This design comes from an exercise in tuning for small area, a short achievable clock period and few clock cycles per item on the open sky130 flow, not from production work. The RTL was checked by simulation tests, not by an equivalence proof against the original design. Some runs may be left out. An edit can pass the tests and still lose a function that they never use.

--- flow/run.sh ---
#!/bin/bash
# synth_recipe.tcl (not shown) runs the flow's synth.tcl, then flattens the netlist and writes it again
# the make line also repeats each setting of config.mk as NAME=value (left out here)
make -C /OpenROAD-flow-scripts/flow DESIGN_CONFIG=/design/flow/config.mk WORK_HOME=/design/flow/orfs CLKGATE_MAP_FILE= SYNTH_SCRIPT=/design/flow/synth_recipe.tcl finish
--- flow/config.mk ---
export PLATFORM = sky130hd
export DESIGN_NAME = tensor_core
export DESIGN_NICKNAME = tensor_core
export VERILOG_FILES = /design/flow/design.v
export SDC_FILE = /design/flow/constraint.sdc
export NUM_CORES = 4
export LEC_CHECK = 0
export CAP_MARGIN = 20
export CORE_MARGIN = 2
export CORE_UTILIZATION = 40
export SLEW_MARGIN = 20
--- flow/constraint.sdc ---
create_clock -name core_clock -period 7.0 [get_ports {clk}]
set_input_delay 1.4000 -clock core_clock [delete_from_list [all_inputs] [get_ports {clk}]]
set_output_delay 1.4000 -clock core_clock [all_outputs]
set_load 0.01 [all_outputs]
--- flow/design.v ---
module mant_mul8 (input wire [7:0] x, input wire [7:0] y, output wire [15:0] r0, output wire [15:0] r1);
    wire pp0_0 = x[0] & y[0];
    wire pp0_1 = x[0] & y[1];
    wire pp0_2 = x[0] & y[2];
    wire pp0_3 = x[0] & y[3];
    wire pp0_4 = x[0] & y[4];
    wire pp0_5 = x[0] & y[5];
    wire pp0_6 = x[0] & y[6];
    wire pp0_7 = x[0] & y[7];
    wire pp1_0 = x[1] & y[0];
    wire pp1_1 = x[1] & y[1];
    wire pp1_2 = x[1] & y[2];
    wire pp1_3 = x[1] & y[3];
    wire pp1_4 = x[1] & y[4];
    wire pp1_5 = x[1] & y[5];
    wire pp1_6 = x[1] & y[6];
    wire pp1_7 = x[1] & y[7];
    wire pp2_0 = x[2] & y[0];
    wire pp2_1 = x[2] & y[1];
    wire pp2_2 = x[2] & y[2];
    wire pp2_3 = x[2] & y[3];
    wire pp2_4 = x[2] & y[4];
    wire pp2_5 = x[2] & y[5];
    wire pp2_6 = x[2] & y[6];
    wire pp2_7 = x[2] & y[7];
    wire pp3_0 = x[3] & y[0];
    wire pp3_1 = x[3] & y[1];
    wire pp3_2 = x[3] & y[2];
    wire pp3_3 = x[3] & y[3];
    wire pp3_4 = x[3] & y[4];
    wire pp3_5 = x[3] & y[5];
    wire pp3_6 = x[3] & y[6];
    wire pp3_7 = x[3] & y[7];
    wire pp4_0 = x[4] & y[0];
    wire pp4_1 = x[4] & y[1];
    wire pp4_2 = x[4] & y[2];
    wire pp4_3 = x[4] & y[3];
    wire pp4_4 = x[4] & y[4];
    wire pp4_5 = x[4] & y[5];
    wire pp4_6 = x[4] & y[6];
    wire pp4_7 = x[4] & y[7];
    wire pp5_0 = x[5] & y[0];
    wire pp5_1 = x[5] & y[1];
    wire pp5_2 = x[5] & y[2];
    wire pp5_3 = x[5] & y[3];
    wire pp5_4 = x[5] & y[4];
    wire pp5_5 = x[5] & y[5];
    wire pp5_6 = x[5] & y[6];
    wire pp5_7 = x[5] & y[7];
    wire pp6_0 = x[6] & y[0];
    wire pp6_1 = x[6] & y[1];
    wire pp6_2 = x[6] & y[2];
    wire pp6_3 = x[6] & y[3];
    wire pp6_4 = x[6] & y[4];
    wire pp6_5 = x[6] & y[5];
    wire pp6_6 = x[6] & y[6];
    wire pp6_7 = x[6] & y[7];
    wire pp7_0 = x[7] & y[0];
    wire pp7_1 = x[7] & y[1];
    wire pp7_2 = x[7] & y[2];
    wire pp7_3 = x[7] & y[3];
    wire pp7_4 = x[7] & y[4];
    wire pp7_5 = x[7] & y[5];
    wire pp7_6 = x[7] & y[6];
    wire pp7_7 = x[7] & y[7];
    wire hs0 = pp0_6 ^ pp1_5;
    wire hc0 = pp0_6 & pp1_5;
    wire fs1 = pp0_7 ^ pp1_6 ^ pp2_5;
    wire fc1 = (pp0_7 & pp1_6) | (pp2_5 & (pp0_7 ^ pp1_6));
    wire hs2 = pp3_4 ^ pp4_3;
    wire hc2 = pp3_4 & pp4_3;
    wire fs3 = pp1_7 ^ pp2_6 ^ pp3_5;
    wire fc3 = (pp1_7 & pp2_6) | (pp3_5 & (pp1_7 ^ pp2_6));
    wire hs4 = pp4_4 ^ pp5_3;
    wire hc4 = pp4_4 & pp5_3;
    wire fs5 = pp2_7 ^ pp3_6 ^ pp4_5;
    wire fc5 = (pp2_7 & pp3_6) | (pp4_5 & (pp2_7 ^ pp3_6));
    wire hs6 = pp0_4 ^ pp1_3;
    wire hc6 = pp0_4 & pp1_3;
    wire fs7 = pp0_5 ^ pp1_4 ^ pp2_3;
    wire fc7 = (pp0_5 & pp1_4) | (pp2_3 & (pp0_5 ^ pp1_4));
    wire hs8 = pp3_2 ^ pp4_1;
    wire hc8 = pp3_2 & pp4_1;
    wire fs9 = pp2_4 ^ pp3_3 ^ pp4_2;
    wire fc9 = (pp2_4 & pp3_3) | (pp4_2 & (pp2_4 ^ pp3_3));
    wire fs10 = pp5_1 ^ pp6_0 ^ hs0;
    wire fc10 = (pp5_1 & pp6_0) | (hs0 & (pp5_1 ^ pp6_0));
    wire fs11 = pp5_2 ^ pp6_1 ^ pp7_0;
    wire fc11 = (pp5_2 & pp6_1) | (pp7_0 & (pp5_2 ^ pp6_1));
    wire fs12 = hc0 ^ fs1 ^ hs2;
    wire fc12 = (hc0 & fs1) | (hs2 & (hc0 ^ fs1));
    wire fs13 = pp6_2 ^ pp7_1 ^ fc1;
    wire fc13 = (pp6_2 & pp7_1) | (fc1 & (pp6_2 ^ pp7_1));
    wire fs14 = hc2 ^ fs3 ^ hs4;
    wire fc14 = (hc2 & fs3) | (hs4 & (hc2 ^ fs3));
    wire fs15 = pp5_4 ^ pp6_3 ^ pp7_2;
    wire fc15 = (pp5_4 & pp6_3) | (pp7_2 & (pp5_4 ^ pp6_3));
    wire fs16 = fc3 ^ hc4 ^ fs5;
    wire fc16 = (fc3 & hc4) | (fs5 & (fc3 ^ hc4));
    wire fs17 = pp3_7 ^ pp4_6 ^ pp5_5;
    wire fc17 = (pp3_7 & pp4_6) | (pp5_5 & (pp3_7 ^ pp4_6));
    wire fs18 = pp6_4 ^ pp7_3 ^ fc5;
    wire fc18 = (pp6_4 & pp7_3) | (fc5 & (pp6_4 ^ pp7_3));
    wire fs19 = pp4_7 ^ pp5_6 ^ pp6_5;
    wire fc19 = (pp4_7 & pp5_6) | (pp6_5 & (pp4_7 ^ pp5_6));
    wire hs20 = pp0_3 ^ pp1_2;
    wire hc20 = pp0_3 & pp1_2;
    wire fs21 = pp2_2 ^ pp3_1 ^ pp4_0;
    wire fc21 = (pp2_2 & pp3_1) | (pp4_0 & (pp2_2 ^ pp3_1));
    wire fs22 = pp5_0 ^ hc6 ^ fs7;
    wire fc22 = (pp5_0 & hc6) | (fs7 & (pp5_0 ^ hc6));
    wire fs23 = fc7 ^ hc8 ^ fs9;
    wire fc23 = (fc7 & hc8) | (fs9 & (fc7 ^ hc8));
    wire fs24 = fc9 ^ fc10 ^ fs11;
    wire fc24 = (fc9 & fc10) | (fs11 & (fc9 ^ fc10));
    wire fs25 = fc11 ^ fc12 ^ fs13;
    wire fc25 = (fc11 & fc12) | (fs13 & (fc11 ^ fc12));
    wire fs26 = fc13 ^ fc14 ^ fs15;
    wire fc26 = (fc13 & fc14) | (fs15 & (fc13 ^ fc14));
    wire fs27 = fc15 ^ fc16 ^ fs17;
    wire fc27 = (fc15 & fc16) | (fs17 & (fc15 ^ fc16));
    wire fs28 = pp7_4 ^ fc17 ^ fc18;
    wire fc28 = (pp7_4 & fc17) | (fc18 & (pp7_4 ^ fc17));
    wire fs29 = pp5_7 ^ pp6_6 ^ pp7_5;
    wire fc29 = (pp5_7 & pp6_6) | (pp7_5 & (pp5_7 ^ pp6_6));
    wire hs30 = pp0_2 ^ pp1_1;
    wire hc30 = pp0_2 & pp1_1;
    wire fs31 = pp2_1 ^ pp3_0 ^ hs20;
    wire fc31 = (pp2_1 & pp3_0) | (hs20 & (pp2_1 ^ pp3_0));
    wire fs32 = hs6 ^ hc20 ^ fs21;
    wire fc32 = (hs6 & hc20) | (fs21 & (hs6 ^ hc20));
    wire fs33 = hs8 ^ fc21 ^ fs22;
    wire fc33 = (hs8 & fc21) | (fs22 & (hs8 ^ fc21));
    wire fs34 = fs10 ^ fc22 ^ fs23;
    wire fc34 = (fs10 & fc22) | (fs23 & (fs10 ^ fc22));
    wire fs35 = fs12 ^ fc23 ^ fs24;
    wire fc35 = (fs12 & fc23) | (fs24 & (fs12 ^ fc23));
    wire fs36 = fs14 ^ fc24 ^ fs25;
    wire fc36 = (fs14 & fc24) | (fs25 & (fs14 ^ fc24));
    wire fs37 = fs16 ^ fc25 ^ fs26;
    wire fc37 = (fs16 & fc25) | (fs26 & (fs16 ^ fc25));
    wire fs38 = fs18 ^ fc26 ^ fs27;
    wire fc38 = (fs18 & fc26) | (fs27 & (fs18 ^ fc26));
    wire fs39 = fs19 ^ fc27 ^ fs28;
    wire fc39 = (fs19 & fc27) | (fs28 & (fs19 ^ fc27));
    wire fs40 = fc19 ^ fc28 ^ fs29;
    wire fc40 = (fc19 & fc28) | (fs29 & (fc19 ^ fc28));
    wire fs41 = pp6_7 ^ pp7_6 ^ fc29;
    wire fc41 = (pp6_7 & pp7_6) | (fc29 & (pp6_7 ^ pp7_6));
    assign r0[0] = pp0_0;
    assign r1[0] = 1'b0;
    assign r0[1] = pp0_1;
    assign r1[1] = pp1_0;
    assign r0[2] = pp2_0;
    assign r1[2] = hs30;
    assign r0[3] = hc30;
    assign r1[3] = fs31;
    assign r0[4] = fc31;
    assign r1[4] = fs32;
    assign r0[5] = fc32;
    assign r1[5] = fs33;
    assign r0[6] = fc33;
    assign r1[6] = fs34;
    assign r0[7] = fc34;
    assign r1[7] = fs35;
    assign r0[8] = fc35;
    assign r1[8] = fs36;
    assign r0[9] = fc36;
    assign r1[9] = fs37;
    assign r0[10] = fc37;
    assign r1[10] = fs38;
    assign r0[11] = fc38;
    assign r1[11] = fs39;
    assign r0[12] = fc39;
    assign r1[12] = fs40;
    assign r0[13] = fc40;
    assign r1[13] = fs41;
    assign r0[14] = pp7_7;
    assign r1[14] = fc41;
    assign r0[15] = 1'b0;
    assign r1[15] = 1'b0;
endmodule
module bf16mul_s1 (
    input  wire [15:0] operand_a,
    input  wire [15:0] operand_b,
    output wire [24:0] mid
);
    function [15:0] ks16(input [15:0] p0, input [15:0] q0);
        reg [15:0] g, p, gg, pp, g2, p2;
        integer i, d;
        begin
            g = p0 & q0; p = p0 ^ q0;
            gg = g; pp = p;
            for (d = 1; d < 16; d = d * 2) begin
                g2 = gg; p2 = pp;
                for (i = d; i < 16; i = i + 1) begin
                    g2[i] = gg[i] | (pp[i] & gg[i-d]);
                    p2[i] = pp[i] & pp[i-d];
                end
                gg = g2; pp = p2;
            end
            ks16[0] = p[0];
            for (i = 1; i < 16; i = i + 1) ks16[i] = p[i] ^ gg[i-1];
        end
    endfunction
    wire sign_a = operand_a[15];
    wire sign_b = operand_b[15];
    wire [7:0] exp_a = operand_a[14:7];
    wire [7:0] exp_b = operand_b[14:7];
    wire [6:0] frac_a = operand_a[6:0];
    wire [6:0] frac_b = operand_b[6:0];
    wire sign_r = sign_a ^ sign_b;
    wire ez_a = ~|exp_a;
    wire ez_b = ~|exp_b;
    wire ef_a = &exp_a;
    wire ef_b = &exp_b;
    wire fz_a = ~|frac_a;
    wire fz_b = ~|frac_b;
    wire nan = (ef_a & ~fz_a) | (ef_b & ~fz_b) | (ef_a & ez_b) | (ef_b & ez_a);
    wire inf = ef_a | ef_b;
    wire zero = ez_a | ez_b;
    wire [1:0] spec = nan ? 2'd3 : inf ? 2'd2 : zero ? 2'd1 : 2'd0;
    wire [15:0] r0, r1;
    mant_mul8 u_mm (.x({1'b1, frac_a}), .y({1'b1, frac_b}), .r0(r0), .r1(r1));
    wire [15:0] mp = ks16(r0, r1);
    wire [9:0] exp_sum = {2'b0, exp_a} + {2'b0, exp_b} - 10'd127;
    assign mid = {spec, sign_r, exp_sum, mp[15:5], |mp[4:0]};
endmodule
module bf16mul_s2 (
    input  wire [24:0] mid,
    output reg  [15:0] result
);
    function [7:0] inc7(input [6:0] v);
        reg [6:0] pa, p2; integer i, d;
        begin
            pa = v;
            for (d = 1; d < 7; d = d * 2) begin
                p2 = pa;
                for (i = d; i < 7; i = i + 1) p2[i] = pa[i] & pa[i-d];
                pa = p2;
            end
            inc7[0] = ~v[0];
            for (i = 1; i < 7; i = i + 1) inc7[i] = v[i] ^ pa[i-1];
            inc7[7] = pa[6];
        end
    endfunction
    wire [1:0] spec = mid[24:23];
    wire sign_r = mid[22];
    wire [9:0] es0 = mid[21:12];
    wire [15:5] mp = mid[11:1];
    wire st5 = mid[0];
    wire [9:0] es1 = es0 + 10'd1;
    wire [9:0] es2 = es0 + 10'd2;
    wire ns = mp[15];
    wire [6:0] fw1 = mp[14:8];
    wire [6:0] fw0 = mp[13:7];
    wire ru1 = mp[7] & (mp[6] | mp[5] | st5 | fw1[0]);
    wire ru0 = mp[6] & (mp[5] | st5 | fw0[0]);
    wire [7:0] fi1 = inc7(fw1);
    wire [7:0] fi0 = inc7(fw0);
    wire ovf1 = ru1 & fi1[7];
    wire ovf0 = ru0 & fi0[7];
    wire [6:0] ff1 = ovf1 ? 7'h40 : ru1 ? fi1[6:0] : fw1;
    wire [6:0] ff0 = ovf0 ? 7'h40 : ru0 ? fi0[6:0] : fw0;
    wire inf0 = es0[9] | es0[8] | (&es0[7:0]);
    wire inf1 = es1[9] | es1[8] | (&es1[7:0]);
    wire inf2 = es2[9] | es2[8] | (&es2[7:0]);
    wire zer0 = (es0 == 10'd0);
    wire zer1 = (es1 == 10'd0);
    wire zer2 = (es2 == 10'd0);
    wire [15:0] n1 = ovf1 ? (inf2 ? {sign_r, 15'h7F80} : zer2 ? {sign_r, 15'b0} : {sign_r, es2[7:0], ff1})
                          : (inf1 ? {sign_r, 15'h7F80} : zer1 ? {sign_r, 15'b0} : {sign_r, es1[7:0], ff1});
    wire [15:0] n0 = ovf0 ? (inf1 ? {sign_r, 15'h7F80} : zer1 ? {sign_r, 15'b0} : {sign_r, es1[7:0], ff0})
                          : (inf0 ? {sign_r, 15'h7F80} : zer0 ? {sign_r, 15'b0} : {sign_r, es0[7:0], ff0});
    always @(*) begin
        case (spec)
            2'd3:    result = 16'h7FC0;
            2'd2:    result = {sign_r, 8'hFF, 7'h00};
            2'd1:    result = {sign_r, 15'b0};
            default: result = ns ? n1 : n0;
        endcase
    end
endmodule
module bf16add_s1 (
    input  wire [15:0] operand_a,
    input  wire [15:0] operand_b,
    output wire [38:0] mid
);
    function [9:0] ks9(input [8:0] x, input [8:0] y, input ci);
        reg [8:0] g, p, gg, pp, g2, p2;
        integer i, d;
        begin
            g = x & y; p = x ^ y;
            gg = g; pp = p;
            gg[0] = g[0] | (p[0] & ci);
            for (d = 1; d < 9; d = d * 2) begin
                g2 = gg; p2 = pp;
                for (i = d; i < 9; i = i + 1) begin
                    g2[i] = gg[i] | (pp[i] & gg[i-d]);
                    p2[i] = pp[i] & pp[i-d];
                end
                gg = g2; pp = p2;
            end
            ks9[0] = p[0] ^ ci;
            for (i = 1; i < 9; i = i + 1) ks9[i] = p[i] ^ gg[i-1];
            ks9[9] = gg[8];
        end
    endfunction
    wire sa = operand_a[15];
    wire sb = operand_b[15];
    wire [7:0] ea = operand_a[14:7];
    wire [7:0] eb = operand_b[14:7];
    wire [6:0] fa = operand_a[6:0];
    wire [6:0] fb = operand_b[6:0];
    wire ha = |ea;
    wire hb = |eb;
    wire [7:0] ma = {ha, fa};
    wire [7:0] mb = {hb, fb};
    wire fza = ~|fa;
    wire fzb = ~|fb;
    wire efa = &ea;
    wire efb = &eb;
    wire za = ~ha & fza;
    wire zb = ~hb & fzb;
    wire eff_sub = sa ^ sb;
    reg special;
    reg [15:0] special_result;
    always @(*) begin
        special = 1'b1;
        if ((efa & ~fza) | (efb & ~fzb))
            special_result = 16'h7FC0;
        else if (efa & efb)
            special_result = eff_sub ? 16'h7FC0 : {sa, 8'hFF, 7'h00};
        else if (efa)
            special_result = {sa, 8'hFF, 7'h00};
        else if (efb)
            special_result = {sb, 8'hFF, 7'h00};
        else if (za & zb)
            special_result = {sa & sb, 15'b0};
        else if (za)
            special_result = operand_b;
        else if (zb)
            special_result = operand_a;
        else begin
            special = 1'b0;
            special_result = 16'h0000;
        end
    end
    wire e_lt = ea < eb;
    wire e_eq = ea == eb;
    wire m_lt = ma < mb;
    wire a_lt_b = e_lt | (e_eq & m_lt);
    wire [7:0] dab = ea - eb;
    wire [7:0] dba = eb - ea;
    wire [7:0] elg = e_lt ? eb : ea;
    wire slg = a_lt_b ? sb : sa;
    wire [7:0] mlg = a_lt_b ? mb : ma;
    wire big_ab = |dab[7:4];
    wire big_ba = |dba[7:4];
    wire [17:0] sx_b = {mb, 10'b0} >> (big_ab ? 4'd15 : dab[3:0]);
    wire [17:0] sx_a = {ma, 10'b0} >> (big_ba ? 4'd15 : dba[3:0]);
    wire [17:0] smx = a_lt_b ? sx_a : sx_b;
    wire big = a_lt_b ? big_ba : big_ab;
    wire [7:0] msa = smx[17:10];
    wire gd = smx[9];
    wire rd = smx[8];
    wire st = (|smx[7:0]) | big;
    wire [9:0] s_w = ks9({1'b0, mlg}, {1'b0, msa} ^ {9{eff_sub}}, eff_sub);
    wire [8:0] sum = s_w[8:0];
    assign mid = {special, special_result, slg, elg, 1'b0, sum, gd, rd, st};
endmodule
module bf16add_s2 (
    input  wire [38:0] mid,
    output reg  [15:0] result
);
    function [8:0] inc8(input [7:0] v);
        reg [7:0] pa, p2; integer i, d;
        begin
            pa = v;
            for (d = 1; d < 8; d = d * 2) begin
                p2 = pa;
                for (i = d; i < 8; i = i + 1) p2[i] = pa[i] & pa[i-d];
                pa = p2;
            end
            inc8[0] = ~v[0];
            for (i = 1; i < 8; i = i + 1) inc8[i] = v[i] ^ pa[i-1];
            inc8[8] = pa[7];
        end
    endfunction
    wire special = mid[38];
    wire [15:0] special_result = mid[37:22];
    wire sgn = mid[21];
    wire [7:0] elg = mid[20:13];
    wire [8:0] sum = mid[11:3];    
    wire g = mid[2];
    wire r = mid[1];
    wire s = mid[0];
    wire elg_zero = ~|elg;
    wire elg_254 = (elg == 8'd254);
    wire elg_253 = (elg == 8'd253);
    wire [8:0] elg_i = inc8(elg);
    wire [7:0] elg_p1 = elg_i[7:0];
    wire [8:0] elg_i2 = inc8(elg_p1);
    wire [7:0] elg_p2 = elg_i2[7:0];
    wire [7:0] m_r = sum[8:1];
    wire ru_r = sum[0] & (g | r | s | sum[1]);
    wire [8:0] i_r = inc8(m_r);
    wire ov_r = ru_r & i_r[8];
    wire [6:0] f_r = ru_r ? i_r[6:0] : m_r[6:0];
    wire inf_r = elg_254 | (elg_253 & ov_r);
    wire [7:0] e_r = ov_r ? elg_p2 : elg_p1;
    wire [7:0] m_n = sum[7:0];
    wire ru_n = g & (r | s | sum[0]);
    wire [8:0] i_n = inc8(m_n);
    wire ov_n = ru_n & i_n[8];
    wire [6:0] f_n = ru_n ? i_n[6:0] : m_n[6:0];
    wire inf_n = elg_254 & ov_n;
    wire zero_n = elg_zero & ~ov_n;
    wire [7:0] e_n = ov_n ? elg_p1 : elg;
    wire [7:0] lim = (elg > 8'd1) ? elg - 8'd1 : 8'd0;
    wire [7:0] mask = (lim >= 8'd7) ? 8'd0 : (8'h80 >> lim);
    wire [7:0] nz = sum[7:0] | mask;
    reg [2:0] lz;
    always @(*) begin
        casez (nz)
            8'b1???????: lz = 3'd0;
            8'b01??????: lz = 3'd1;
            8'b001?????: lz = 3'd2;
            8'b0001????: lz = 3'd3;
            8'b00001???: lz = 3'd4;
            8'b000001??: lz = 3'd5;
            8'b0000001?: lz = 3'd6;
            default:     lz = 3'd7;
        endcase
    end
    wire [7:0] m_l = sum[7:0] << lz;
    wire [6:0] f_l = {m_l[6:1], g & (r | s)};
    wire [7:0] e_l = elg - {5'b0, lz};
    wire l_none = (lz == 3'd0);    
    wire c_r = sum[8];
    wire c_n = ~sum[8] & (sum[7] | l_none);
    wire sum_zero = ~|sum;
    always @(*) begin
        if (special)
            result = special_result;
        else if (sum_zero)
            result = 16'h0000;
        else if (c_r)
            result = inf_r ? {sgn, 8'hFF, 7'h00} : {sgn, e_r, f_r};
        else if (c_n)
            result = inf_n ? {sgn, 8'hFF, 7'h00} : zero_n ? {sgn, 15'b0} : {sgn, e_n, f_n};
        else
            result = {sgn, e_l, f_l};
    end
endmodule
module bf16pe (
    input  wire        clk,
    input  wire        load,       
    input  wire        zero_prod,  
    input  wire [15:0] a_in,
    input  wire [15:0] b_in,
    input  wire [15:0] cx_in,
    input  wire [15:0] cy_in,
    output reg  [15:0] dx,         
    output reg  [15:0] acc
);
    wire [24:0] mm_w;
    reg  [24:0] mm;
    wire [15:0] prod_w;
    reg  [15:0] prod;
    wire [38:0] mid_w;
    reg  [38:0] mid;
    wire [15:0] sum_w;
    bf16mul_s1 u_m1 (.operand_a(a_in), .operand_b(b_in), .mid(mm_w));
    bf16mul_s2 u_m2 (.mid(mm), .result(prod_w));
    bf16add_s1 u_a1 (.operand_a(acc), .operand_b(prod), .mid(mid_w));
    bf16add_s2 u_a2 (.mid(mid), .result(sum_w));
    always @(posedge clk) begin
        mm   <= mm_w;
        prod <= zero_prod ? 16'h8000 : prod_w;
        mid  <= load ? {1'b1, cy_in, 22'd0} : mid_w;
        acc  <= load ? cx_in : sum_w;
        dx   <= acc;
    end
endmodule
module bf16sa (
    input  wire          clk,
    input  wire          load,
    input  wire          zero_prod,
    input  wire [4*16-1:0] a_row,    
    input  wire [2*16-1:0] b_col,    
    input  wire [255:0]  c_in,
    output wire [255:0]  d_out
);
    genvar i, m;
    generate
        for (i = 0; i < 4; i = i + 1) begin : ROW
            for (m = 0; m < 2; m = m + 1) begin : COL
                bf16pe u_pe (
                    .clk(clk),
                    .load(load),
                    .zero_prod(zero_prod),
                    .a_in(a_row[i*16 +: 16]),
                    .b_in(b_col[m*16 +: 16]),
                    .cx_in(c_in[(i*4+2*m)*16 +: 16]),
                    .cy_in(c_in[(i*4+2*m+1)*16 +: 16]),
                    .dx(d_out[(i*4+2*m)*16 +: 16]),
                    .acc(d_out[(i*4+2*m+1)*16 +: 16])
                );
            end
        end
    endgenerate
endmodule
module tensor_core (
    input  wire clk,
    input  wire rst_n,
    input  wire [4*4*16-1:0] matrix_a,
    input  wire [4*4*16-1:0] matrix_b,
    input  wire [4*4*16-1:0] matrix_c,
    input  wire valid_in,
    output wire [4*4*16-1:0] matrix_d,
    output reg  valid_out
);
    reg [63:0] a_s0, a_s1, a_s2, a_s3;
    reg [31:0] b_s0, b_s1, b_s2, b_s3, b_s4, b_s5, b_s6, b_s7;
    reg [10:0] busy;      
    reg        run;       
    wire [63:0] a_k [0:3];
    wire [31:0] b_q [0:7];
    genvar n, k;
    generate
        for (k = 0; k < 4; k = k + 1) begin : KS
            for (n = 0; n < 4; n = n + 1) begin : RS
                assign a_k[k][n*16 +: 16] = matrix_a[(n*4+k)*16 +: 16];
            end
            for (n = 0; n < 2; n = n + 1) begin : CS
                assign b_q[2*k][n*16 +: 16]   = matrix_b[(k*4+2*n)*16 +: 16];
                assign b_q[2*k+1][n*16 +: 16] = matrix_b[(k*4+2*n+1)*16 +: 16];
            end
        end
    endgenerate
    wire a_shift = busy[1] | busy[3] | busy[5];
    always @(posedge clk) begin
        if (!run) begin
            a_s0 <= a_k[0]; a_s1 <= a_k[1]; a_s2 <= a_k[2];
        end else if (a_shift) begin
            a_s0 <= a_s1; a_s1 <= a_s2; a_s2 <= a_s3;
        end
        if (!run || a_shift)
            a_s3 <= a_k[3];
        b_s0 <= run ? b_s1 : b_q[0];
        b_s1 <= run ? b_s2 : b_q[1];
        b_s2 <= run ? b_s3 : b_q[2];
        b_s3 <= run ? b_s4 : b_q[3];
        b_s4 <= run ? b_s5 : b_q[4];
        b_s5 <= run ? b_s6 : b_q[5];
        b_s6 <= run ? b_s7 : b_q[6];
        b_s7 <= b_q[7];
    end
    always @(posedge clk or negedge rst_n) begin
        if (!rst_n) begin
            busy <= 11'd0;
            run <= 1'b0;
            valid_out <= 1'b0;
        end else begin
            busy <= {busy[9:0], valid_in};
            run <= valid_in | (|busy[9:0]);
            valid_out <= busy[10];
        end
    end
    bf16sa u_sa (
        .clk(clk),
        .load(~run),
        .zero_prod(~run | busy[0]),
        .a_row(a_s0),
        .b_col(b_s0),
        .c_in(matrix_c),
        .d_out(matrix_d)
    );
endmodule
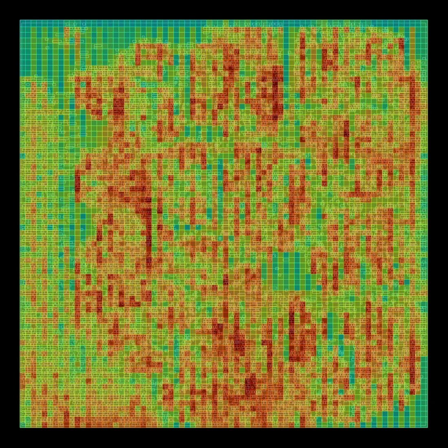
run_1/congestion_map.png
Tot GR Track Use: 27.4%
GRT busiest layer: met2

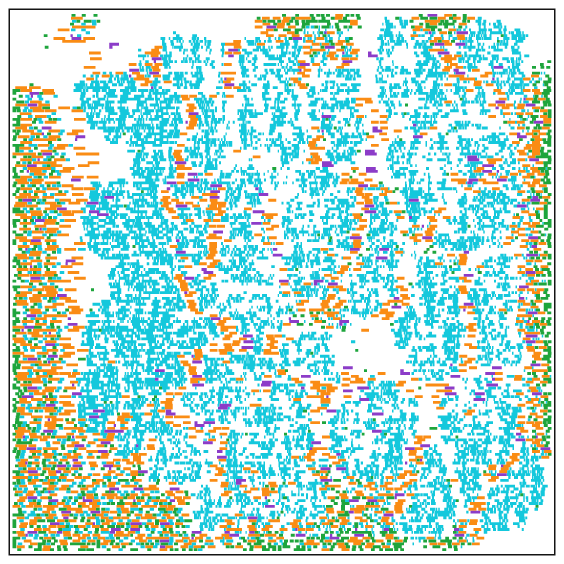
run_1/class_map.png
Green is remaining buffers and delay cells, cells 1140. Purple is clock drivers and dummy loads, cells 307. Orange is sequential cells, cells 1413. Cyan is remaining logic cells, cells 10021.

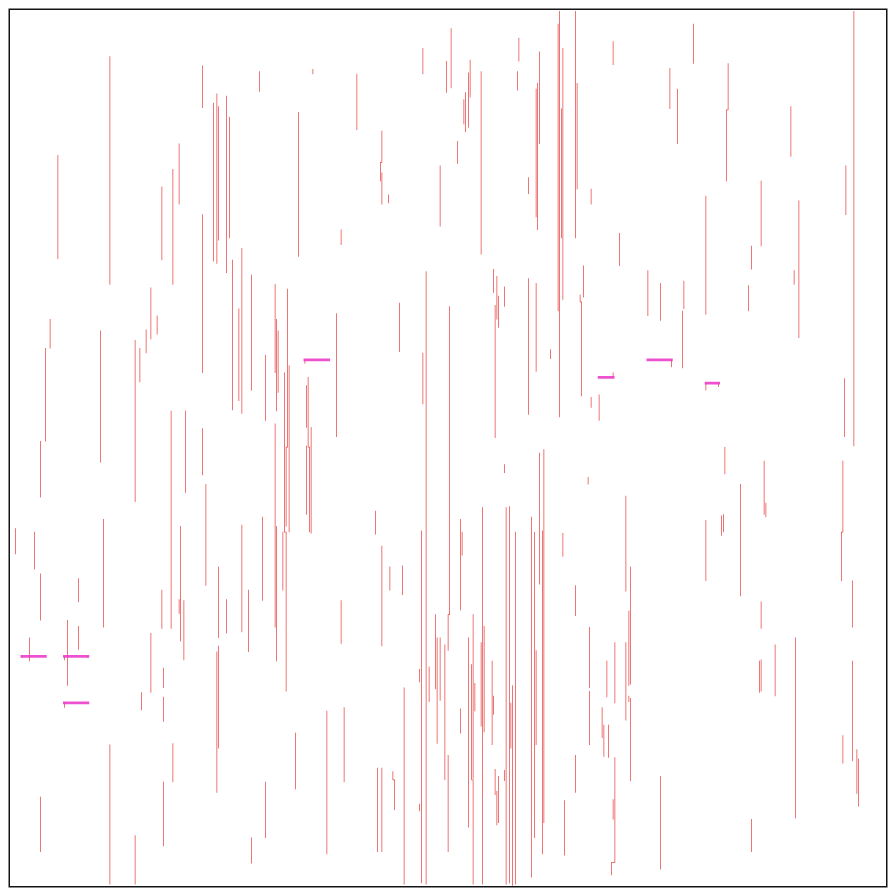
run_1/layers.png
Two of the layers only.
Red is M4, wire length 12300 microns. Magenta is M5, wire length 84.6 microns.

==> reports/metrics.csv, run 1 <==
stage,metric,value,unit
status,outcome,timing/DRC/antenna clean,
global_route,antenna_found_initial,56,
yosys,syn_area_per_cell,8.55,sq um
yosys,synth_cells,12100,
cells_and_area,n_antenna_cell,15,
worst_hold_path,holdCritStartpoint,busy[10],
route,wl_met1,168000,microns
global_route,grt_overflow,0,
die,tap_cells,3384,
sta,timing.final.ws_setup,0.987,ns
worst_hold_path,holdCritPathClass,flop to flop,
yosys,synth.net_count,13800,
yosys,async_flop_share,0.920,%
cells_and_area,ff_latch_area,30900,sq um
yosys,yosysUniqueCellTypes,109,
setup_path,critPathCapture,u_sa.ROW[3].COL[1].u_pe.mid[11],
setup_path,cp_num_cells,25,
cells_and_area,top_regs,"u_sa.ROW.COL.u_pe.mid (304), u_sa.ROW.COL.u_pe.mm (200)",
global_route,globalRouteMet1Util,38.0,%
setup_path,crit_slowest_cell,or4b_1,
route,routed_wl,374000,microns
setup_path,end_kind,flop,
yosys,synth_fa_ha_area_share,14.1,%
clocking,clock-sinks,1413,
setup_path,max_stage_delay,0.77,ns
route,drt_pass1_iterations,8,
cells_and_area,final_cell_mix,"1183 x nor2_1, 1143 x dfxtp_1, 1027 x clkdlybuf4s50_1, 901 x nand2_1, 885 x a21oi_1",
setup_path,timing.rr.end,u_sa.ROW[3].COL[1].u_pe.mid[11],
die,chipWidth,512,microns
cells_and_area,regMostFlops,u_sa.ROW.COL.u_pe.mid,
setup_path,crit_fanout,10,
cells_and_area,design.seq.count,1413,
die,die-area,263000,sq um
die,ios,1028,
cells_and_area,buffer_area_share,9.12,%
worst_hold_path,min_to,valid_out,
yosys,synth_top_family_by_area,compound AO/OA/AOI/OAI gates,
yosys,synth_edf_count,256,
route,route.detailed.wl_per_inst,23.0,microns
sta,hold_viol,0,
placement,place_area,116000,sq um
cells_and_area,syn2layout_area_growth,18.3,%
yosys,muxShareOfSynthArea,8.26,%
Testbench counts for the RTL of run 1, summed over its fixed seeds: cycles 4,616, items 384.
run_1/clock_wires.png
Bar = 200 microns.
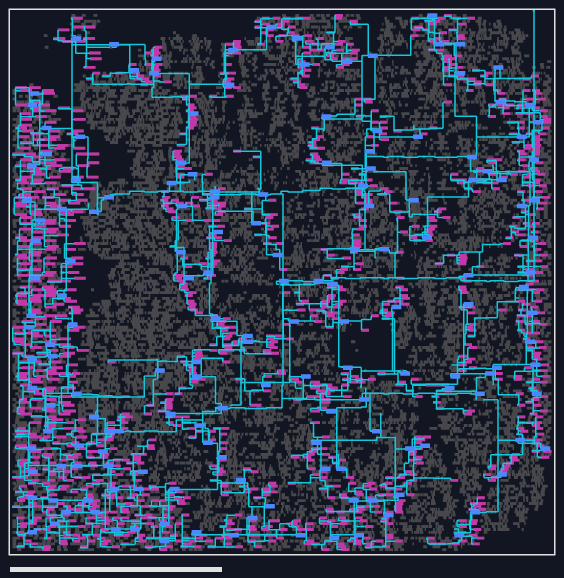

## Run 2: what changed since run 1
--- a/flow/design.v
+++ b/flow/design.v
@@ -284,7 +284,7 @@
 module bf16add_s1 (
     input  wire [15:0] operand_a,
     input  wire [15:0] operand_b,
-    output wire [38:0] mid
+    output wire [53:0] mid
 );
     function [9:0] ks9(input [8:0] x, input [8:0] y, input ci);
         reg [8:0] g, p, gg, pp, g2, p2;
@@ -357,22 +357,42 @@
     wire [7:0] mlg = a_lt_b ? mb : ma;
     wire big_ab = |dab[7:4];
     wire big_ba = |dba[7:4];
-    wire [17:0] sx_b = {mb, 10'b0} >> (big_ab ? 4'd15 : dab[3:0]);
-    wire [17:0] sx_a = {ma, 10'b0} >> (big_ba ? 4'd15 : dba[3:0]);
+    wire [17:0] sx_b = {mb, 10'b0} >> dab[3:0];
+    wire [17:0] sx_a = {ma, 10'b0} >> dba[3:0];
     wire [17:0] smx = a_lt_b ? sx_a : sx_b;
     wire big = a_lt_b ? big_ba : big_ab;
-    wire [7:0] msa = smx[17:10];
-    wire gd = smx[9];
-    wire rd = smx[8];
+    wire [7:0] msa = big ? 8'd0 : smx[17:10];
+    wire gd = ~big & smx[9];
+    wire rd = ~big & smx[8];
     wire st = (|smx[7:0]) | big;
-    wire [9:0] s_w = ks9({1'b0, mlg}, {1'b0, msa} ^ {9{eff_sub}}, eff_sub);
-    wire [8:0] sum = s_w[8:0];
-    assign mid = {special, special_result, slg, elg, 1'b0, sum, gd, rd, st};
+    wire [7:0] lim = (elg > 8'd1) ? elg - 8'd1 : 8'd0;
+    wire [7:0] mask = (lim >= 8'd7) ? 8'd0 : (8'h80 >> lim);
+    assign mid = {mask, special, special_result, slg, elg, eff_sub, mlg, msa, gd, rd, st};
 endmodule
 module bf16add_s2 (
-    input  wire [38:0] mid,
+    input  wire [53:0] mid,
     output reg  [15:0] result
 );
+    function [9:0] ks9(input [8:0] x, input [8:0] y, input ci);
+        reg [8:0] g, p, gg, pp, g2, p2;
+        integer i, d;
+        begin
+            g = x & y; p = x ^ y;
+            gg = g; pp = p;
+            gg[0] = g[0] | (p[0] & ci);
+            for (d = 1; d < 9; d = d * 2) begin
+                g2 = gg; p2 = pp;
+                for (i = d; i < 9; i = i + 1) begin
+                    g2[i] = gg[i] | (pp[i] & gg[i-d]);
+                    p2[i] = pp[i] & pp[i-d];
+                end
+                gg = g2; pp = p2;
+            end
+            ks9[0] = p[0] ^ ci;
+            for (i = 1; i < 9; i = i + 1) ks9[i] = p[i] ^ gg[i-1];
+            ks9[9] = gg[8];
+        end
+    endfunction
     function [8:0] inc8(input [7:0] v);
         reg [7:0] pa, p2; integer i, d;
         begin
@@ -387,14 +407,18 @@
             inc8[8] = pa[7];
         end
     endfunction
-    wire special = mid[38];
-    wire [15:0] special_result = mid[37:22];
-    wire sgn = mid[21];
-    wire [7:0] elg = mid[20:13];
-    wire [8:0] sum = mid[11:3];    
+    wire special = mid[45];
+    wire [15:0] special_result = mid[44:29];
+    wire sgn = mid[28];
+    wire [7:0] elg = mid[27:20];
+    wire eff_sub = mid[19];
+    wire [7:0] mlg = mid[18:11];
+    wire [7:0] msa = mid[10:3];
     wire g = mid[2];
     wire r = mid[1];
     wire s = mid[0];
+    wire [9:0] s_w = ks9({1'b0, mlg}, {1'b0, msa} ^ {9{eff_sub}}, eff_sub);
+    wire [8:0] sum = s_w[8:0];
     wire elg_zero = ~|elg;
     wire elg_254 = (elg == 8'd254);
     wire elg_253 = (elg == 8'd253);
@@ -417,8 +441,7 @@
     wire inf_n = elg_254 & ov_n;
     wire zero_n = elg_zero & ~ov_n;
     wire [7:0] e_n = ov_n ? elg_p1 : elg;
-    wire [7:0] lim = (elg > 8'd1) ? elg - 8'd1 : 8'd0;
-    wire [7:0] mask = (lim >= 8'd7) ? 8'd0 : (8'h80 >> lim);
+    wire [7:0] mask = mid[53:46];
     wire [7:0] nz = sum[7:0] | mask;
     reg [2:0] lz;
     always @(*) begin
@@ -468,8 +491,8 @@
     reg  [24:0] mm;
     wire [15:0] prod_w;
     reg  [15:0] prod;
-    wire [38:0] mid_w;
-    reg  [38:0] mid;
+    wire [53:0] mid_w;
+    reg  [53:0] mid;
     wire [15:0] sum_w;
     bf16mul_s1 u_m1 (.operand_a(a_in), .operand_b(b_in), .mid(mm_w));
     bf16mul_s2 u_m2 (.mid(mm), .result(prod_w));
@@ -478,7 +501,7 @@
     always @(posedge clk) begin
         mm   <= mm_w;
         prod <= zero_prod ? 16'h8000 : prod_w;
-        mid  <= load ? {1'b1, cy_in, 22'd0} : mid_w;
+        mid  <= load ? {8'd0, 1'b1, cy_in, 29'd0} : mid_w;
         acc  <= load ? cx_in : sum_w;
         dx   <= acc;
     end
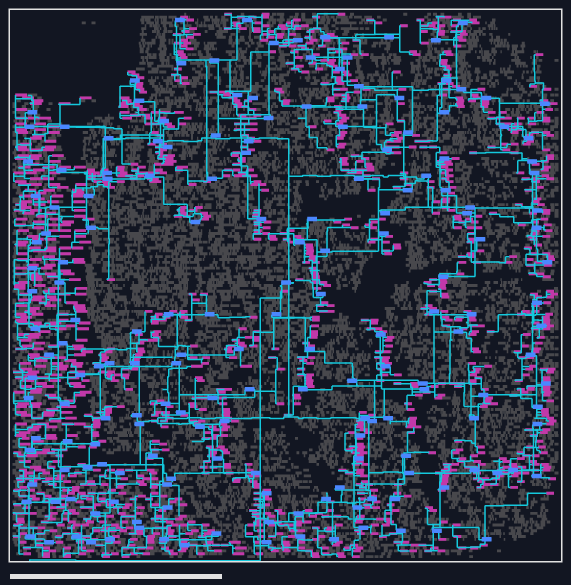
run_2/clock_wires.png
Bar = 200 microns.
Magenta is flip-flops, count 1533. Cyan is clock wires, length 22.1 mm. Blue is clock-net drivers, count 183.
There are 184 routed clock nets.

==> run 2 against run 1 <==
Net effect:
- still clean
- via count up 2.6%
- register-to-register slack better by 0.61 ns
- die area up 2.8%
- highest routed layer unchanged
==> reports/metrics.csv, run 2 <==
stage,metric,value,unit,change
yosys,syn_area_per_cell,8.78,sq um,was 8.55 sq um
setup_path,cp_num_cells,17,,was 25
route,routed_wl,391000,microns,was 374000 microns
status,outcome,timing/DRC/antenna clean,,unchanged
cells_and_area,syn2layout_area_growth,18.5,%,was 18.3%
die,tap_cells,3533,,was 3384
global_route,globalRouteMet1Util,37.9,%,was 38.0%
yosys,synth_fa_ha_area_share,13.9,%,was 14.1%
yosys,async_flop_share,0.848,%,was 0.920%
global_route,busiest_layer,met2,,unchanged
flow_run,cap_viol_max_count,0,,unchanged
die,chipWidth,519,microns,was 512 microns
die,die-area,270000,sq um,was 263000 sq um
yosys,synth.net_count,13900,,was 13800
sta,hold_viol,0,,unchanged
cells_and_area,nFillCells,25000,,was 24600
cells_and_area,regMostFlops,u_sa.ROW.COL.u_pe.mid,,unchanged
die,ios,1028,,unchanged
global_route,grt_overflow,0,,unchanged
yosys,synth_cells,12100,,unchanged
route,route.detailed.wl_per_inst,23.7,microns,was 23.0 microns
clocking,clock-sinks,1533,,was 1413
cells_and_area,ff_latch_area,33300,sq um,was 30900 sq um
global_route,antenna_found_initial,49,,was 56
placement,place_area,120000,sq um,was 116000 sq um
setup_path,timing.rr.end,u_sa.ROW[3].COL[0].u_pe.acc[12],,was u_sa.ROW[3].COL[1].u_pe.mid[11]
cells_and_area,buffer_area_share,8.92,%,was 9.12%
yosys,yosysUniqueCellTypes,120,,was 109
cells_and_area,top_regs,"u_sa.ROW.COL.u_pe.mid (424), u_sa.ROW.COL.u_pe.mm (200)",,"was u_sa.ROW.COL.u_pe.mid (304), u_sa.ROW.COL.u_pe.mm (200)"
setup_path,critPathCapture,u_sa.ROW[3].COL[0].u_pe.acc[12],,was u_sa.ROW[3].COL[1].u_pe.mid[11]
yosys,synth_top_family_by_area,compound AO/OA/AOI/OAI gates,,unchanged
cells_and_area,final_cell_mix,"1264 x dfxtp_1, 1063 x nor2_1, 1027 x clkdlybuf4s50_1, 845 x nand2_1",,"was 1183 x nor2_1, 1143 x dfxtp_1, 1027 x clkdlybuf4s50_1, 901 x nand2_1, 885 x a21oi_1"
global_route,grt_use_total,27.8,%,was 27.4%
worst_hold_path,min_to,valid_out,,unchanged
setup_path,crit_fanout,13,,was 10
route,wl_met1,172000,microns,was 168000 microns
route,drt_pass1_iterations,6,,was 8
Testbench counts for the RTL of run 2, summed over its fixed seeds: cycles 4,616, items 384.
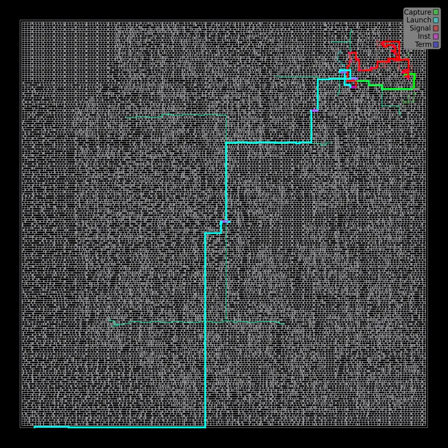
run_2/critical_path.png
fin crit period: 5.40 ns
fin worst setup slack: 1.60 ns
Post-Route Setup TNS: 0 ns

run_2/layers.png
Two of the layers only.
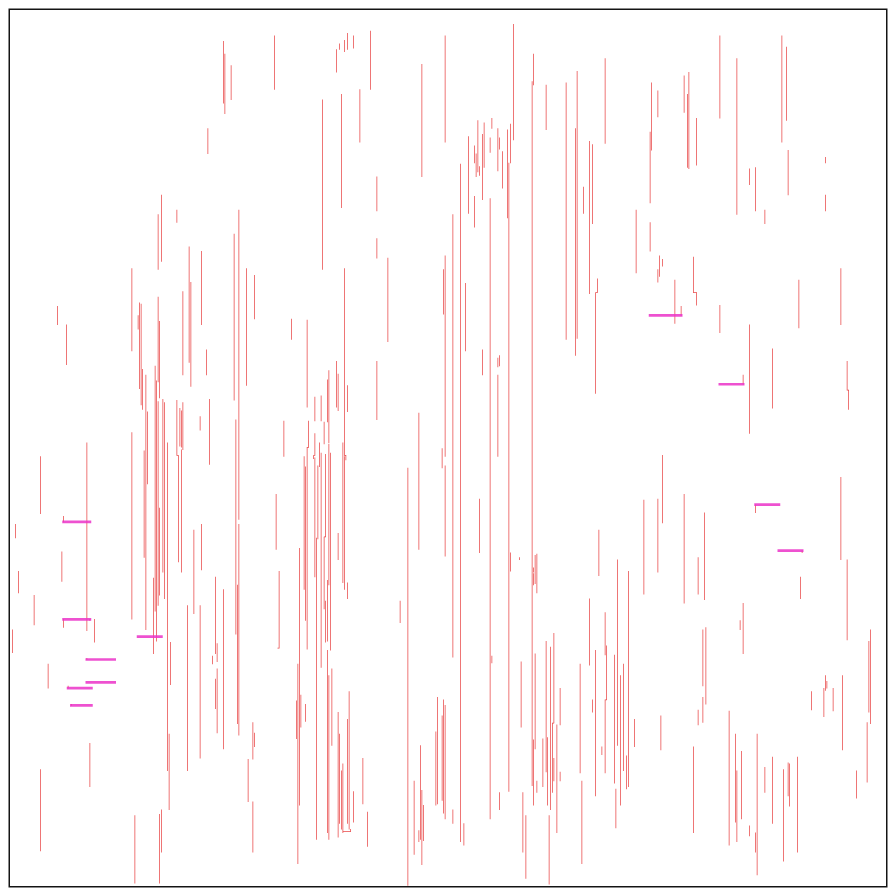

## Run 3: what changed since run 2
--- a/flow/design.v
+++ b/flow/design.v
@@ -183,26 +183,8 @@
 module bf16mul_s1 (
     input  wire [15:0] operand_a,
     input  wire [15:0] operand_b,
-    output wire [24:0] mid
+    output wire [34:0] mid
 );
-    function [15:0] ks16(input [15:0] p0, input [15:0] q0);
-        reg [15:0] g, p, gg, pp, g2, p2;
-        integer i, d;
-        begin
-            g = p0 & q0; p = p0 ^ q0;
-            gg = g; pp = p;
-            for (d = 1; d < 16; d = d * 2) begin
-                g2 = gg; p2 = pp;
-                for (i = d; i < 16; i = i + 1) begin
-                    g2[i] = gg[i] | (pp[i] & gg[i-d]);
-                    p2[i] = pp[i] & pp[i-d];
-                end
-                gg = g2; pp = p2;
-            end
-            ks16[0] = p[0];
-            for (i = 1; i < 16; i = i + 1) ks16[i] = p[i] ^ gg[i-1];
-        end
-    endfunction
     wire sign_a = operand_a[15];
     wire sign_b = operand_b[15];
     wire [7:0] exp_a = operand_a[14:7];
@@ -222,14 +204,33 @@
     wire [1:0] spec = nan ? 2'd3 : inf ? 2'd2 : zero ? 2'd1 : 2'd0;
     wire [15:0] r0, r1;
     mant_mul8 u_mm (.x({1'b1, frac_a}), .y({1'b1, frac_b}), .r0(r0), .r1(r1));
-    wire [15:0] mp = ks16(r0, r1);
+    wire [5:0] lo = {1'b0, r0[4:0]} + {1'b0, r1[4:0]};
     wire [9:0] exp_sum = {2'b0, exp_a} + {2'b0, exp_b} - 10'd127;
-    assign mid = {spec, sign_r, exp_sum, mp[15:5], |mp[4:0]};
+    assign mid = {spec, sign_r, exp_sum, r0[14:5], r1[14:5], lo[5], |lo[4:0]};
 endmodule
 module bf16mul_s2 (
-    input  wire [24:0] mid,
+    input  wire [34:0] mid,
     output reg  [15:0] result
 );
+    function [10:0] ks11(input [10:0] x, input [10:0] y, input ci);
+        reg [10:0] g, p, gg, pp, g2, p2;
+        integer i, d;
+        begin
+            g = x & y; p = x ^ y;
+            gg = g; pp = p;
+            gg[0] = g[0] | (p[0] & ci);
+            for (d = 1; d < 11; d = d * 2) begin
+                g2 = gg; p2 = pp;
+                for (i = d; i < 11; i = i + 1) begin
+                    g2[i] = gg[i] | (pp[i] & gg[i-d]);
+                    p2[i] = pp[i] & pp[i-d];
+                end
+                gg = g2; pp = p2;
+            end
+            ks11[0] = p[0] ^ ci;
+            for (i = 1; i < 11; i = i + 1) ks11[i] = p[i] ^ gg[i-1];
+        end
+    endfunction
     function [7:0] inc7(input [6:0] v);
         reg [6:0] pa, p2; integer i, d;
         begin
@@ -244,10 +245,11 @@
             inc7[7] = pa[6];
         end
     endfunction
-    wire [1:0] spec = mid[24:23];
-    wire sign_r = mid[22];
-    wire [9:0] es0 = mid[21:12];
-    wire [15:5] mp = mid[11:1];
+    wire [1:0] spec = mid[34:33];
+    wire sign_r = mid[32];
+    wire [9:0] es0 = mid[31:22];
+    wire [10:0] hi = ks11({1'b0, mid[21:12]}, {1'b0, mid[11:2]}, mid[1]);
+    wire [15:5] mp = hi;
     wire st5 = mid[0];
     wire [9:0] es1 = es0 + 10'd1;
     wire [9:0] es2 = es0 + 10'd2;
@@ -284,7 +286,7 @@
 module bf16add_s1 (
     input  wire [15:0] operand_a,
     input  wire [15:0] operand_b,
-    output wire [53:0] mid
+    output wire [38:0] mid
 );
     function [9:0] ks9(input [8:0] x, input [8:0] y, input ci);
         reg [8:0] g, p, gg, pp, g2, p2;
@@ -323,29 +325,10 @@
     wire za = ~ha & fza;
     wire zb = ~hb & fzb;
     wire eff_sub = sa ^ sb;
-    reg special;
-    reg [15:0] special_result;
-    always @(*) begin
-        special = 1'b1;
-        if ((efa & ~fza) | (efb & ~fzb))
-            special_result = 16'h7FC0;
-        else if (efa & efb)
-            special_result = eff_sub ? 16'h7FC0 : {sa, 8'hFF, 7'h00};
-        else if (efa)
-            special_result = {sa, 8'hFF, 7'h00};
-        else if (efb)
-            special_result = {sb, 8'hFF, 7'h00};
-        else if (za & zb)
-            special_result = {sa & sb, 15'b0};
-        else if (za)
-            special_result = operand_b;
-        else if (zb)
-            special_result = operand_a;
-        else begin
-            special = 1'b0;
-            special_result = 16'h0000;
-        end
-    end
+    wire nan = (efa & ~fza) | (efb & ~fzb) | (efa & efb & eff_sub);
+    wire inf = efa | efb;
+    wire pass = za | zb;
+    wire [1:0] kind = nan ? 2'd3 : inf ? 2'd2 : pass ? 2'd1 : 2'd0;
     wire e_lt = ea < eb;
     wire e_eq = ea == eb;
     wire m_lt = ma < mb;
@@ -353,7 +336,7 @@
     wire [7:0] dab = ea - eb;
     wire [7:0] dba = eb - ea;
     wire [7:0] elg = e_lt ? eb : ea;
-    wire slg = a_lt_b ? sb : sa;
+    wire slg = (za & zb) ? (sa & sb) : a_lt_b ? sb : sa;
     wire [7:0] mlg = a_lt_b ? mb : ma;
     wire big_ab = |dab[7:4];
     wire big_ba = |dba[7:4];
@@ -367,10 +350,10 @@
     wire st = (|smx[7:0]) | big;
     wire [7:0] lim = (elg > 8'd1) ? elg - 8'd1 : 8'd0;
     wire [7:0] mask = (lim >= 8'd7) ? 8'd0 : (8'h80 >> lim);
-    assign mid = {mask, special, special_result, slg, elg, eff_sub, mlg, msa, gd, rd, st};
+    assign mid = {mask, kind, slg, elg, eff_sub, mlg, msa ^ {8{eff_sub}}, gd, rd, st};
 endmodule
 module bf16add_s2 (
-    input  wire [53:0] mid,
+    input  wire [38:0] mid,
     output reg  [15:0] result
 );
     function [9:0] ks9(input [8:0] x, input [8:0] y, input ci);
@@ -407,17 +390,16 @@
             inc8[8] = pa[7];
         end
     endfunction
-    wire special = mid[45];
-    wire [15:0] special_result = mid[44:29];
+    wire [1:0] kind = mid[30:29];
     wire sgn = mid[28];
     wire [7:0] elg = mid[27:20];
     wire eff_sub = mid[19];
     wire [7:0] mlg = mid[18:11];
-    wire [7:0] msa = mid[10:3];
+    wire [7:0] msa = mid[10:3];        
     wire g = mid[2];
     wire r = mid[1];
     wire s = mid[0];
-    wire [9:0] s_w = ks9({1'b0, mlg}, {1'b0, msa} ^ {9{eff_sub}}, eff_sub);
+    wire [9:0] s_w = ks9({1'b0, mlg}, {eff_sub, msa}, eff_sub);
     wire [8:0] sum = s_w[8:0];
     wire elg_zero = ~|elg;
     wire elg_254 = (elg == 8'd254);
@@ -441,7 +423,7 @@
     wire inf_n = elg_254 & ov_n;
     wire zero_n = elg_zero & ~ov_n;
     wire [7:0] e_n = ov_n ? elg_p1 : elg;
-    wire [7:0] mask = mid[53:46];
+    wire [7:0] mask = mid[38:31];
     wire [7:0] nz = sum[7:0] | mask;
     reg [2:0] lz;
     always @(*) begin
@@ -458,14 +440,20 @@
     end
     wire [7:0] m_l = sum[7:0] << lz;
     wire [6:0] f_l = {m_l[6:1], g & (r | s)};
-    wire [7:0] e_l = elg - {5'b0, lz};
+    wire [3:0] e_lo = {1'b0, elg[2:0]} - {1'b0, lz};
+    wire [4:0] e_hi_m1 = elg[7:3] - 5'd1;
+    wire [7:0] e_l = {e_lo[3] ? e_hi_m1 : elg[7:3], e_lo[2:0]};
     wire l_none = (lz == 3'd0);    
     wire c_r = sum[8];
     wire c_n = ~sum[8] & (sum[7] | l_none);
     wire sum_zero = ~|sum;
     always @(*) begin
-        if (special)
-            result = special_result;
+        if (kind == 2'd3)
+            result = 16'h7FC0;
+        else if (kind == 2'd2)
+            result = {sgn, 8'hFF, 7'h00};
+        else if (kind == 2'd1)
+            result = {sgn, elg, mlg[6:0]};
         else if (sum_zero)
             result = 16'h0000;
         else if (c_r)
@@ -487,12 +475,12 @@
     output reg  [15:0] dx,         
     output reg  [15:0] acc
 );
-    wire [24:0] mm_w;
-    reg  [24:0] mm;
+    wire [34:0] mm_w;
+    reg  [34:0] mm;
     wire [15:0] prod_w;
     reg  [15:0] prod;
-    wire [53:0] mid_w;
-    reg  [53:0] mid;
+    wire [38:0] mid_w;
+    reg  [38:0] mid;
     wire [15:0] sum_w;
     bf16mul_s1 u_m1 (.operand_a(a_in), .operand_b(b_in), .mid(mm_w));
     bf16mul_s2 u_m2 (.mid(mm), .result(prod_w));
@@ -501,8 +489,8 @@
     always @(posedge clk) begin
         mm   <= mm_w;
         prod <= zero_prod ? 16'h8000 : prod_w;
-        mid  <= load ? {8'd0, 1'b1, cy_in, 29'd0} : mid_w;
-        acc  <= load ? cx_in : sum_w;
+        mid  <= load ? {8'd0, 2'd1, cx_in[15:7], 2'b0, cx_in[6:0], 11'd0} : mid_w;
+        acc  <= load ? cy_in : sum_w;
         dx   <= acc;
     end
 endmodule
@@ -545,8 +533,8 @@
     output reg  valid_out
 );
     reg [63:0] a_s0, a_s1, a_s2, a_s3;
-    reg [31:0] b_s0, b_s1, b_s2, b_s3, b_s4, b_s5, b_s6, b_s7;
-    reg [10:0] busy;      
+    reg [31:0] b_s0, b_s1, b_s2, b_s3, b_s4, b_s5, b_s6;
+    reg [9:0]  busy;      
     reg        run;       
     wire [63:0] a_k [0:3];
     wire [31:0] b_q [0:7];
@@ -562,7 +550,7 @@
             end
         end
     endgenerate
-    wire a_shift = busy[1] | busy[3] | busy[5];
+    wire a_shift = busy[0] | busy[2] | busy[4];
     always @(posedge clk) begin
         if (!run) begin
             a_s0 <= a_k[0]; a_s1 <= a_k[1]; a_s2 <= a_k[2];
@@ -571,32 +559,31 @@
         end
         if (!run || a_shift)
             a_s3 <= a_k[3];
-        b_s0 <= run ? b_s1 : b_q[0];
-        b_s1 <= run ? b_s2 : b_q[1];
-        b_s2 <= run ? b_s3 : b_q[2];
-        b_s3 <= run ? b_s4 : b_q[3];
-        b_s4 <= run ? b_s5 : b_q[4];
-        b_s5 <= run ? b_s6 : b_q[5];
-        b_s6 <= run ? b_s7 : b_q[6];
-        b_s7 <= b_q[7];
+        b_s0 <= run ? b_s1 : b_q[1];
+        b_s1 <= run ? b_s2 : b_q[2];
+        b_s2 <= run ? b_s3 : b_q[3];
+        b_s3 <= run ? b_s4 : b_q[4];
+        b_s4 <= run ? b_s5 : b_q[5];
+        b_s5 <= run ? b_s6 : b_q[6];
+        b_s6 <= b_q[7];
     end
     always @(posedge clk or negedge rst_n) begin
         if (!rst_n) begin
-            busy <= 11'd0;
+            busy <= 10'd0;
             run <= 1'b0;
             valid_out <= 1'b0;
         end else begin
-            busy <= {busy[9:0], valid_in};
-            run <= valid_in | (|busy[9:0]);
-            valid_out <= busy[10];
+            busy <= {busy[8:0], valid_in};
+            run <= valid_in | (|busy[8:0]);
+            valid_out <= busy[9];
         end
     end
     bf16sa u_sa (
         .clk(clk),
         .load(~run),
-        .zero_prod(~run | busy[0]),
-        .a_row(a_s0),
-        .b_col(b_s0),
+        .zero_prod(~run),
+        .a_row(run ? a_s0 : a_k[0]),
+        .b_col(run ? b_s0 : b_q[0]),
         .c_in(matrix_c),
         .d_out(matrix_d)
     );
--- a/flow/config.mk
+++ b/flow/config.mk
@@ -5,6 +5,7 @@
 export SDC_FILE = /design/flow/constraint.sdc
 export NUM_CORES = 4
 export LEC_CHECK = 0
+export ABC_AREA = 1
 export CAP_MARGIN = 20
 export CORE_MARGIN = 2
 export CORE_UTILIZATION = 40
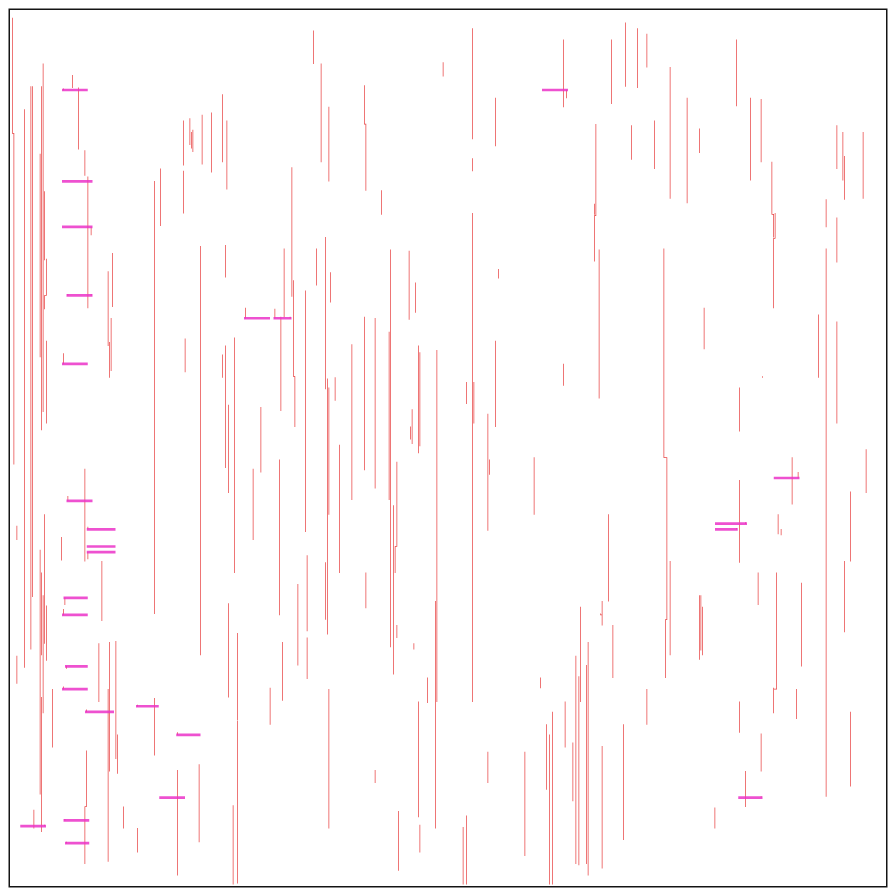
run_3/layers.png
Two of the layers only.
Red is M4, wire length 12000 microns. Magenta is M5, wire length 375 microns.

==> run 3 against run 2 <==
Net effect:
- utilization barely moved
- clock skew fell by 0.023 ns
- clock-buffer cell count fell by 15
- wire length shrank 2.3%
- largest cell class unchanged
- sequential share of layout area is 1.5 points lower
- critical path depth unchanged
- area after synthesis up 0.99%
- critical endpoint is now u_sa.ROW[3].COL[0].u_pe.prod[6]
- global-route usage down 0.69 points
- sequential cell count decreased by 81
- synthesized cell count is 29% higher
- final cell count rose by 22%
==> reports/metrics.csv, run 3 <==
stage,metric,value,unit,change
cells_and_area,buffer_area_share,8.76,%,was 8.92%
route,wl_met1,173000,microns,was 172000 microns
yosys,synth_cells,15600,,was 12100
setup_path,critPathCapture,u_sa.ROW[3].COL[0].u_pe.prod[6],,was u_sa.ROW[3].COL[0].u_pe.acc[12]
worst_hold_path,holdCritPathClass,flop to flop,,unchanged
status,outcome,timing/DRC/antenna clean,,unchanged
cells_and_area,final_cell_mix,"4633 x nand2_1, 2195 x inv_1, 1184 x dfxtp_1, 1147 x nor2_1, 1137 x o21ai_0",,"was 1264 x dfxtp_1, 1063 x nor2_1, 1027 x clkdlybuf4s50_1, 845 x nand2_1"
yosys,synth_edf_count,256,,unchanged
placement,portBuffers,1027,,unchanged
sta,hold_viol,0,,unchanged
die,die-area,272000,sq um,was 270000 sq um
setup_path,crit_fanout,10,,was 13
yosys,muxShareOfSynthArea,0.280,%,was 7.52%
setup_path,end_kind,flop,,unchanged
sta,timing.final.ws_setup,2.27,ns,was 1.60 ns
worst_hold_path,holdCritStartpoint,busy[9],,was busy[10]
worst_hold_path,min_to,valid_out,,unchanged
cells_and_area,syn2layout_area_growth,18.5,%,about the same
yosys,async_flop_share,0.826,%,was 0.848%
yosys,yosysUniqueCellTypes,85,,was 120
cells_and_area,top_regs,"u_sa.ROW.COL.u_pe.mid (304), u_sa.ROW.COL.u_pe.mm (272)",,"was u_sa.ROW.COL.u_pe.mid (424), u_sa.ROW.COL.u_pe.mm (200)"
cells_and_area,n_antenna_cell,42,,was 15
die,tap_cells,3552,,was 3533
placement,place_area,121000,sq um,was 120000 sq um
die,ios,1028,,unchanged
setup_path,max_stage_delay,0.95,ns,was 0.79 ns
clocking,clock-sinks,1452,,was 1533
route,drt_pass1_iterations,7,,was 6
yosys,synth_top_family_by_area,simple AND/OR/NAND/NOR gates,,was compound AO/OA/AOI/OAI gates
yosys,synth_seq_cells,1452,,was 1533
yosys,synth_fa_ha_area_share,14.5,%,was 13.9%
yosys,synth.net_count,17500,,was 13900
global_route,grt_use_total,27.1,%,was 27.8%
cells_and_area,ff_latch_area,31700,sq um,was 33300 sq um
global_route,globalRouteMet1Util,37.4,%,was 37.9%
setup_path,timing.rr.end,u_sa.ROW[3].COL[0].u_pe.prod[6],,was u_sa.ROW[3].COL[0].u_pe.acc[12]
global_route,grt_overflow,0,,unchanged
route,routed_wl,382000,microns,was 391000 microns
die,chipWidth,522,microns,was 519 microns
yosys,syn_area_per_cell,6.86,sq um,was 8.78 sq um
cells_and_area,nFillCells,27300,,was 25000
cells_and_area,design.seq.count,1452,,was 1533
sta,setup_tns,0,ns,unchanged
Testbench counts for the RTL of run 3, summed over its fixed seeds: cycles 4,232, items 384.
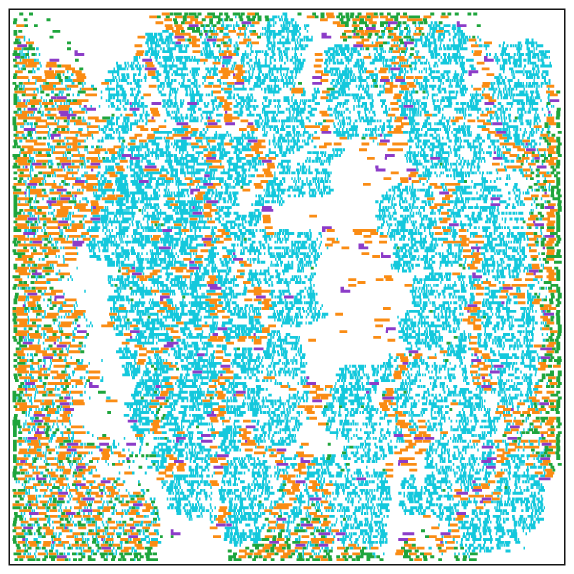
run_3/class_map.png
Purple is clock drivers and dummy loads, cells 323. Cyan is remaining logic cells, cells 13709. Orange is sequential cells, cells 1452. Green is remaining buffers and delay cells, cells 1131.

run_3/pinout.png
Pins as bars across the die edge, other pins in gray.
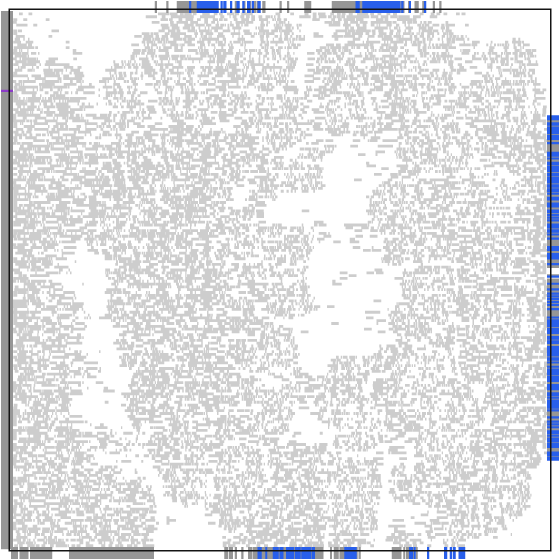

## Run 4: what changed since run 3
--- a/flow/config.mk
+++ b/flow/config.mk
@@ -5,8 +5,8 @@
 export SDC_FILE = /design/flow/constraint.sdc
 export NUM_CORES = 4
 export LEC_CHECK = 0
-export ABC_AREA = 1
 export CAP_MARGIN = 20
 export CORE_MARGIN = 2
 export CORE_UTILIZATION = 40
+export SETUP_SLACK_MARGIN = 2.5
 export SLEW_MARGIN = 20
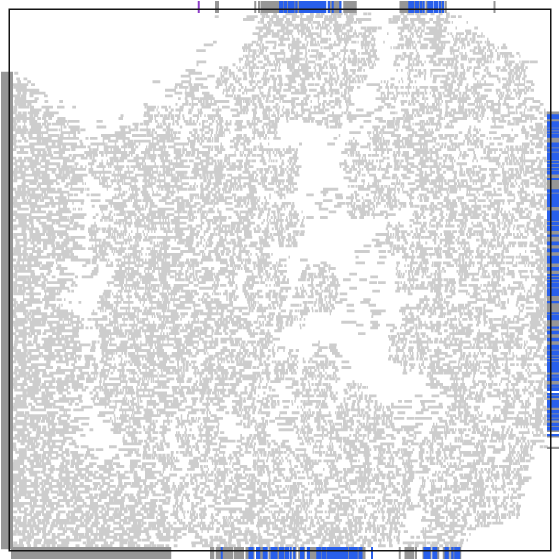
run_4/pinout.png
Pins as bars across the die edge, other pins in gray.
Blue is matrix_c, pins 256, direction input, edge 122 right, 79 bottom, 55 top. Purple is valid_in, pins 1, direction input, edge top.
All pins by edge: 337 left, 332 bottom, 227 right, 132 top.

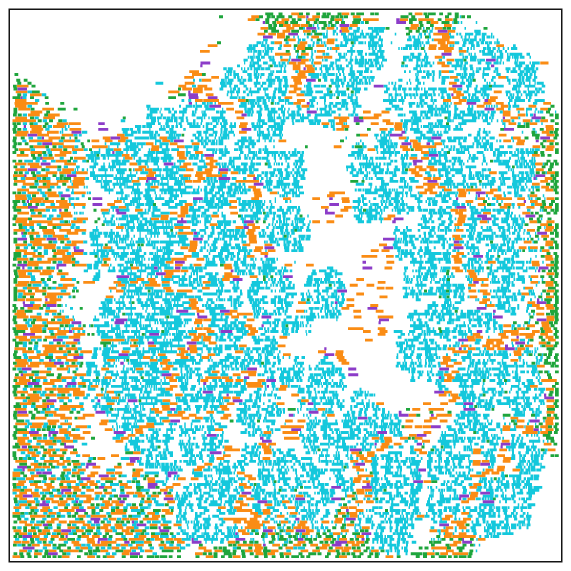
run_4/class_map.png
Green is remaining buffers and delay cells, cells 1197. Purple is clock drivers and dummy loads, cells 324. Orange is sequential cells, cells 1452. Cyan is remaining logic cells, cells 10406.

==> run 4 against run 3 <==
Net effect:
- hold slack got worse by 0.0054 ns
- utilization increased by 0.34 points
- worst setup slack improved by 0.30 ns
- critical path depth decreased by 4
- clock-buffer cell count increased by 6
- critical path type unchanged
- largest cell class unchanged
- highest routed layer unchanged
==> reports/metrics.csv, run 4 <==
stage,metric,value,unit,change
die,die-area,269000,sq um,was 272000 sq um
yosys,synth.net_count,14300,,was 17500
cells_and_area,ff_latch_area,31700,sq um,about the same
placement,place_area,120000,sq um,was 121000 sq um
global_route,antenna_found_initial,65,,was 56
status,outcome,timing/DRC/antenna clean,,unchanged
yosys,synth_edf_count,256,,unchanged
flow_run,cap_viol_max_count,0,,unchanged
cells_and_area,design.seq.count,1452,,unchanged
setup_path,critPathCapture,u_sa.ROW[2].COL[0].u_pe.prod[7],,was u_sa.ROW[3].COL[0].u_pe.prod[6]
sta,hold_viol,0,,unchanged
global_route,busiest_layer,met2,,unchanged
yosys,yosysUniqueCellTypes,125,,was 85
setup_path,timing.rr.end,u_sa.ROW[2].COL[0].u_pe.prod[7],,was u_sa.ROW[3].COL[0].u_pe.prod[6]
cells_and_area,top_regs,"u_sa.ROW.COL.u_pe.mid (304), u_sa.ROW.COL.u_pe.mm (272)",,unchanged
sta,fin_crit,4.43,ns,was 4.73 ns
global_route,globalRouteMet1Util,37.5,%,was 37.4%
die,chipWidth,519,microns,was 522 microns
yosys,synth_seq_cells,1452,,unchanged
worst_hold_path,holdCritPathClass,flop to flop,,unchanged
yosys,synth_top_family_by_area,simple AND/OR/NAND/NOR gates,,unchanged
yosys,async_flop_share,0.826,%,unchanged
worst_hold_path,holdCritStartpoint,busy[9],,unchanged
cells_and_area,nFillCells,25500,,was 27300
yosys,muxShareOfSynthArea,8.62,%,was 0.280%
setup_path,max_stage_delay,0.69,ns,was 0.95 ns
sta,setup_tns,0,ns,unchanged
cells_and_area,buffer_area_share,9.20,%,was 8.76%
route,routed_wl,377000,microns,was 382000 microns
global_route,grt_overflow,0,,unchanged
global_route,grt_use_total,26.9,%,was 27.1%
yosys,synth_cells,12400,,was 15600
route,route.detailed.wl_per_inst,22.2,microns,was 18.9 microns
cells_and_area,syn2layout_area_growth,19.4,%,was 18.5%
placement,portBuffers,1027,,unchanged
route,wl_met1,169000,microns,was 173000 microns
sta,timing.final.ws_setup,2.57,ns,was 2.27 ns
cells_and_area,regMostFlops,u_sa.ROW.COL.u_pe.mid,,unchanged
cells_and_area,final_cell_mix,"1432 x nor2_1, 1181 x dfxtp_1, 1027 x clkdlybuf4s50_1, 982 x inv_1, 820 x a21oi_1",,"was 4633 x nand2_1, 2195 x inv_1, 1184 x dfxtp_1, 1147 x nor2_1, 1137 x o21ai_0"
worst_hold_path,min_to,valid_out,,unchanged
run_4/clock_wires.png
Bar = 200 microns.
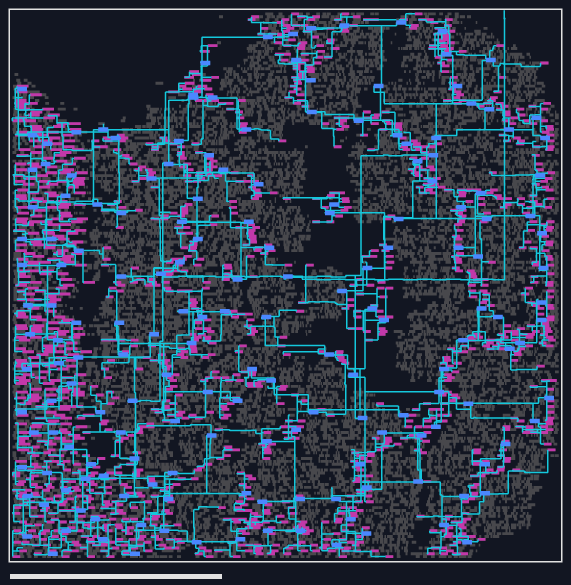

## Run 5: what changed since run 4
--- a/flow/config.mk
+++ b/flow/config.mk
@@ -8,5 +8,5 @@
 export CAP_MARGIN = 20
 export CORE_MARGIN = 2
 export CORE_UTILIZATION = 40
-export SETUP_SLACK_MARGIN = 2.5
+export SETUP_SLACK_MARGIN = 3.2
 export SLEW_MARGIN = 20
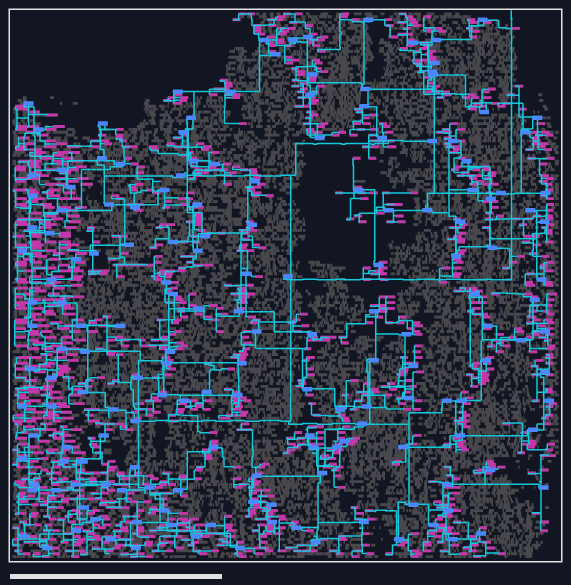
run_5/clock_wires.png
Bar = 200 microns.
Blue is clock-net drivers, count 172. Magenta is flip-flops, count 1452. Cyan is clock wires, length 21.4 mm.
There are 173 routed clock nets.

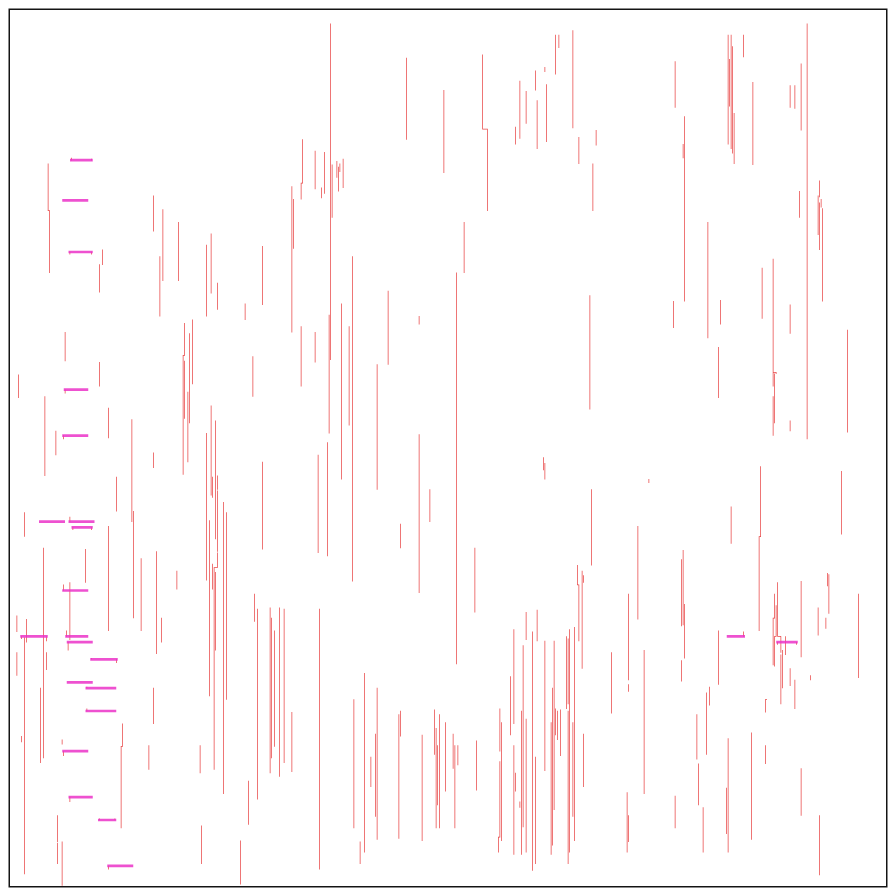
run_5/layers.png
Two of the layers only.
Red is M4, wire length 11100 microns. Magenta is M5, wire length 290 microns.

==> run 5 against run 4 <==
Net effect:
- cell area grew 5.7%
- register-to-register slack gained 0.38 ns
- maximum frequency increased by 9.5%
- wire length grew 2.0%
- first-iteration DRC count decreased by 3.7%
- critical path depth up 13
- area after synthesis unchanged
- non-clock buffer count increased by 343
- sequential share of layout area fell by 1.3 points
- largest cell class unchanged
==> reports/metrics.csv, run 5 <==
stage,metric,value,unit,change
status,outcome,timing/DRC/antenna clean,,unchanged
cells_and_area,ff_latch_area,31800,sq um,was 31700 sq um
setup_path,crit_slowest_cell,fa_2,,was or4_1
yosys,synth_seq_cells,1452,,unchanged
yosys,yosysUniqueCellTypes,125,,unchanged
yosys,async_flop_share,0.826,%,unchanged
route,drt_pass1_iterations,8,,was 7
route,routed_wl,384000,microns,was 377000 microns
global_route,antenna_found_initial,74,,was 65
yosys,muxShareOfSynthArea,8.62,%,unchanged
cells_and_area,buffer_area_share,11.1,%,was 9.20%
sta,hold_viol,0,,unchanged
cells_and_area,design.seq.count,1452,,unchanged
cells_and_area,n_antenna_cell,24,,was 18
global_route,grt_overflow,0,,unchanged
sta,fin_crit,4.05,ns,was 4.43 ns
yosys,synth_cells,12400,,unchanged
cells_and_area,nFillCells,25000,,was 25500
cells_and_area,final_area,134000,sq um,was 127000 sq um
setup_path,end_kind,flop,,unchanged
die,ios,1028,,unchanged
setup_path,max_stage_delay,0.43,ns,was 0.69 ns
die,die-area,269000,sq um,unchanged
yosys,synth.net_count,14300,,unchanged
cells_and_area,top_regs,"u_sa.ROW.COL.u_pe.mid (304), u_sa.ROW.COL.u_pe.mm (272)",,unchanged
setup_path,worst_r2r_path_depth,26,,was 13
die,tap_cells,3533,,unchanged
cells_and_area,syn2layout_area_growth,26.2,%,was 19.4%
cells_and_area,regMostFlops,u_sa.ROW.COL.u_pe.mid,,unchanged
flow_run,cap_viol_max_count,0,,unchanged
clocking,clock-sinks,1452,,unchanged
cells_and_area,final_cell_mix,"1384 x nor2_1, 1114 x dfxtp_1, 1024 x clkdlybuf4s50_1, 946 x inv_1, 793 x nand2_1",,"was 1432 x nor2_1, 1181 x dfxtp_1, 1027 x clkdlybuf4s50_1, 982 x inv_1, 820 x a21oi_1"
sta,setup_tns,0,ns,unchanged
global_route,grt_use_total,27.0,%,was 26.9%
setup_path,timing.rr.end,u_sa.ROW[3].COL[0].u_pe.acc[2],,was u_sa.ROW[2].COL[0].u_pe.prod[7]
setup_path,worstSetupStartpoint,u_sa.ROW[3].COL[0].u_pe.mid[3],,was u_sa.ROW[2].COL[0].u_pe.mm[1]
sta,timing.final.ws_setup,2.95,ns,was 2.57 ns
placement,portBuffers,1027,,unchanged
worst_hold_path,min_to,valid_out,,unchanged
route,wl_met1,172000,microns,was 169000 microns
setup_path,cp_num_cells,26,,was 13
yosys,synth_edf_count,256,,unchanged
global_route,busiest_layer,met2,,unchanged
placement,dp_hpwl,292000,microns,was 293000 microns
worst_hold_path,holdCritPathClass,flop to flop,,unchanged
setup_path,critPathCapture,u_sa.ROW[3].COL[0].u_pe.acc[2],,was u_sa.ROW[2].COL[0].u_pe.prod[7]
yosys,synth_fa_ha_area_share,14.7,%,unchanged
yosys,syn_area_per_cell,8.53,sq um,unchanged
die,chipWidth,519,microns,unchanged
run_5/class_map.png
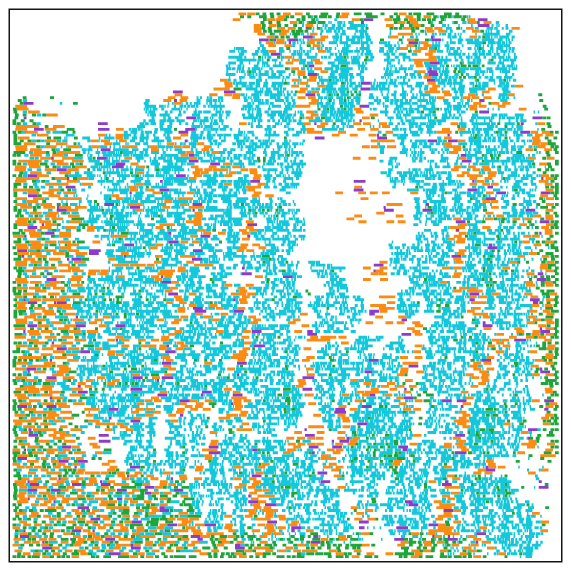

## Run 6: what changed since run 5
--- a/flow/config.mk
+++ b/flow/config.mk
@@ -5,8 +5,9 @@
 export SDC_FILE = /design/flow/constraint.sdc
 export NUM_CORES = 4
 export LEC_CHECK = 0
+export ABC_AREA = 1
 export CAP_MARGIN = 20
 export CORE_MARGIN = 2
 export CORE_UTILIZATION = 40
-export SETUP_SLACK_MARGIN = 3.2
+export SETUP_SLACK_MARGIN = 3.0
 export SLEW_MARGIN = 20
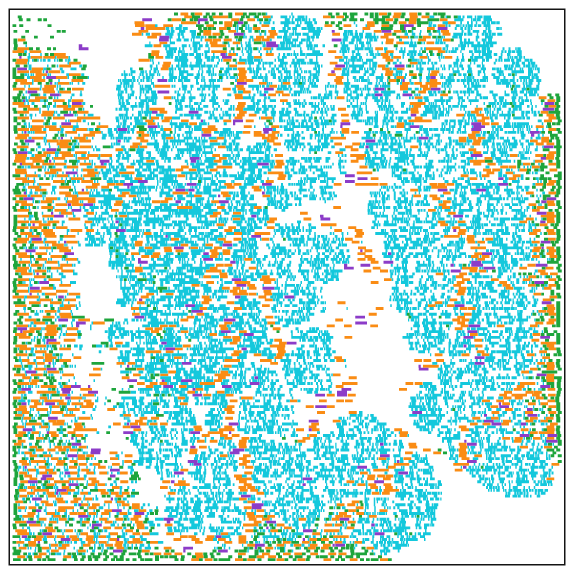
run_6/class_map.png
Purple is clock drivers and dummy loads, cells 321. Cyan is remaining logic cells, cells 13710. Green is remaining buffers and delay cells, cells 1187. Orange is sequential cells, cells 1452.

==> run 6 against run 5 <==
Net effect:
- wire length down 0.93%
- largest cell class unchanged
- worst setup slack better by 0.071 ns
- final cell count up 17%
- clock skew up 0.0025 ns
- area after synthesis up 1.1%
- highest routed layer unchanged
==> reports/metrics.csv, run 6 <==
stage,metric,value,unit,change
cells_and_area,buffer_area_share,9.22,%,was 11.1%
route,route.detailed.wl_per_inst,18.8,microns,was 22.2 microns
setup_path,timing.rr.end,u_sa.ROW[3].COL[0].u_pe.prod[1],,was u_sa.ROW[3].COL[0].u_pe.acc[2]
die,ios,1028,,unchanged
setup_path,crit_slowest_cell,a21oi_1,,was fa_2
cells_and_area,n_antenna_cell,21,,was 24
sta,hold_viol,0,,unchanged
global_route,grt_use_total,26.8,%,was 27.0%
route,routed_wl,380000,microns,was 384000 microns
setup_path,worstSetupStartpoint,u_sa.ROW[3].COL[0].u_pe.mm[2],,was u_sa.ROW[3].COL[0].u_pe.mid[3]
placement,portBuffers,1027,,unchanged
setup_path,max_stage_delay,0.55,ns,was 0.43 ns
yosys,synth_seq_cells,1452,,unchanged
yosys,yosysUniqueCellTypes,85,,was 125
sta,setup_tns,0,ns,unchanged
global_route,busiest_layer,met2,,unchanged
die,tap_cells,3552,,was 3533
worst_hold_path,min_to,valid_out,,unchanged
status,outcome,timing/DRC/antenna clean,,unchanged
sta,timing.final.ws_setup,3.02,ns,was 2.95 ns
yosys,synth_edf_count,256,,unchanged
setup_path,critPathCapture,u_sa.ROW[3].COL[0].u_pe.prod[1],,was u_sa.ROW[3].COL[0].u_pe.acc[2]
worst_hold_path,holdCritPathClass,flop to flop,,unchanged
global_route,grt_overflow,0,,unchanged
yosys,synth.net_count,17500,,was 14300
yosys,synth_cells,15600,,was 12400
cells_and_area,design.seq.count,1452,,unchanged
cells_and_area,top_regs,"u_sa.ROW.COL.u_pe.mid (304), u_sa.ROW.COL.u_pe.mm (272)",,unchanged
cells_and_area,regMostFlops,u_sa.ROW.COL.u_pe.mid,,unchanged
route,drt_pass1_iterations,9,,was 8
yosys,muxShareOfSynthArea,0.280,%,was 8.62%
placement,dp_hpwl,300000,microns,was 292000 microns
cells_and_area,final_area,129000,sq um,was 134000 sq um
die,die-area,272000,sq um,was 269000 sq um
cells_and_area,final_cell_mix,"4579 x nand2_1, 2171 x inv_1, 1178 x dfxtp_1, 1136 x nor2_1, 1124 x o21ai_0",,"was 1384 x nor2_1, 1114 x dfxtp_1, 1024 x clkdlybuf4s50_1, 946 x inv_1, 793 x nand2_1"
global_route,antenna_found_initial,66,,was 74
flow_run,cap_viol_max_count,0,,unchanged
clocking,clock-sinks,1452,,unchanged
yosys,async_flop_share,0.826,%,unchanged
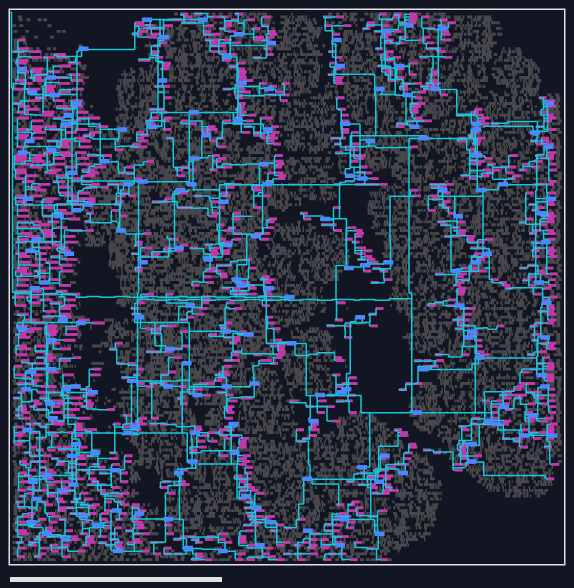
run_6/clock_wires.png
Bar = 200 microns.
Cyan is clock wires, length 22.1 mm. Magenta is flip-flops, count 1452. Blue is clock-net drivers, count 179.
There are 180 routed clock nets. Position of the flops: spread over the die.

run_6/pinout.png
Pins as bars across the die edge, other pins in gray.
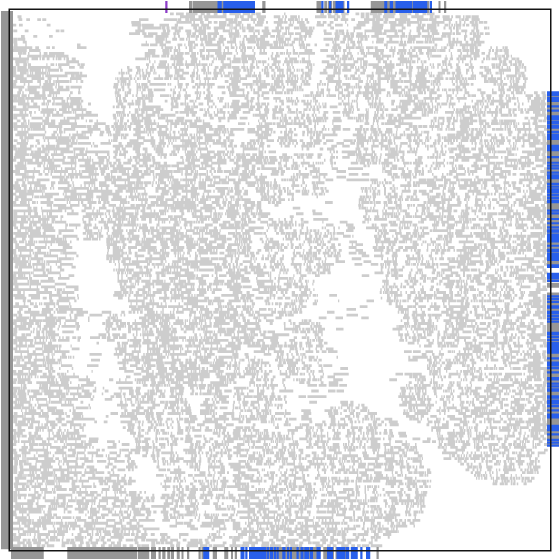

## Run 7: what changed since run 6
--- a/flow/config.mk
+++ b/flow/config.mk
@@ -9,5 +9,5 @@
 export CAP_MARGIN = 20
 export CORE_MARGIN = 2
 export CORE_UTILIZATION = 40
-export SETUP_SLACK_MARGIN = 3.0
+export SETUP_SLACK_MARGIN = 3.6
 export SLEW_MARGIN = 20
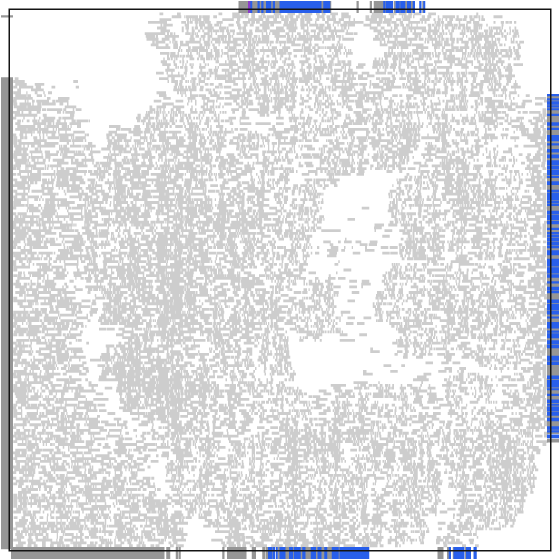
run_7/pinout.png
Pins as bars across the die edge, other pins in gray.
Blue is matrix_c, pins 256, direction input, edge 121 right, 70 bottom, 65 top. Purple is valid_in, pins 1, direction input, edge top.
All pins by edge: 336 left, 313 bottom, 245 right, 134 top.

==> run 7 against run 6 <==
Net effect:
- sequential cell count unchanged
- die area unchanged
- register-to-register slack improved by 0.31 ns
- global-route usage increased by 1.3 points
- worst setup slack improved by 0.31 ns
- largest cell class unchanged
- maximum frequency increased by 8.5%
==> reports/metrics.csv, run 7 <==
stage,metric,value,unit,change
worst_hold_path,holdCritStartpoint,busy[9],,unchanged
yosys,muxShareOfSynthArea,0.280,%,unchanged
cells_and_area,design.seq.count,1452,,unchanged
setup_path,worstSetupStartpoint,run,,was u_sa.ROW[3].COL[0].u_pe.mm[2]
yosys,synth_seq_cells,1452,,unchanged
cells_and_area,ff_latch_area,31900,sq um,was 31700 sq um
cells_and_area,nFillCells,26300,,was 27200
placement,portBuffers,1027,,unchanged
worst_hold_path,min_to,valid_out,,unchanged
sta,hold_viol,0,,unchanged
sta,timing.final.ws_setup,3.33,ns,was 3.02 ns
cells_and_area,n_antenna_cell,29,,was 21
global_route,grt_overflow,0,,unchanged
yosys,async_flop_share,0.826,%,unchanged
sta,setup_tns,0,ns,unchanged
setup_path,end_kind,flop,,unchanged
cells_and_area,syn2layout_area_growth,29.5,%,was 19.9%
clocking,clock-sinks,1452,,unchanged
sta,fin_crit,3.67,ns,was 3.98 ns
die,ios,1028,,unchanged
yosys,synth_edf_count,256,,unchanged
setup_path,worst_r2r_path_depth,14,,was 17
yosys,synth_top_family_by_area,simple AND/OR/NAND/NOR gates,,unchanged
yosys,synth_cells,15600,,unchanged
cells_and_area,regMostFlops,u_sa.ROW.COL.u_pe.mid,,unchanged
worst_hold_path,holdCritPathClass,flop to flop,,unchanged
route,drt_pass1_iterations,7,,was 9
yosys,yosysUniqueCellTypes,85,,unchanged
setup_path,critPathCapture,u_sa.ROW[2].COL[0].u_pe.mm[6],,was u_sa.ROW[3].COL[0].u_pe.prod[1]
die,chipWidth,522,microns,unchanged
setup_path,cp_num_cells,14,,was 17
cells_and_area,final_area,139000,sq um,was 129000 sq um
flow_run,cap_viol_max_count,0,,unchanged
yosys,syn_area_per_cell,6.86,sq um,unchanged
route,route.detailed.wl_per_inst,19.6,microns,was 18.8 microns
yosys,synth_fa_ha_area_share,14.5,%,unchanged
route,routed_wl,405000,microns,was 380000 microns
placement,dp_hpwl,301000,microns,was 300000 microns
status,outcome,timing/DRC/antenna clean,,unchanged
setup_path,crit_slowest_cell,fa_1,,was a21oi_1
setup_path,timing.rr.end,u_sa.ROW[2].COL[0].u_pe.mm[6],,was u_sa.ROW[3].COL[0].u_pe.prod[1]
global_route,globalRouteMet1Util,38.4,%,was 37.1%
setup_path,max_stage_delay,0.55,ns,about the same
setup_path,crit_fanout,8,,was 10
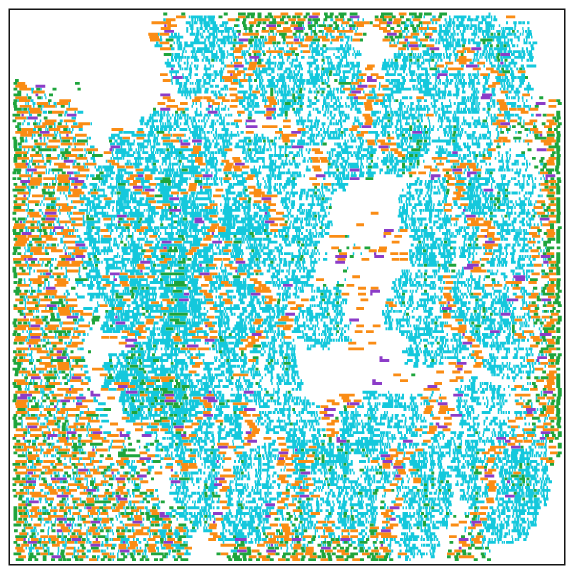
run_7/class_map.png
Purple is clock drivers and dummy loads, cells 318. Green is remaining buffers and delay cells, cells 1633. Cyan is remaining logic cells, cells 13738. Orange is sequential cells, cells 1452.

run_7/clock_wires.png
Bar = 200 microns.
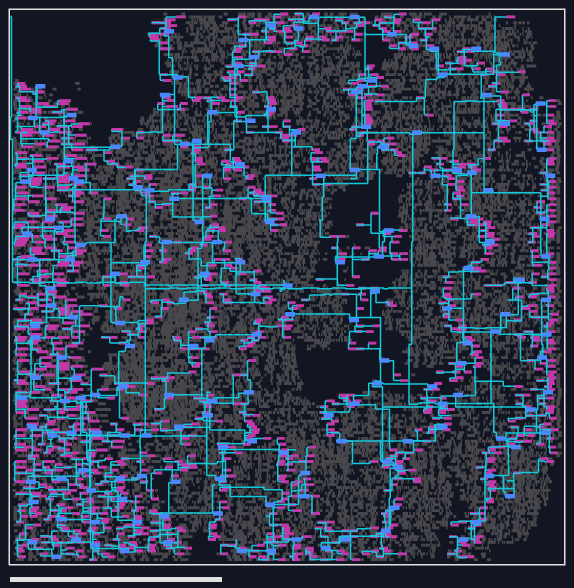

## Run 8: what changed since run 7
--- a/flow/config.mk
+++ b/flow/config.mk
@@ -9,5 +9,5 @@
 export CAP_MARGIN = 20
 export CORE_MARGIN = 2
 export CORE_UTILIZATION = 40
-export SETUP_SLACK_MARGIN = 3.6
+export SETUP_SLACK_MARGIN = 4.0
 export SLEW_MARGIN = 20
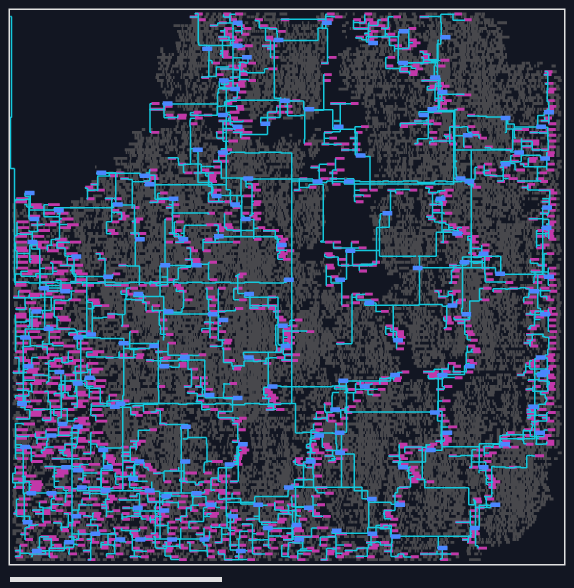
run_8/clock_wires.png
Bar = 200 microns.
Blue is clock-net drivers, count 176. Cyan is clock wires, length 22.1 mm. Magenta is flip-flops, count 1452.
There are 177 routed clock nets.

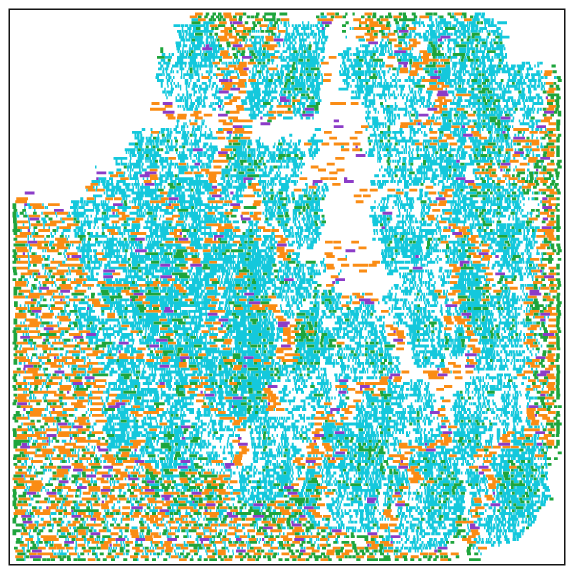
run_8/class_map.png
Purple is clock drivers and dummy loads, cells 322. Orange is sequential cells, cells 1452. Green is remaining buffers and delay cells, cells 2291. Cyan is remaining logic cells, cells 13749.

==> run 8 against run 7 <==
Net effect:
- critical endpoint is now u_sa.ROW[3].COL[0].u_pe.mm[30]
- final cell count grew 3.2%
- utilization rose by 5.2 points
- first-iteration DRC count up 9.9%
- largest cell class unchanged
- wire length increased by 6.4%
==> reports/metrics.csv, run 8 <==
stage,metric,value,unit,change
status,outcome,timing/DRC/antenna clean,,unchanged
die,chipWidth,522,microns,unchanged
setup_path,end_kind,flop,,unchanged
clocking,clock-sinks,1452,,unchanged
yosys,synth_cells,15600,,unchanged
global_route,globalRouteMet1Util,40.1,%,was 38.4%
yosys,synth_edf_count,256,,unchanged
setup_path,worstSetupStartpoint,run,,unchanged
die,die-area,272000,sq um,unchanged
sta,setup_tns,0,ns,unchanged
yosys,yosysUniqueCellTypes,85,,unchanged
cells_and_area,top_regs,"u_sa.ROW.COL.u_pe.mid (304), u_sa.ROW.COL.u_pe.mm (272)",,unchanged
cells_and_area,buffer_area_share,14.8,%,was 11.8%
yosys,synth_seq_cells,1452,,unchanged
cells_and_area,design.seq.count,1452,,unchanged
setup_path,crit_fanout,8,,unchanged
placement,portBuffers,1027,,unchanged
worst_hold_path,holdCritPathClass,flop to flop,,unchanged
placement,dp_hpwl,301000,microns,about the same
die,tap_cells,3552,,unchanged
worst_hold_path,holdCritStartpoint,busy[9],,unchanged
placement,place_area,121000,sq um,about the same
setup_path,crit_slowest_cell,dfrtp_4,,was fa_1
yosys,synth_fa_ha_area_share,14.5,%,unchanged
cells_and_area,n_antenna_cell,21,,was 29
cells_and_area,final_cell_mix,"4057 x nand2_1, 1806 x inv_1, 993 x dfxtp_1, 957 x nor2_1, 899 x o21ai_0",,"was 4362 x nand2_1, 1964 x inv_1, 1074 x nor2_1, 1066 x o21ai_0, 1054 x dfxtp_1"
die,ios,1028,,unchanged
yosys,syn_area_per_cell,6.86,sq um,unchanged
global_route,antenna_found_initial,64,,was 70
yosys,async_flop_share,0.826,%,unchanged
run_8/layers.png
Two of the layers only.
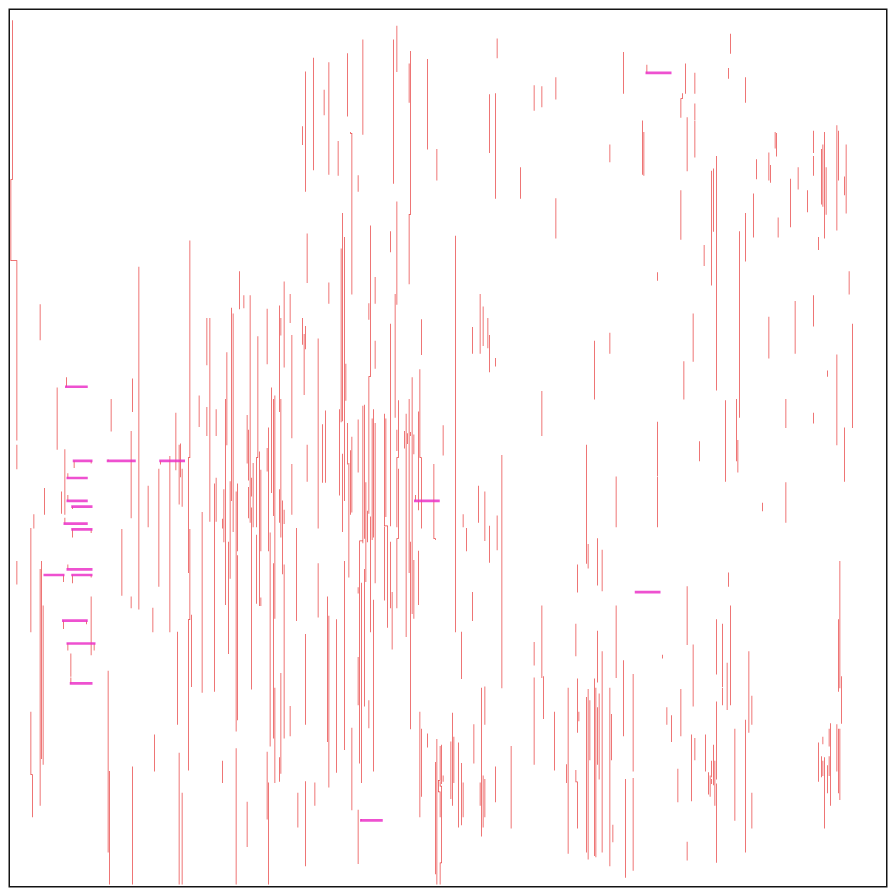

## Run 9: what changed since run 8
--- a/flow/config.mk
+++ b/flow/config.mk
@@ -9,5 +9,5 @@
 export CAP_MARGIN = 20
 export CORE_MARGIN = 2
 export CORE_UTILIZATION = 40
-export SETUP_SLACK_MARGIN = 4.0
+export SETUP_SLACK_MARGIN = 3.3
 export SLEW_MARGIN = 20
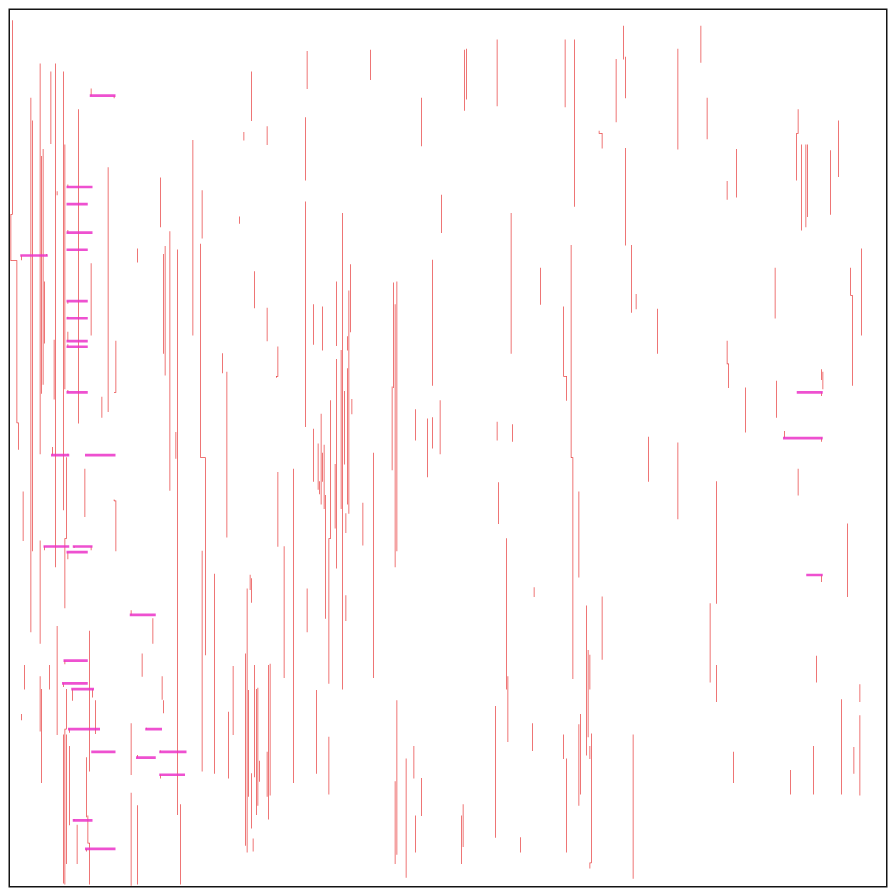
run_9/layers.png
Two of the layers only.
Magenta is M5, wire length 395 microns. Red is M4, wire length 12400 microns.

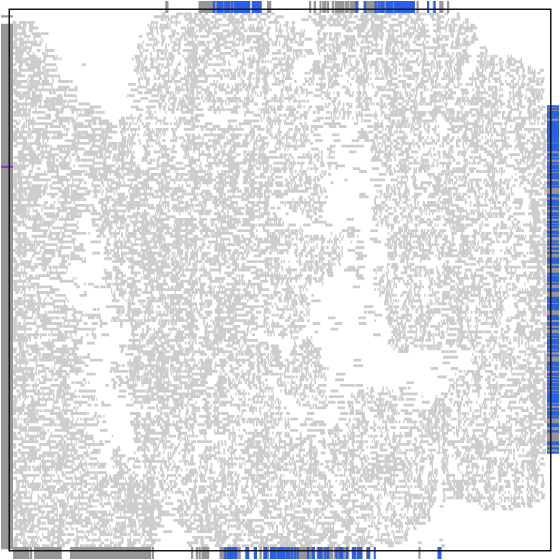
run_9/pinout.png
Pins as bars across the die edge, other pins in gray.
Purple is valid_in, pins 1, direction input, edge left. Blue is matrix_c, pins 256, direction input, edge 133 right, 63 top, 60 bottom.

==> run 9 against run 8 <==
Net effect:
- sequential cell count did not move
- cell area shrank 14%
- die area did not move
- utilization down 7.9 points
- non-clock buffer count decreased by 972
- clock skew is 0.058 ns lower
- global-route usage is 2.3 points lower
- maximum frequency decreased by 2.3%
- synthesized cell count did not move
- register-to-register slack worse by 0.09 ns
- largest cell class unchanged
- highest routed layer unchanged
==> reports/metrics.csv, run 9 <==
stage,metric,value,unit,change
worst_hold_path,holdCritPathClass,flop to flop,,unchanged
yosys,synth_cells,15600,,unchanged
yosys,synth_edf_count,256,,unchanged
cells_and_area,top_regs,"u_sa.ROW.COL.u_pe.mid (304), u_sa.ROW.COL.u_pe.mm (272)",,unchanged
sta,fin_crit,3.69,ns,was 3.61 ns
die,die-area,272000,sq um,unchanged
placement,dp_hpwl,298000,microns,was 301000 microns
yosys,synth.net_count,17500,,unchanged
yosys,synth_top_family_by_area,simple AND/OR/NAND/NOR gates,,unchanged
global_route,grt_use_total,27.0,%,was 29.2%
yosys,synth_fa_ha_area_share,14.5,%,unchanged
status,outcome,timing/DRC/antenna clean,,unchanged
cells_and_area,buffer_area_share,10.1,%,was 14.8%
global_route,antenna_found_initial,82,,was 64
route,drt_pass1_iterations,8,,was 7
die,tap_cells,3552,,unchanged
setup_path,cp_num_cells,15,,was 19
setup_path,timing.rr.end,u_sa.ROW[1].COL[0].u_pe.mm[7],,was u_sa.ROW[3].COL[0].u_pe.mm[30]
setup_path,critPathCapture,u_sa.ROW[1].COL[0].u_pe.mm[7],,was u_sa.ROW[3].COL[0].u_pe.mm[30]
route,wl_met1,172000,microns,was 184000 microns
clocking,clock-sinks,1452,,unchanged
cells_and_area,nFillCells,27000,,was 24400
die,chipWidth,522,microns,unchanged
worst_hold_path,holdCritStartpoint,busy[9],,unchanged
flow_run,cap_viol_max_count,0,,unchanged
route,route.detailed.wl_per_inst,18.9,microns,was 20.2 microns
sta,setup_tns,0,ns,unchanged
setup_path,end_kind,flop,,unchanged
cells_and_area,syn2layout_area_growth,22.9,%,was 42.5%
die,ios,1028,,unchanged
setup_path,worst_r2r_path_depth,15,,was 19
cells_and_area,n_antenna_cell,35,,was 21
cells_and_area,regMostFlops,u_sa.ROW.COL.u_pe.mid,,unchanged
setup_path,crit_fanout,8,,unchanged
global_route,busiest_layer,met2,,unchanged
cells_and_area,final_cell_mix,"4540 x nand2_1, 2102 x inv_1, 1148 x dfxtp_1, 1117 x nor2_1, 1100 x o21ai_0",,"was 4057 x nand2_1, 1806 x inv_1, 993 x dfxtp_1, 957 x nor2_1, 899 x o21ai_0"
cells_and_area,final_area,132000,sq um,was 153000 sq um
setup_path,max_stage_delay,0.56,ns,was 0.50 ns
yosys,yosysUniqueCellTypes,85,,unchanged
sta,hold_viol,0,,unchanged
yosys,muxShareOfSynthArea,0.280,%,unchanged
worst_hold_path,min_to,valid_out,,unchanged
placement,portBuffers,1027,,unchanged
global_route,grt_overflow,0,,unchanged
run_9/congestion_map.png
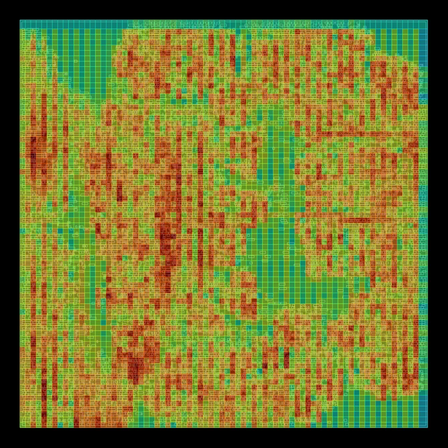

## Run 10: what changed since run 9
--- a/flow/config.mk
+++ b/flow/config.mk
@@ -9,5 +9,6 @@
 export CAP_MARGIN = 20
 export CORE_MARGIN = 2
 export CORE_UTILIZATION = 40
-export SETUP_SLACK_MARGIN = 3.3
+export PLACE_DENSITY = 0.7
+export SETUP_SLACK_MARGIN = 3.6
 export SLEW_MARGIN = 20
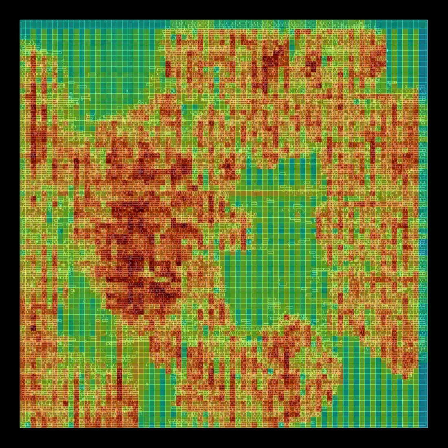
run_10/congestion_map.png
WL per Instance: 19.3 microns
GR Util met3: 5.47%
Tot GR Track Use: 27.4%
fin util: 51.9%
M2 GR Usage: 43.6%

==> run 10 against run 9 <==
Net effect:
- clock skew grew 0.041 ns
- area after synthesis is the same
- still clean
- worst setup slack gained 0.015 ns
- clock-buffer cell count shrank 4
- sequential share of layout area shrank 1.1 points
- cell area grew 5.2%
- synthesized cell count is the same
- critical path depth is the same
- wire length grew 3.7%
- global-route usage grew 0.43 points
==> reports/metrics.csv, run 10 <==
stage,metric,value,unit,change
status,outcome,timing/DRC/antenna clean,,unchanged
yosys,muxShareOfSynthArea,0.280,%,unchanged
cells_and_area,nFillCells,25300,,was 27000
global_route,busiest_layer,met2,,unchanged
cells_and_area,final_cell_mix,"4391 x nand2_1, 1992 x inv_1, 1061 x nor2_1, 1058 x o21ai_0, 1053 x dfxtp_1",,"was 4540 x nand2_1, 2102 x inv_1, 1148 x dfxtp_1, 1117 x nor2_1, 1100 x o21ai_0"
setup_path,crit_fanout,6,,was 8
cells_and_area,ff_latch_area,31900,sq um,was 31700 sq um
worst_hold_path,holdCritPathClass,flop to flop,,unchanged
placement,portBuffers,1027,,unchanged
die,die-area,272000,sq um,unchanged
yosys,synth_edf_count,256,,unchanged
die,chipWidth,522,microns,unchanged
cells_and_area,final_area,139000,sq um,was 132000 sq um
flow_run,cap_viol_max_count,0,,unchanged
yosys,synth.net_count,17500,,unchanged
route,drt_pass1_iterations,8,,unchanged
setup_path,crit_slowest_cell,fa_1,,was fa_2
sta,setup_tns,0,ns,unchanged
cells_and_area,syn2layout_area_growth,29.3,%,was 22.9%
setup_path,critPathCapture,u_sa.ROW[3].COL[1].u_pe.mm[5],,was u_sa.ROW[1].COL[0].u_pe.mm[7]
route,routed_wl,400000,microns,was 385000 microns
setup_path,worst_r2r_path_depth,15,,unchanged
global_route,globalRouteMet1Util,35.7,%,was 36.7%
cells_and_area,buffer_area_share,11.6,%,was 10.1%
route,wl_met1,164000,microns,was 172000 microns
setup_path,max_stage_delay,0.53,ns,was 0.56 ns
cells_and_area,design.seq.count,1452,,unchanged
yosys,yosysUniqueCellTypes,85,,unchanged
cells_and_area,regMostFlops,u_sa.ROW.COL.u_pe.mid,,unchanged
yosys,synth_top_family_by_area,simple AND/OR/NAND/NOR gates,,unchanged
setup_path,timing.rr.end,u_sa.ROW[3].COL[1].u_pe.mm[5],,was u_sa.ROW[1].COL[0].u_pe.mm[7]
yosys,syn_area_per_cell,6.86,sq um,unchanged
clocking,clock-sinks,1452,,unchanged
cells_and_area,n_antenna_cell,23,,was 35
setup_path,end_kind,flop,,unchanged
die,die_h,522,microns,unchanged
global_route,antenna_found_initial,48,,was 82
worst_hold_path,holdCritStartpoint,busy[9],,unchanged
setup_path,worstSetupStartpoint,run,,unchanged
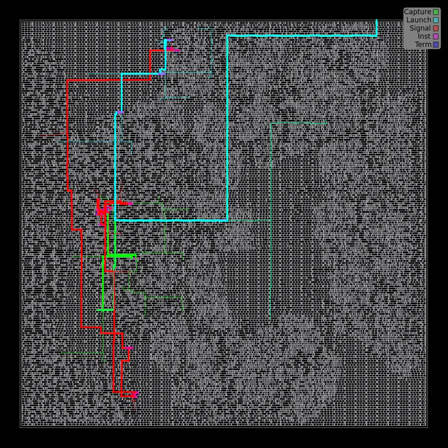
run_10/critical_path.png
fin crit period: 3.68 ns
fin worst setup slack: 3.32 ns

-- static timing again, ports no longer ideal --
The flow's constraints put no driver on any port. The routed layouts listed below were extracted and timed again, unchanged, in two steps. Step 1 assumes that a clkbuf_16 drives the clock port and a buf_2 every other input. Step 2 also shifts input and output timing later by t, the mid clock arrival at the registers, as if the neighbouring blocks saw the same clock. Three values: ideal, step 1, step 2; two values: the first two.
run | t (ns) | setup WS [ns] | hold slack, ns
run 1 | 0.945 | 0.987 / 0.987 / 0.987 | 0.352 / 0.352 / 0.352
run 2 | 0.950 | 1.601 / 1.601 / 1.601 | 0.350 / 0.350 / 0.350
run 3 | 0.974 | 2.269 / 2.269 / 1.936 | 0.352 / 0.352 / 0.352
run 4 | 0.965 | 2.565 / 2.565 / 1.805 | 0.347 / 0.347 / 0.347
run 5 | 0.961 | 2.949 / 2.949 / 2.352 | 0.350 / 0.350 / 0.350
run 6 | 0.967 | 3.020 / 3.020 / 2.270 | 0.350 / 0.350 / 0.350
run 7 | 0.985 | 3.332 / 3.332 / 2.470 | 0.348 / 0.348 / 0.348
run 8 | 0.968 | 3.391 / 3.391 / 2.501 | 0.347 / 0.347 / 0.347
run 9 | 0.954 | 3.306 / 3.233 / 2.455 | 0.357 / 0.357 / 0.357
run 10 | 0.972 | 3.321 / 3.321 / 2.433 | 0.348 / 0.348 / 0.348
After both steps every run listed still meets setup and hold. The setup slack of run 8, which loses most, moves by 0.000 ns with the drivers and by -0.890 ns with both steps.
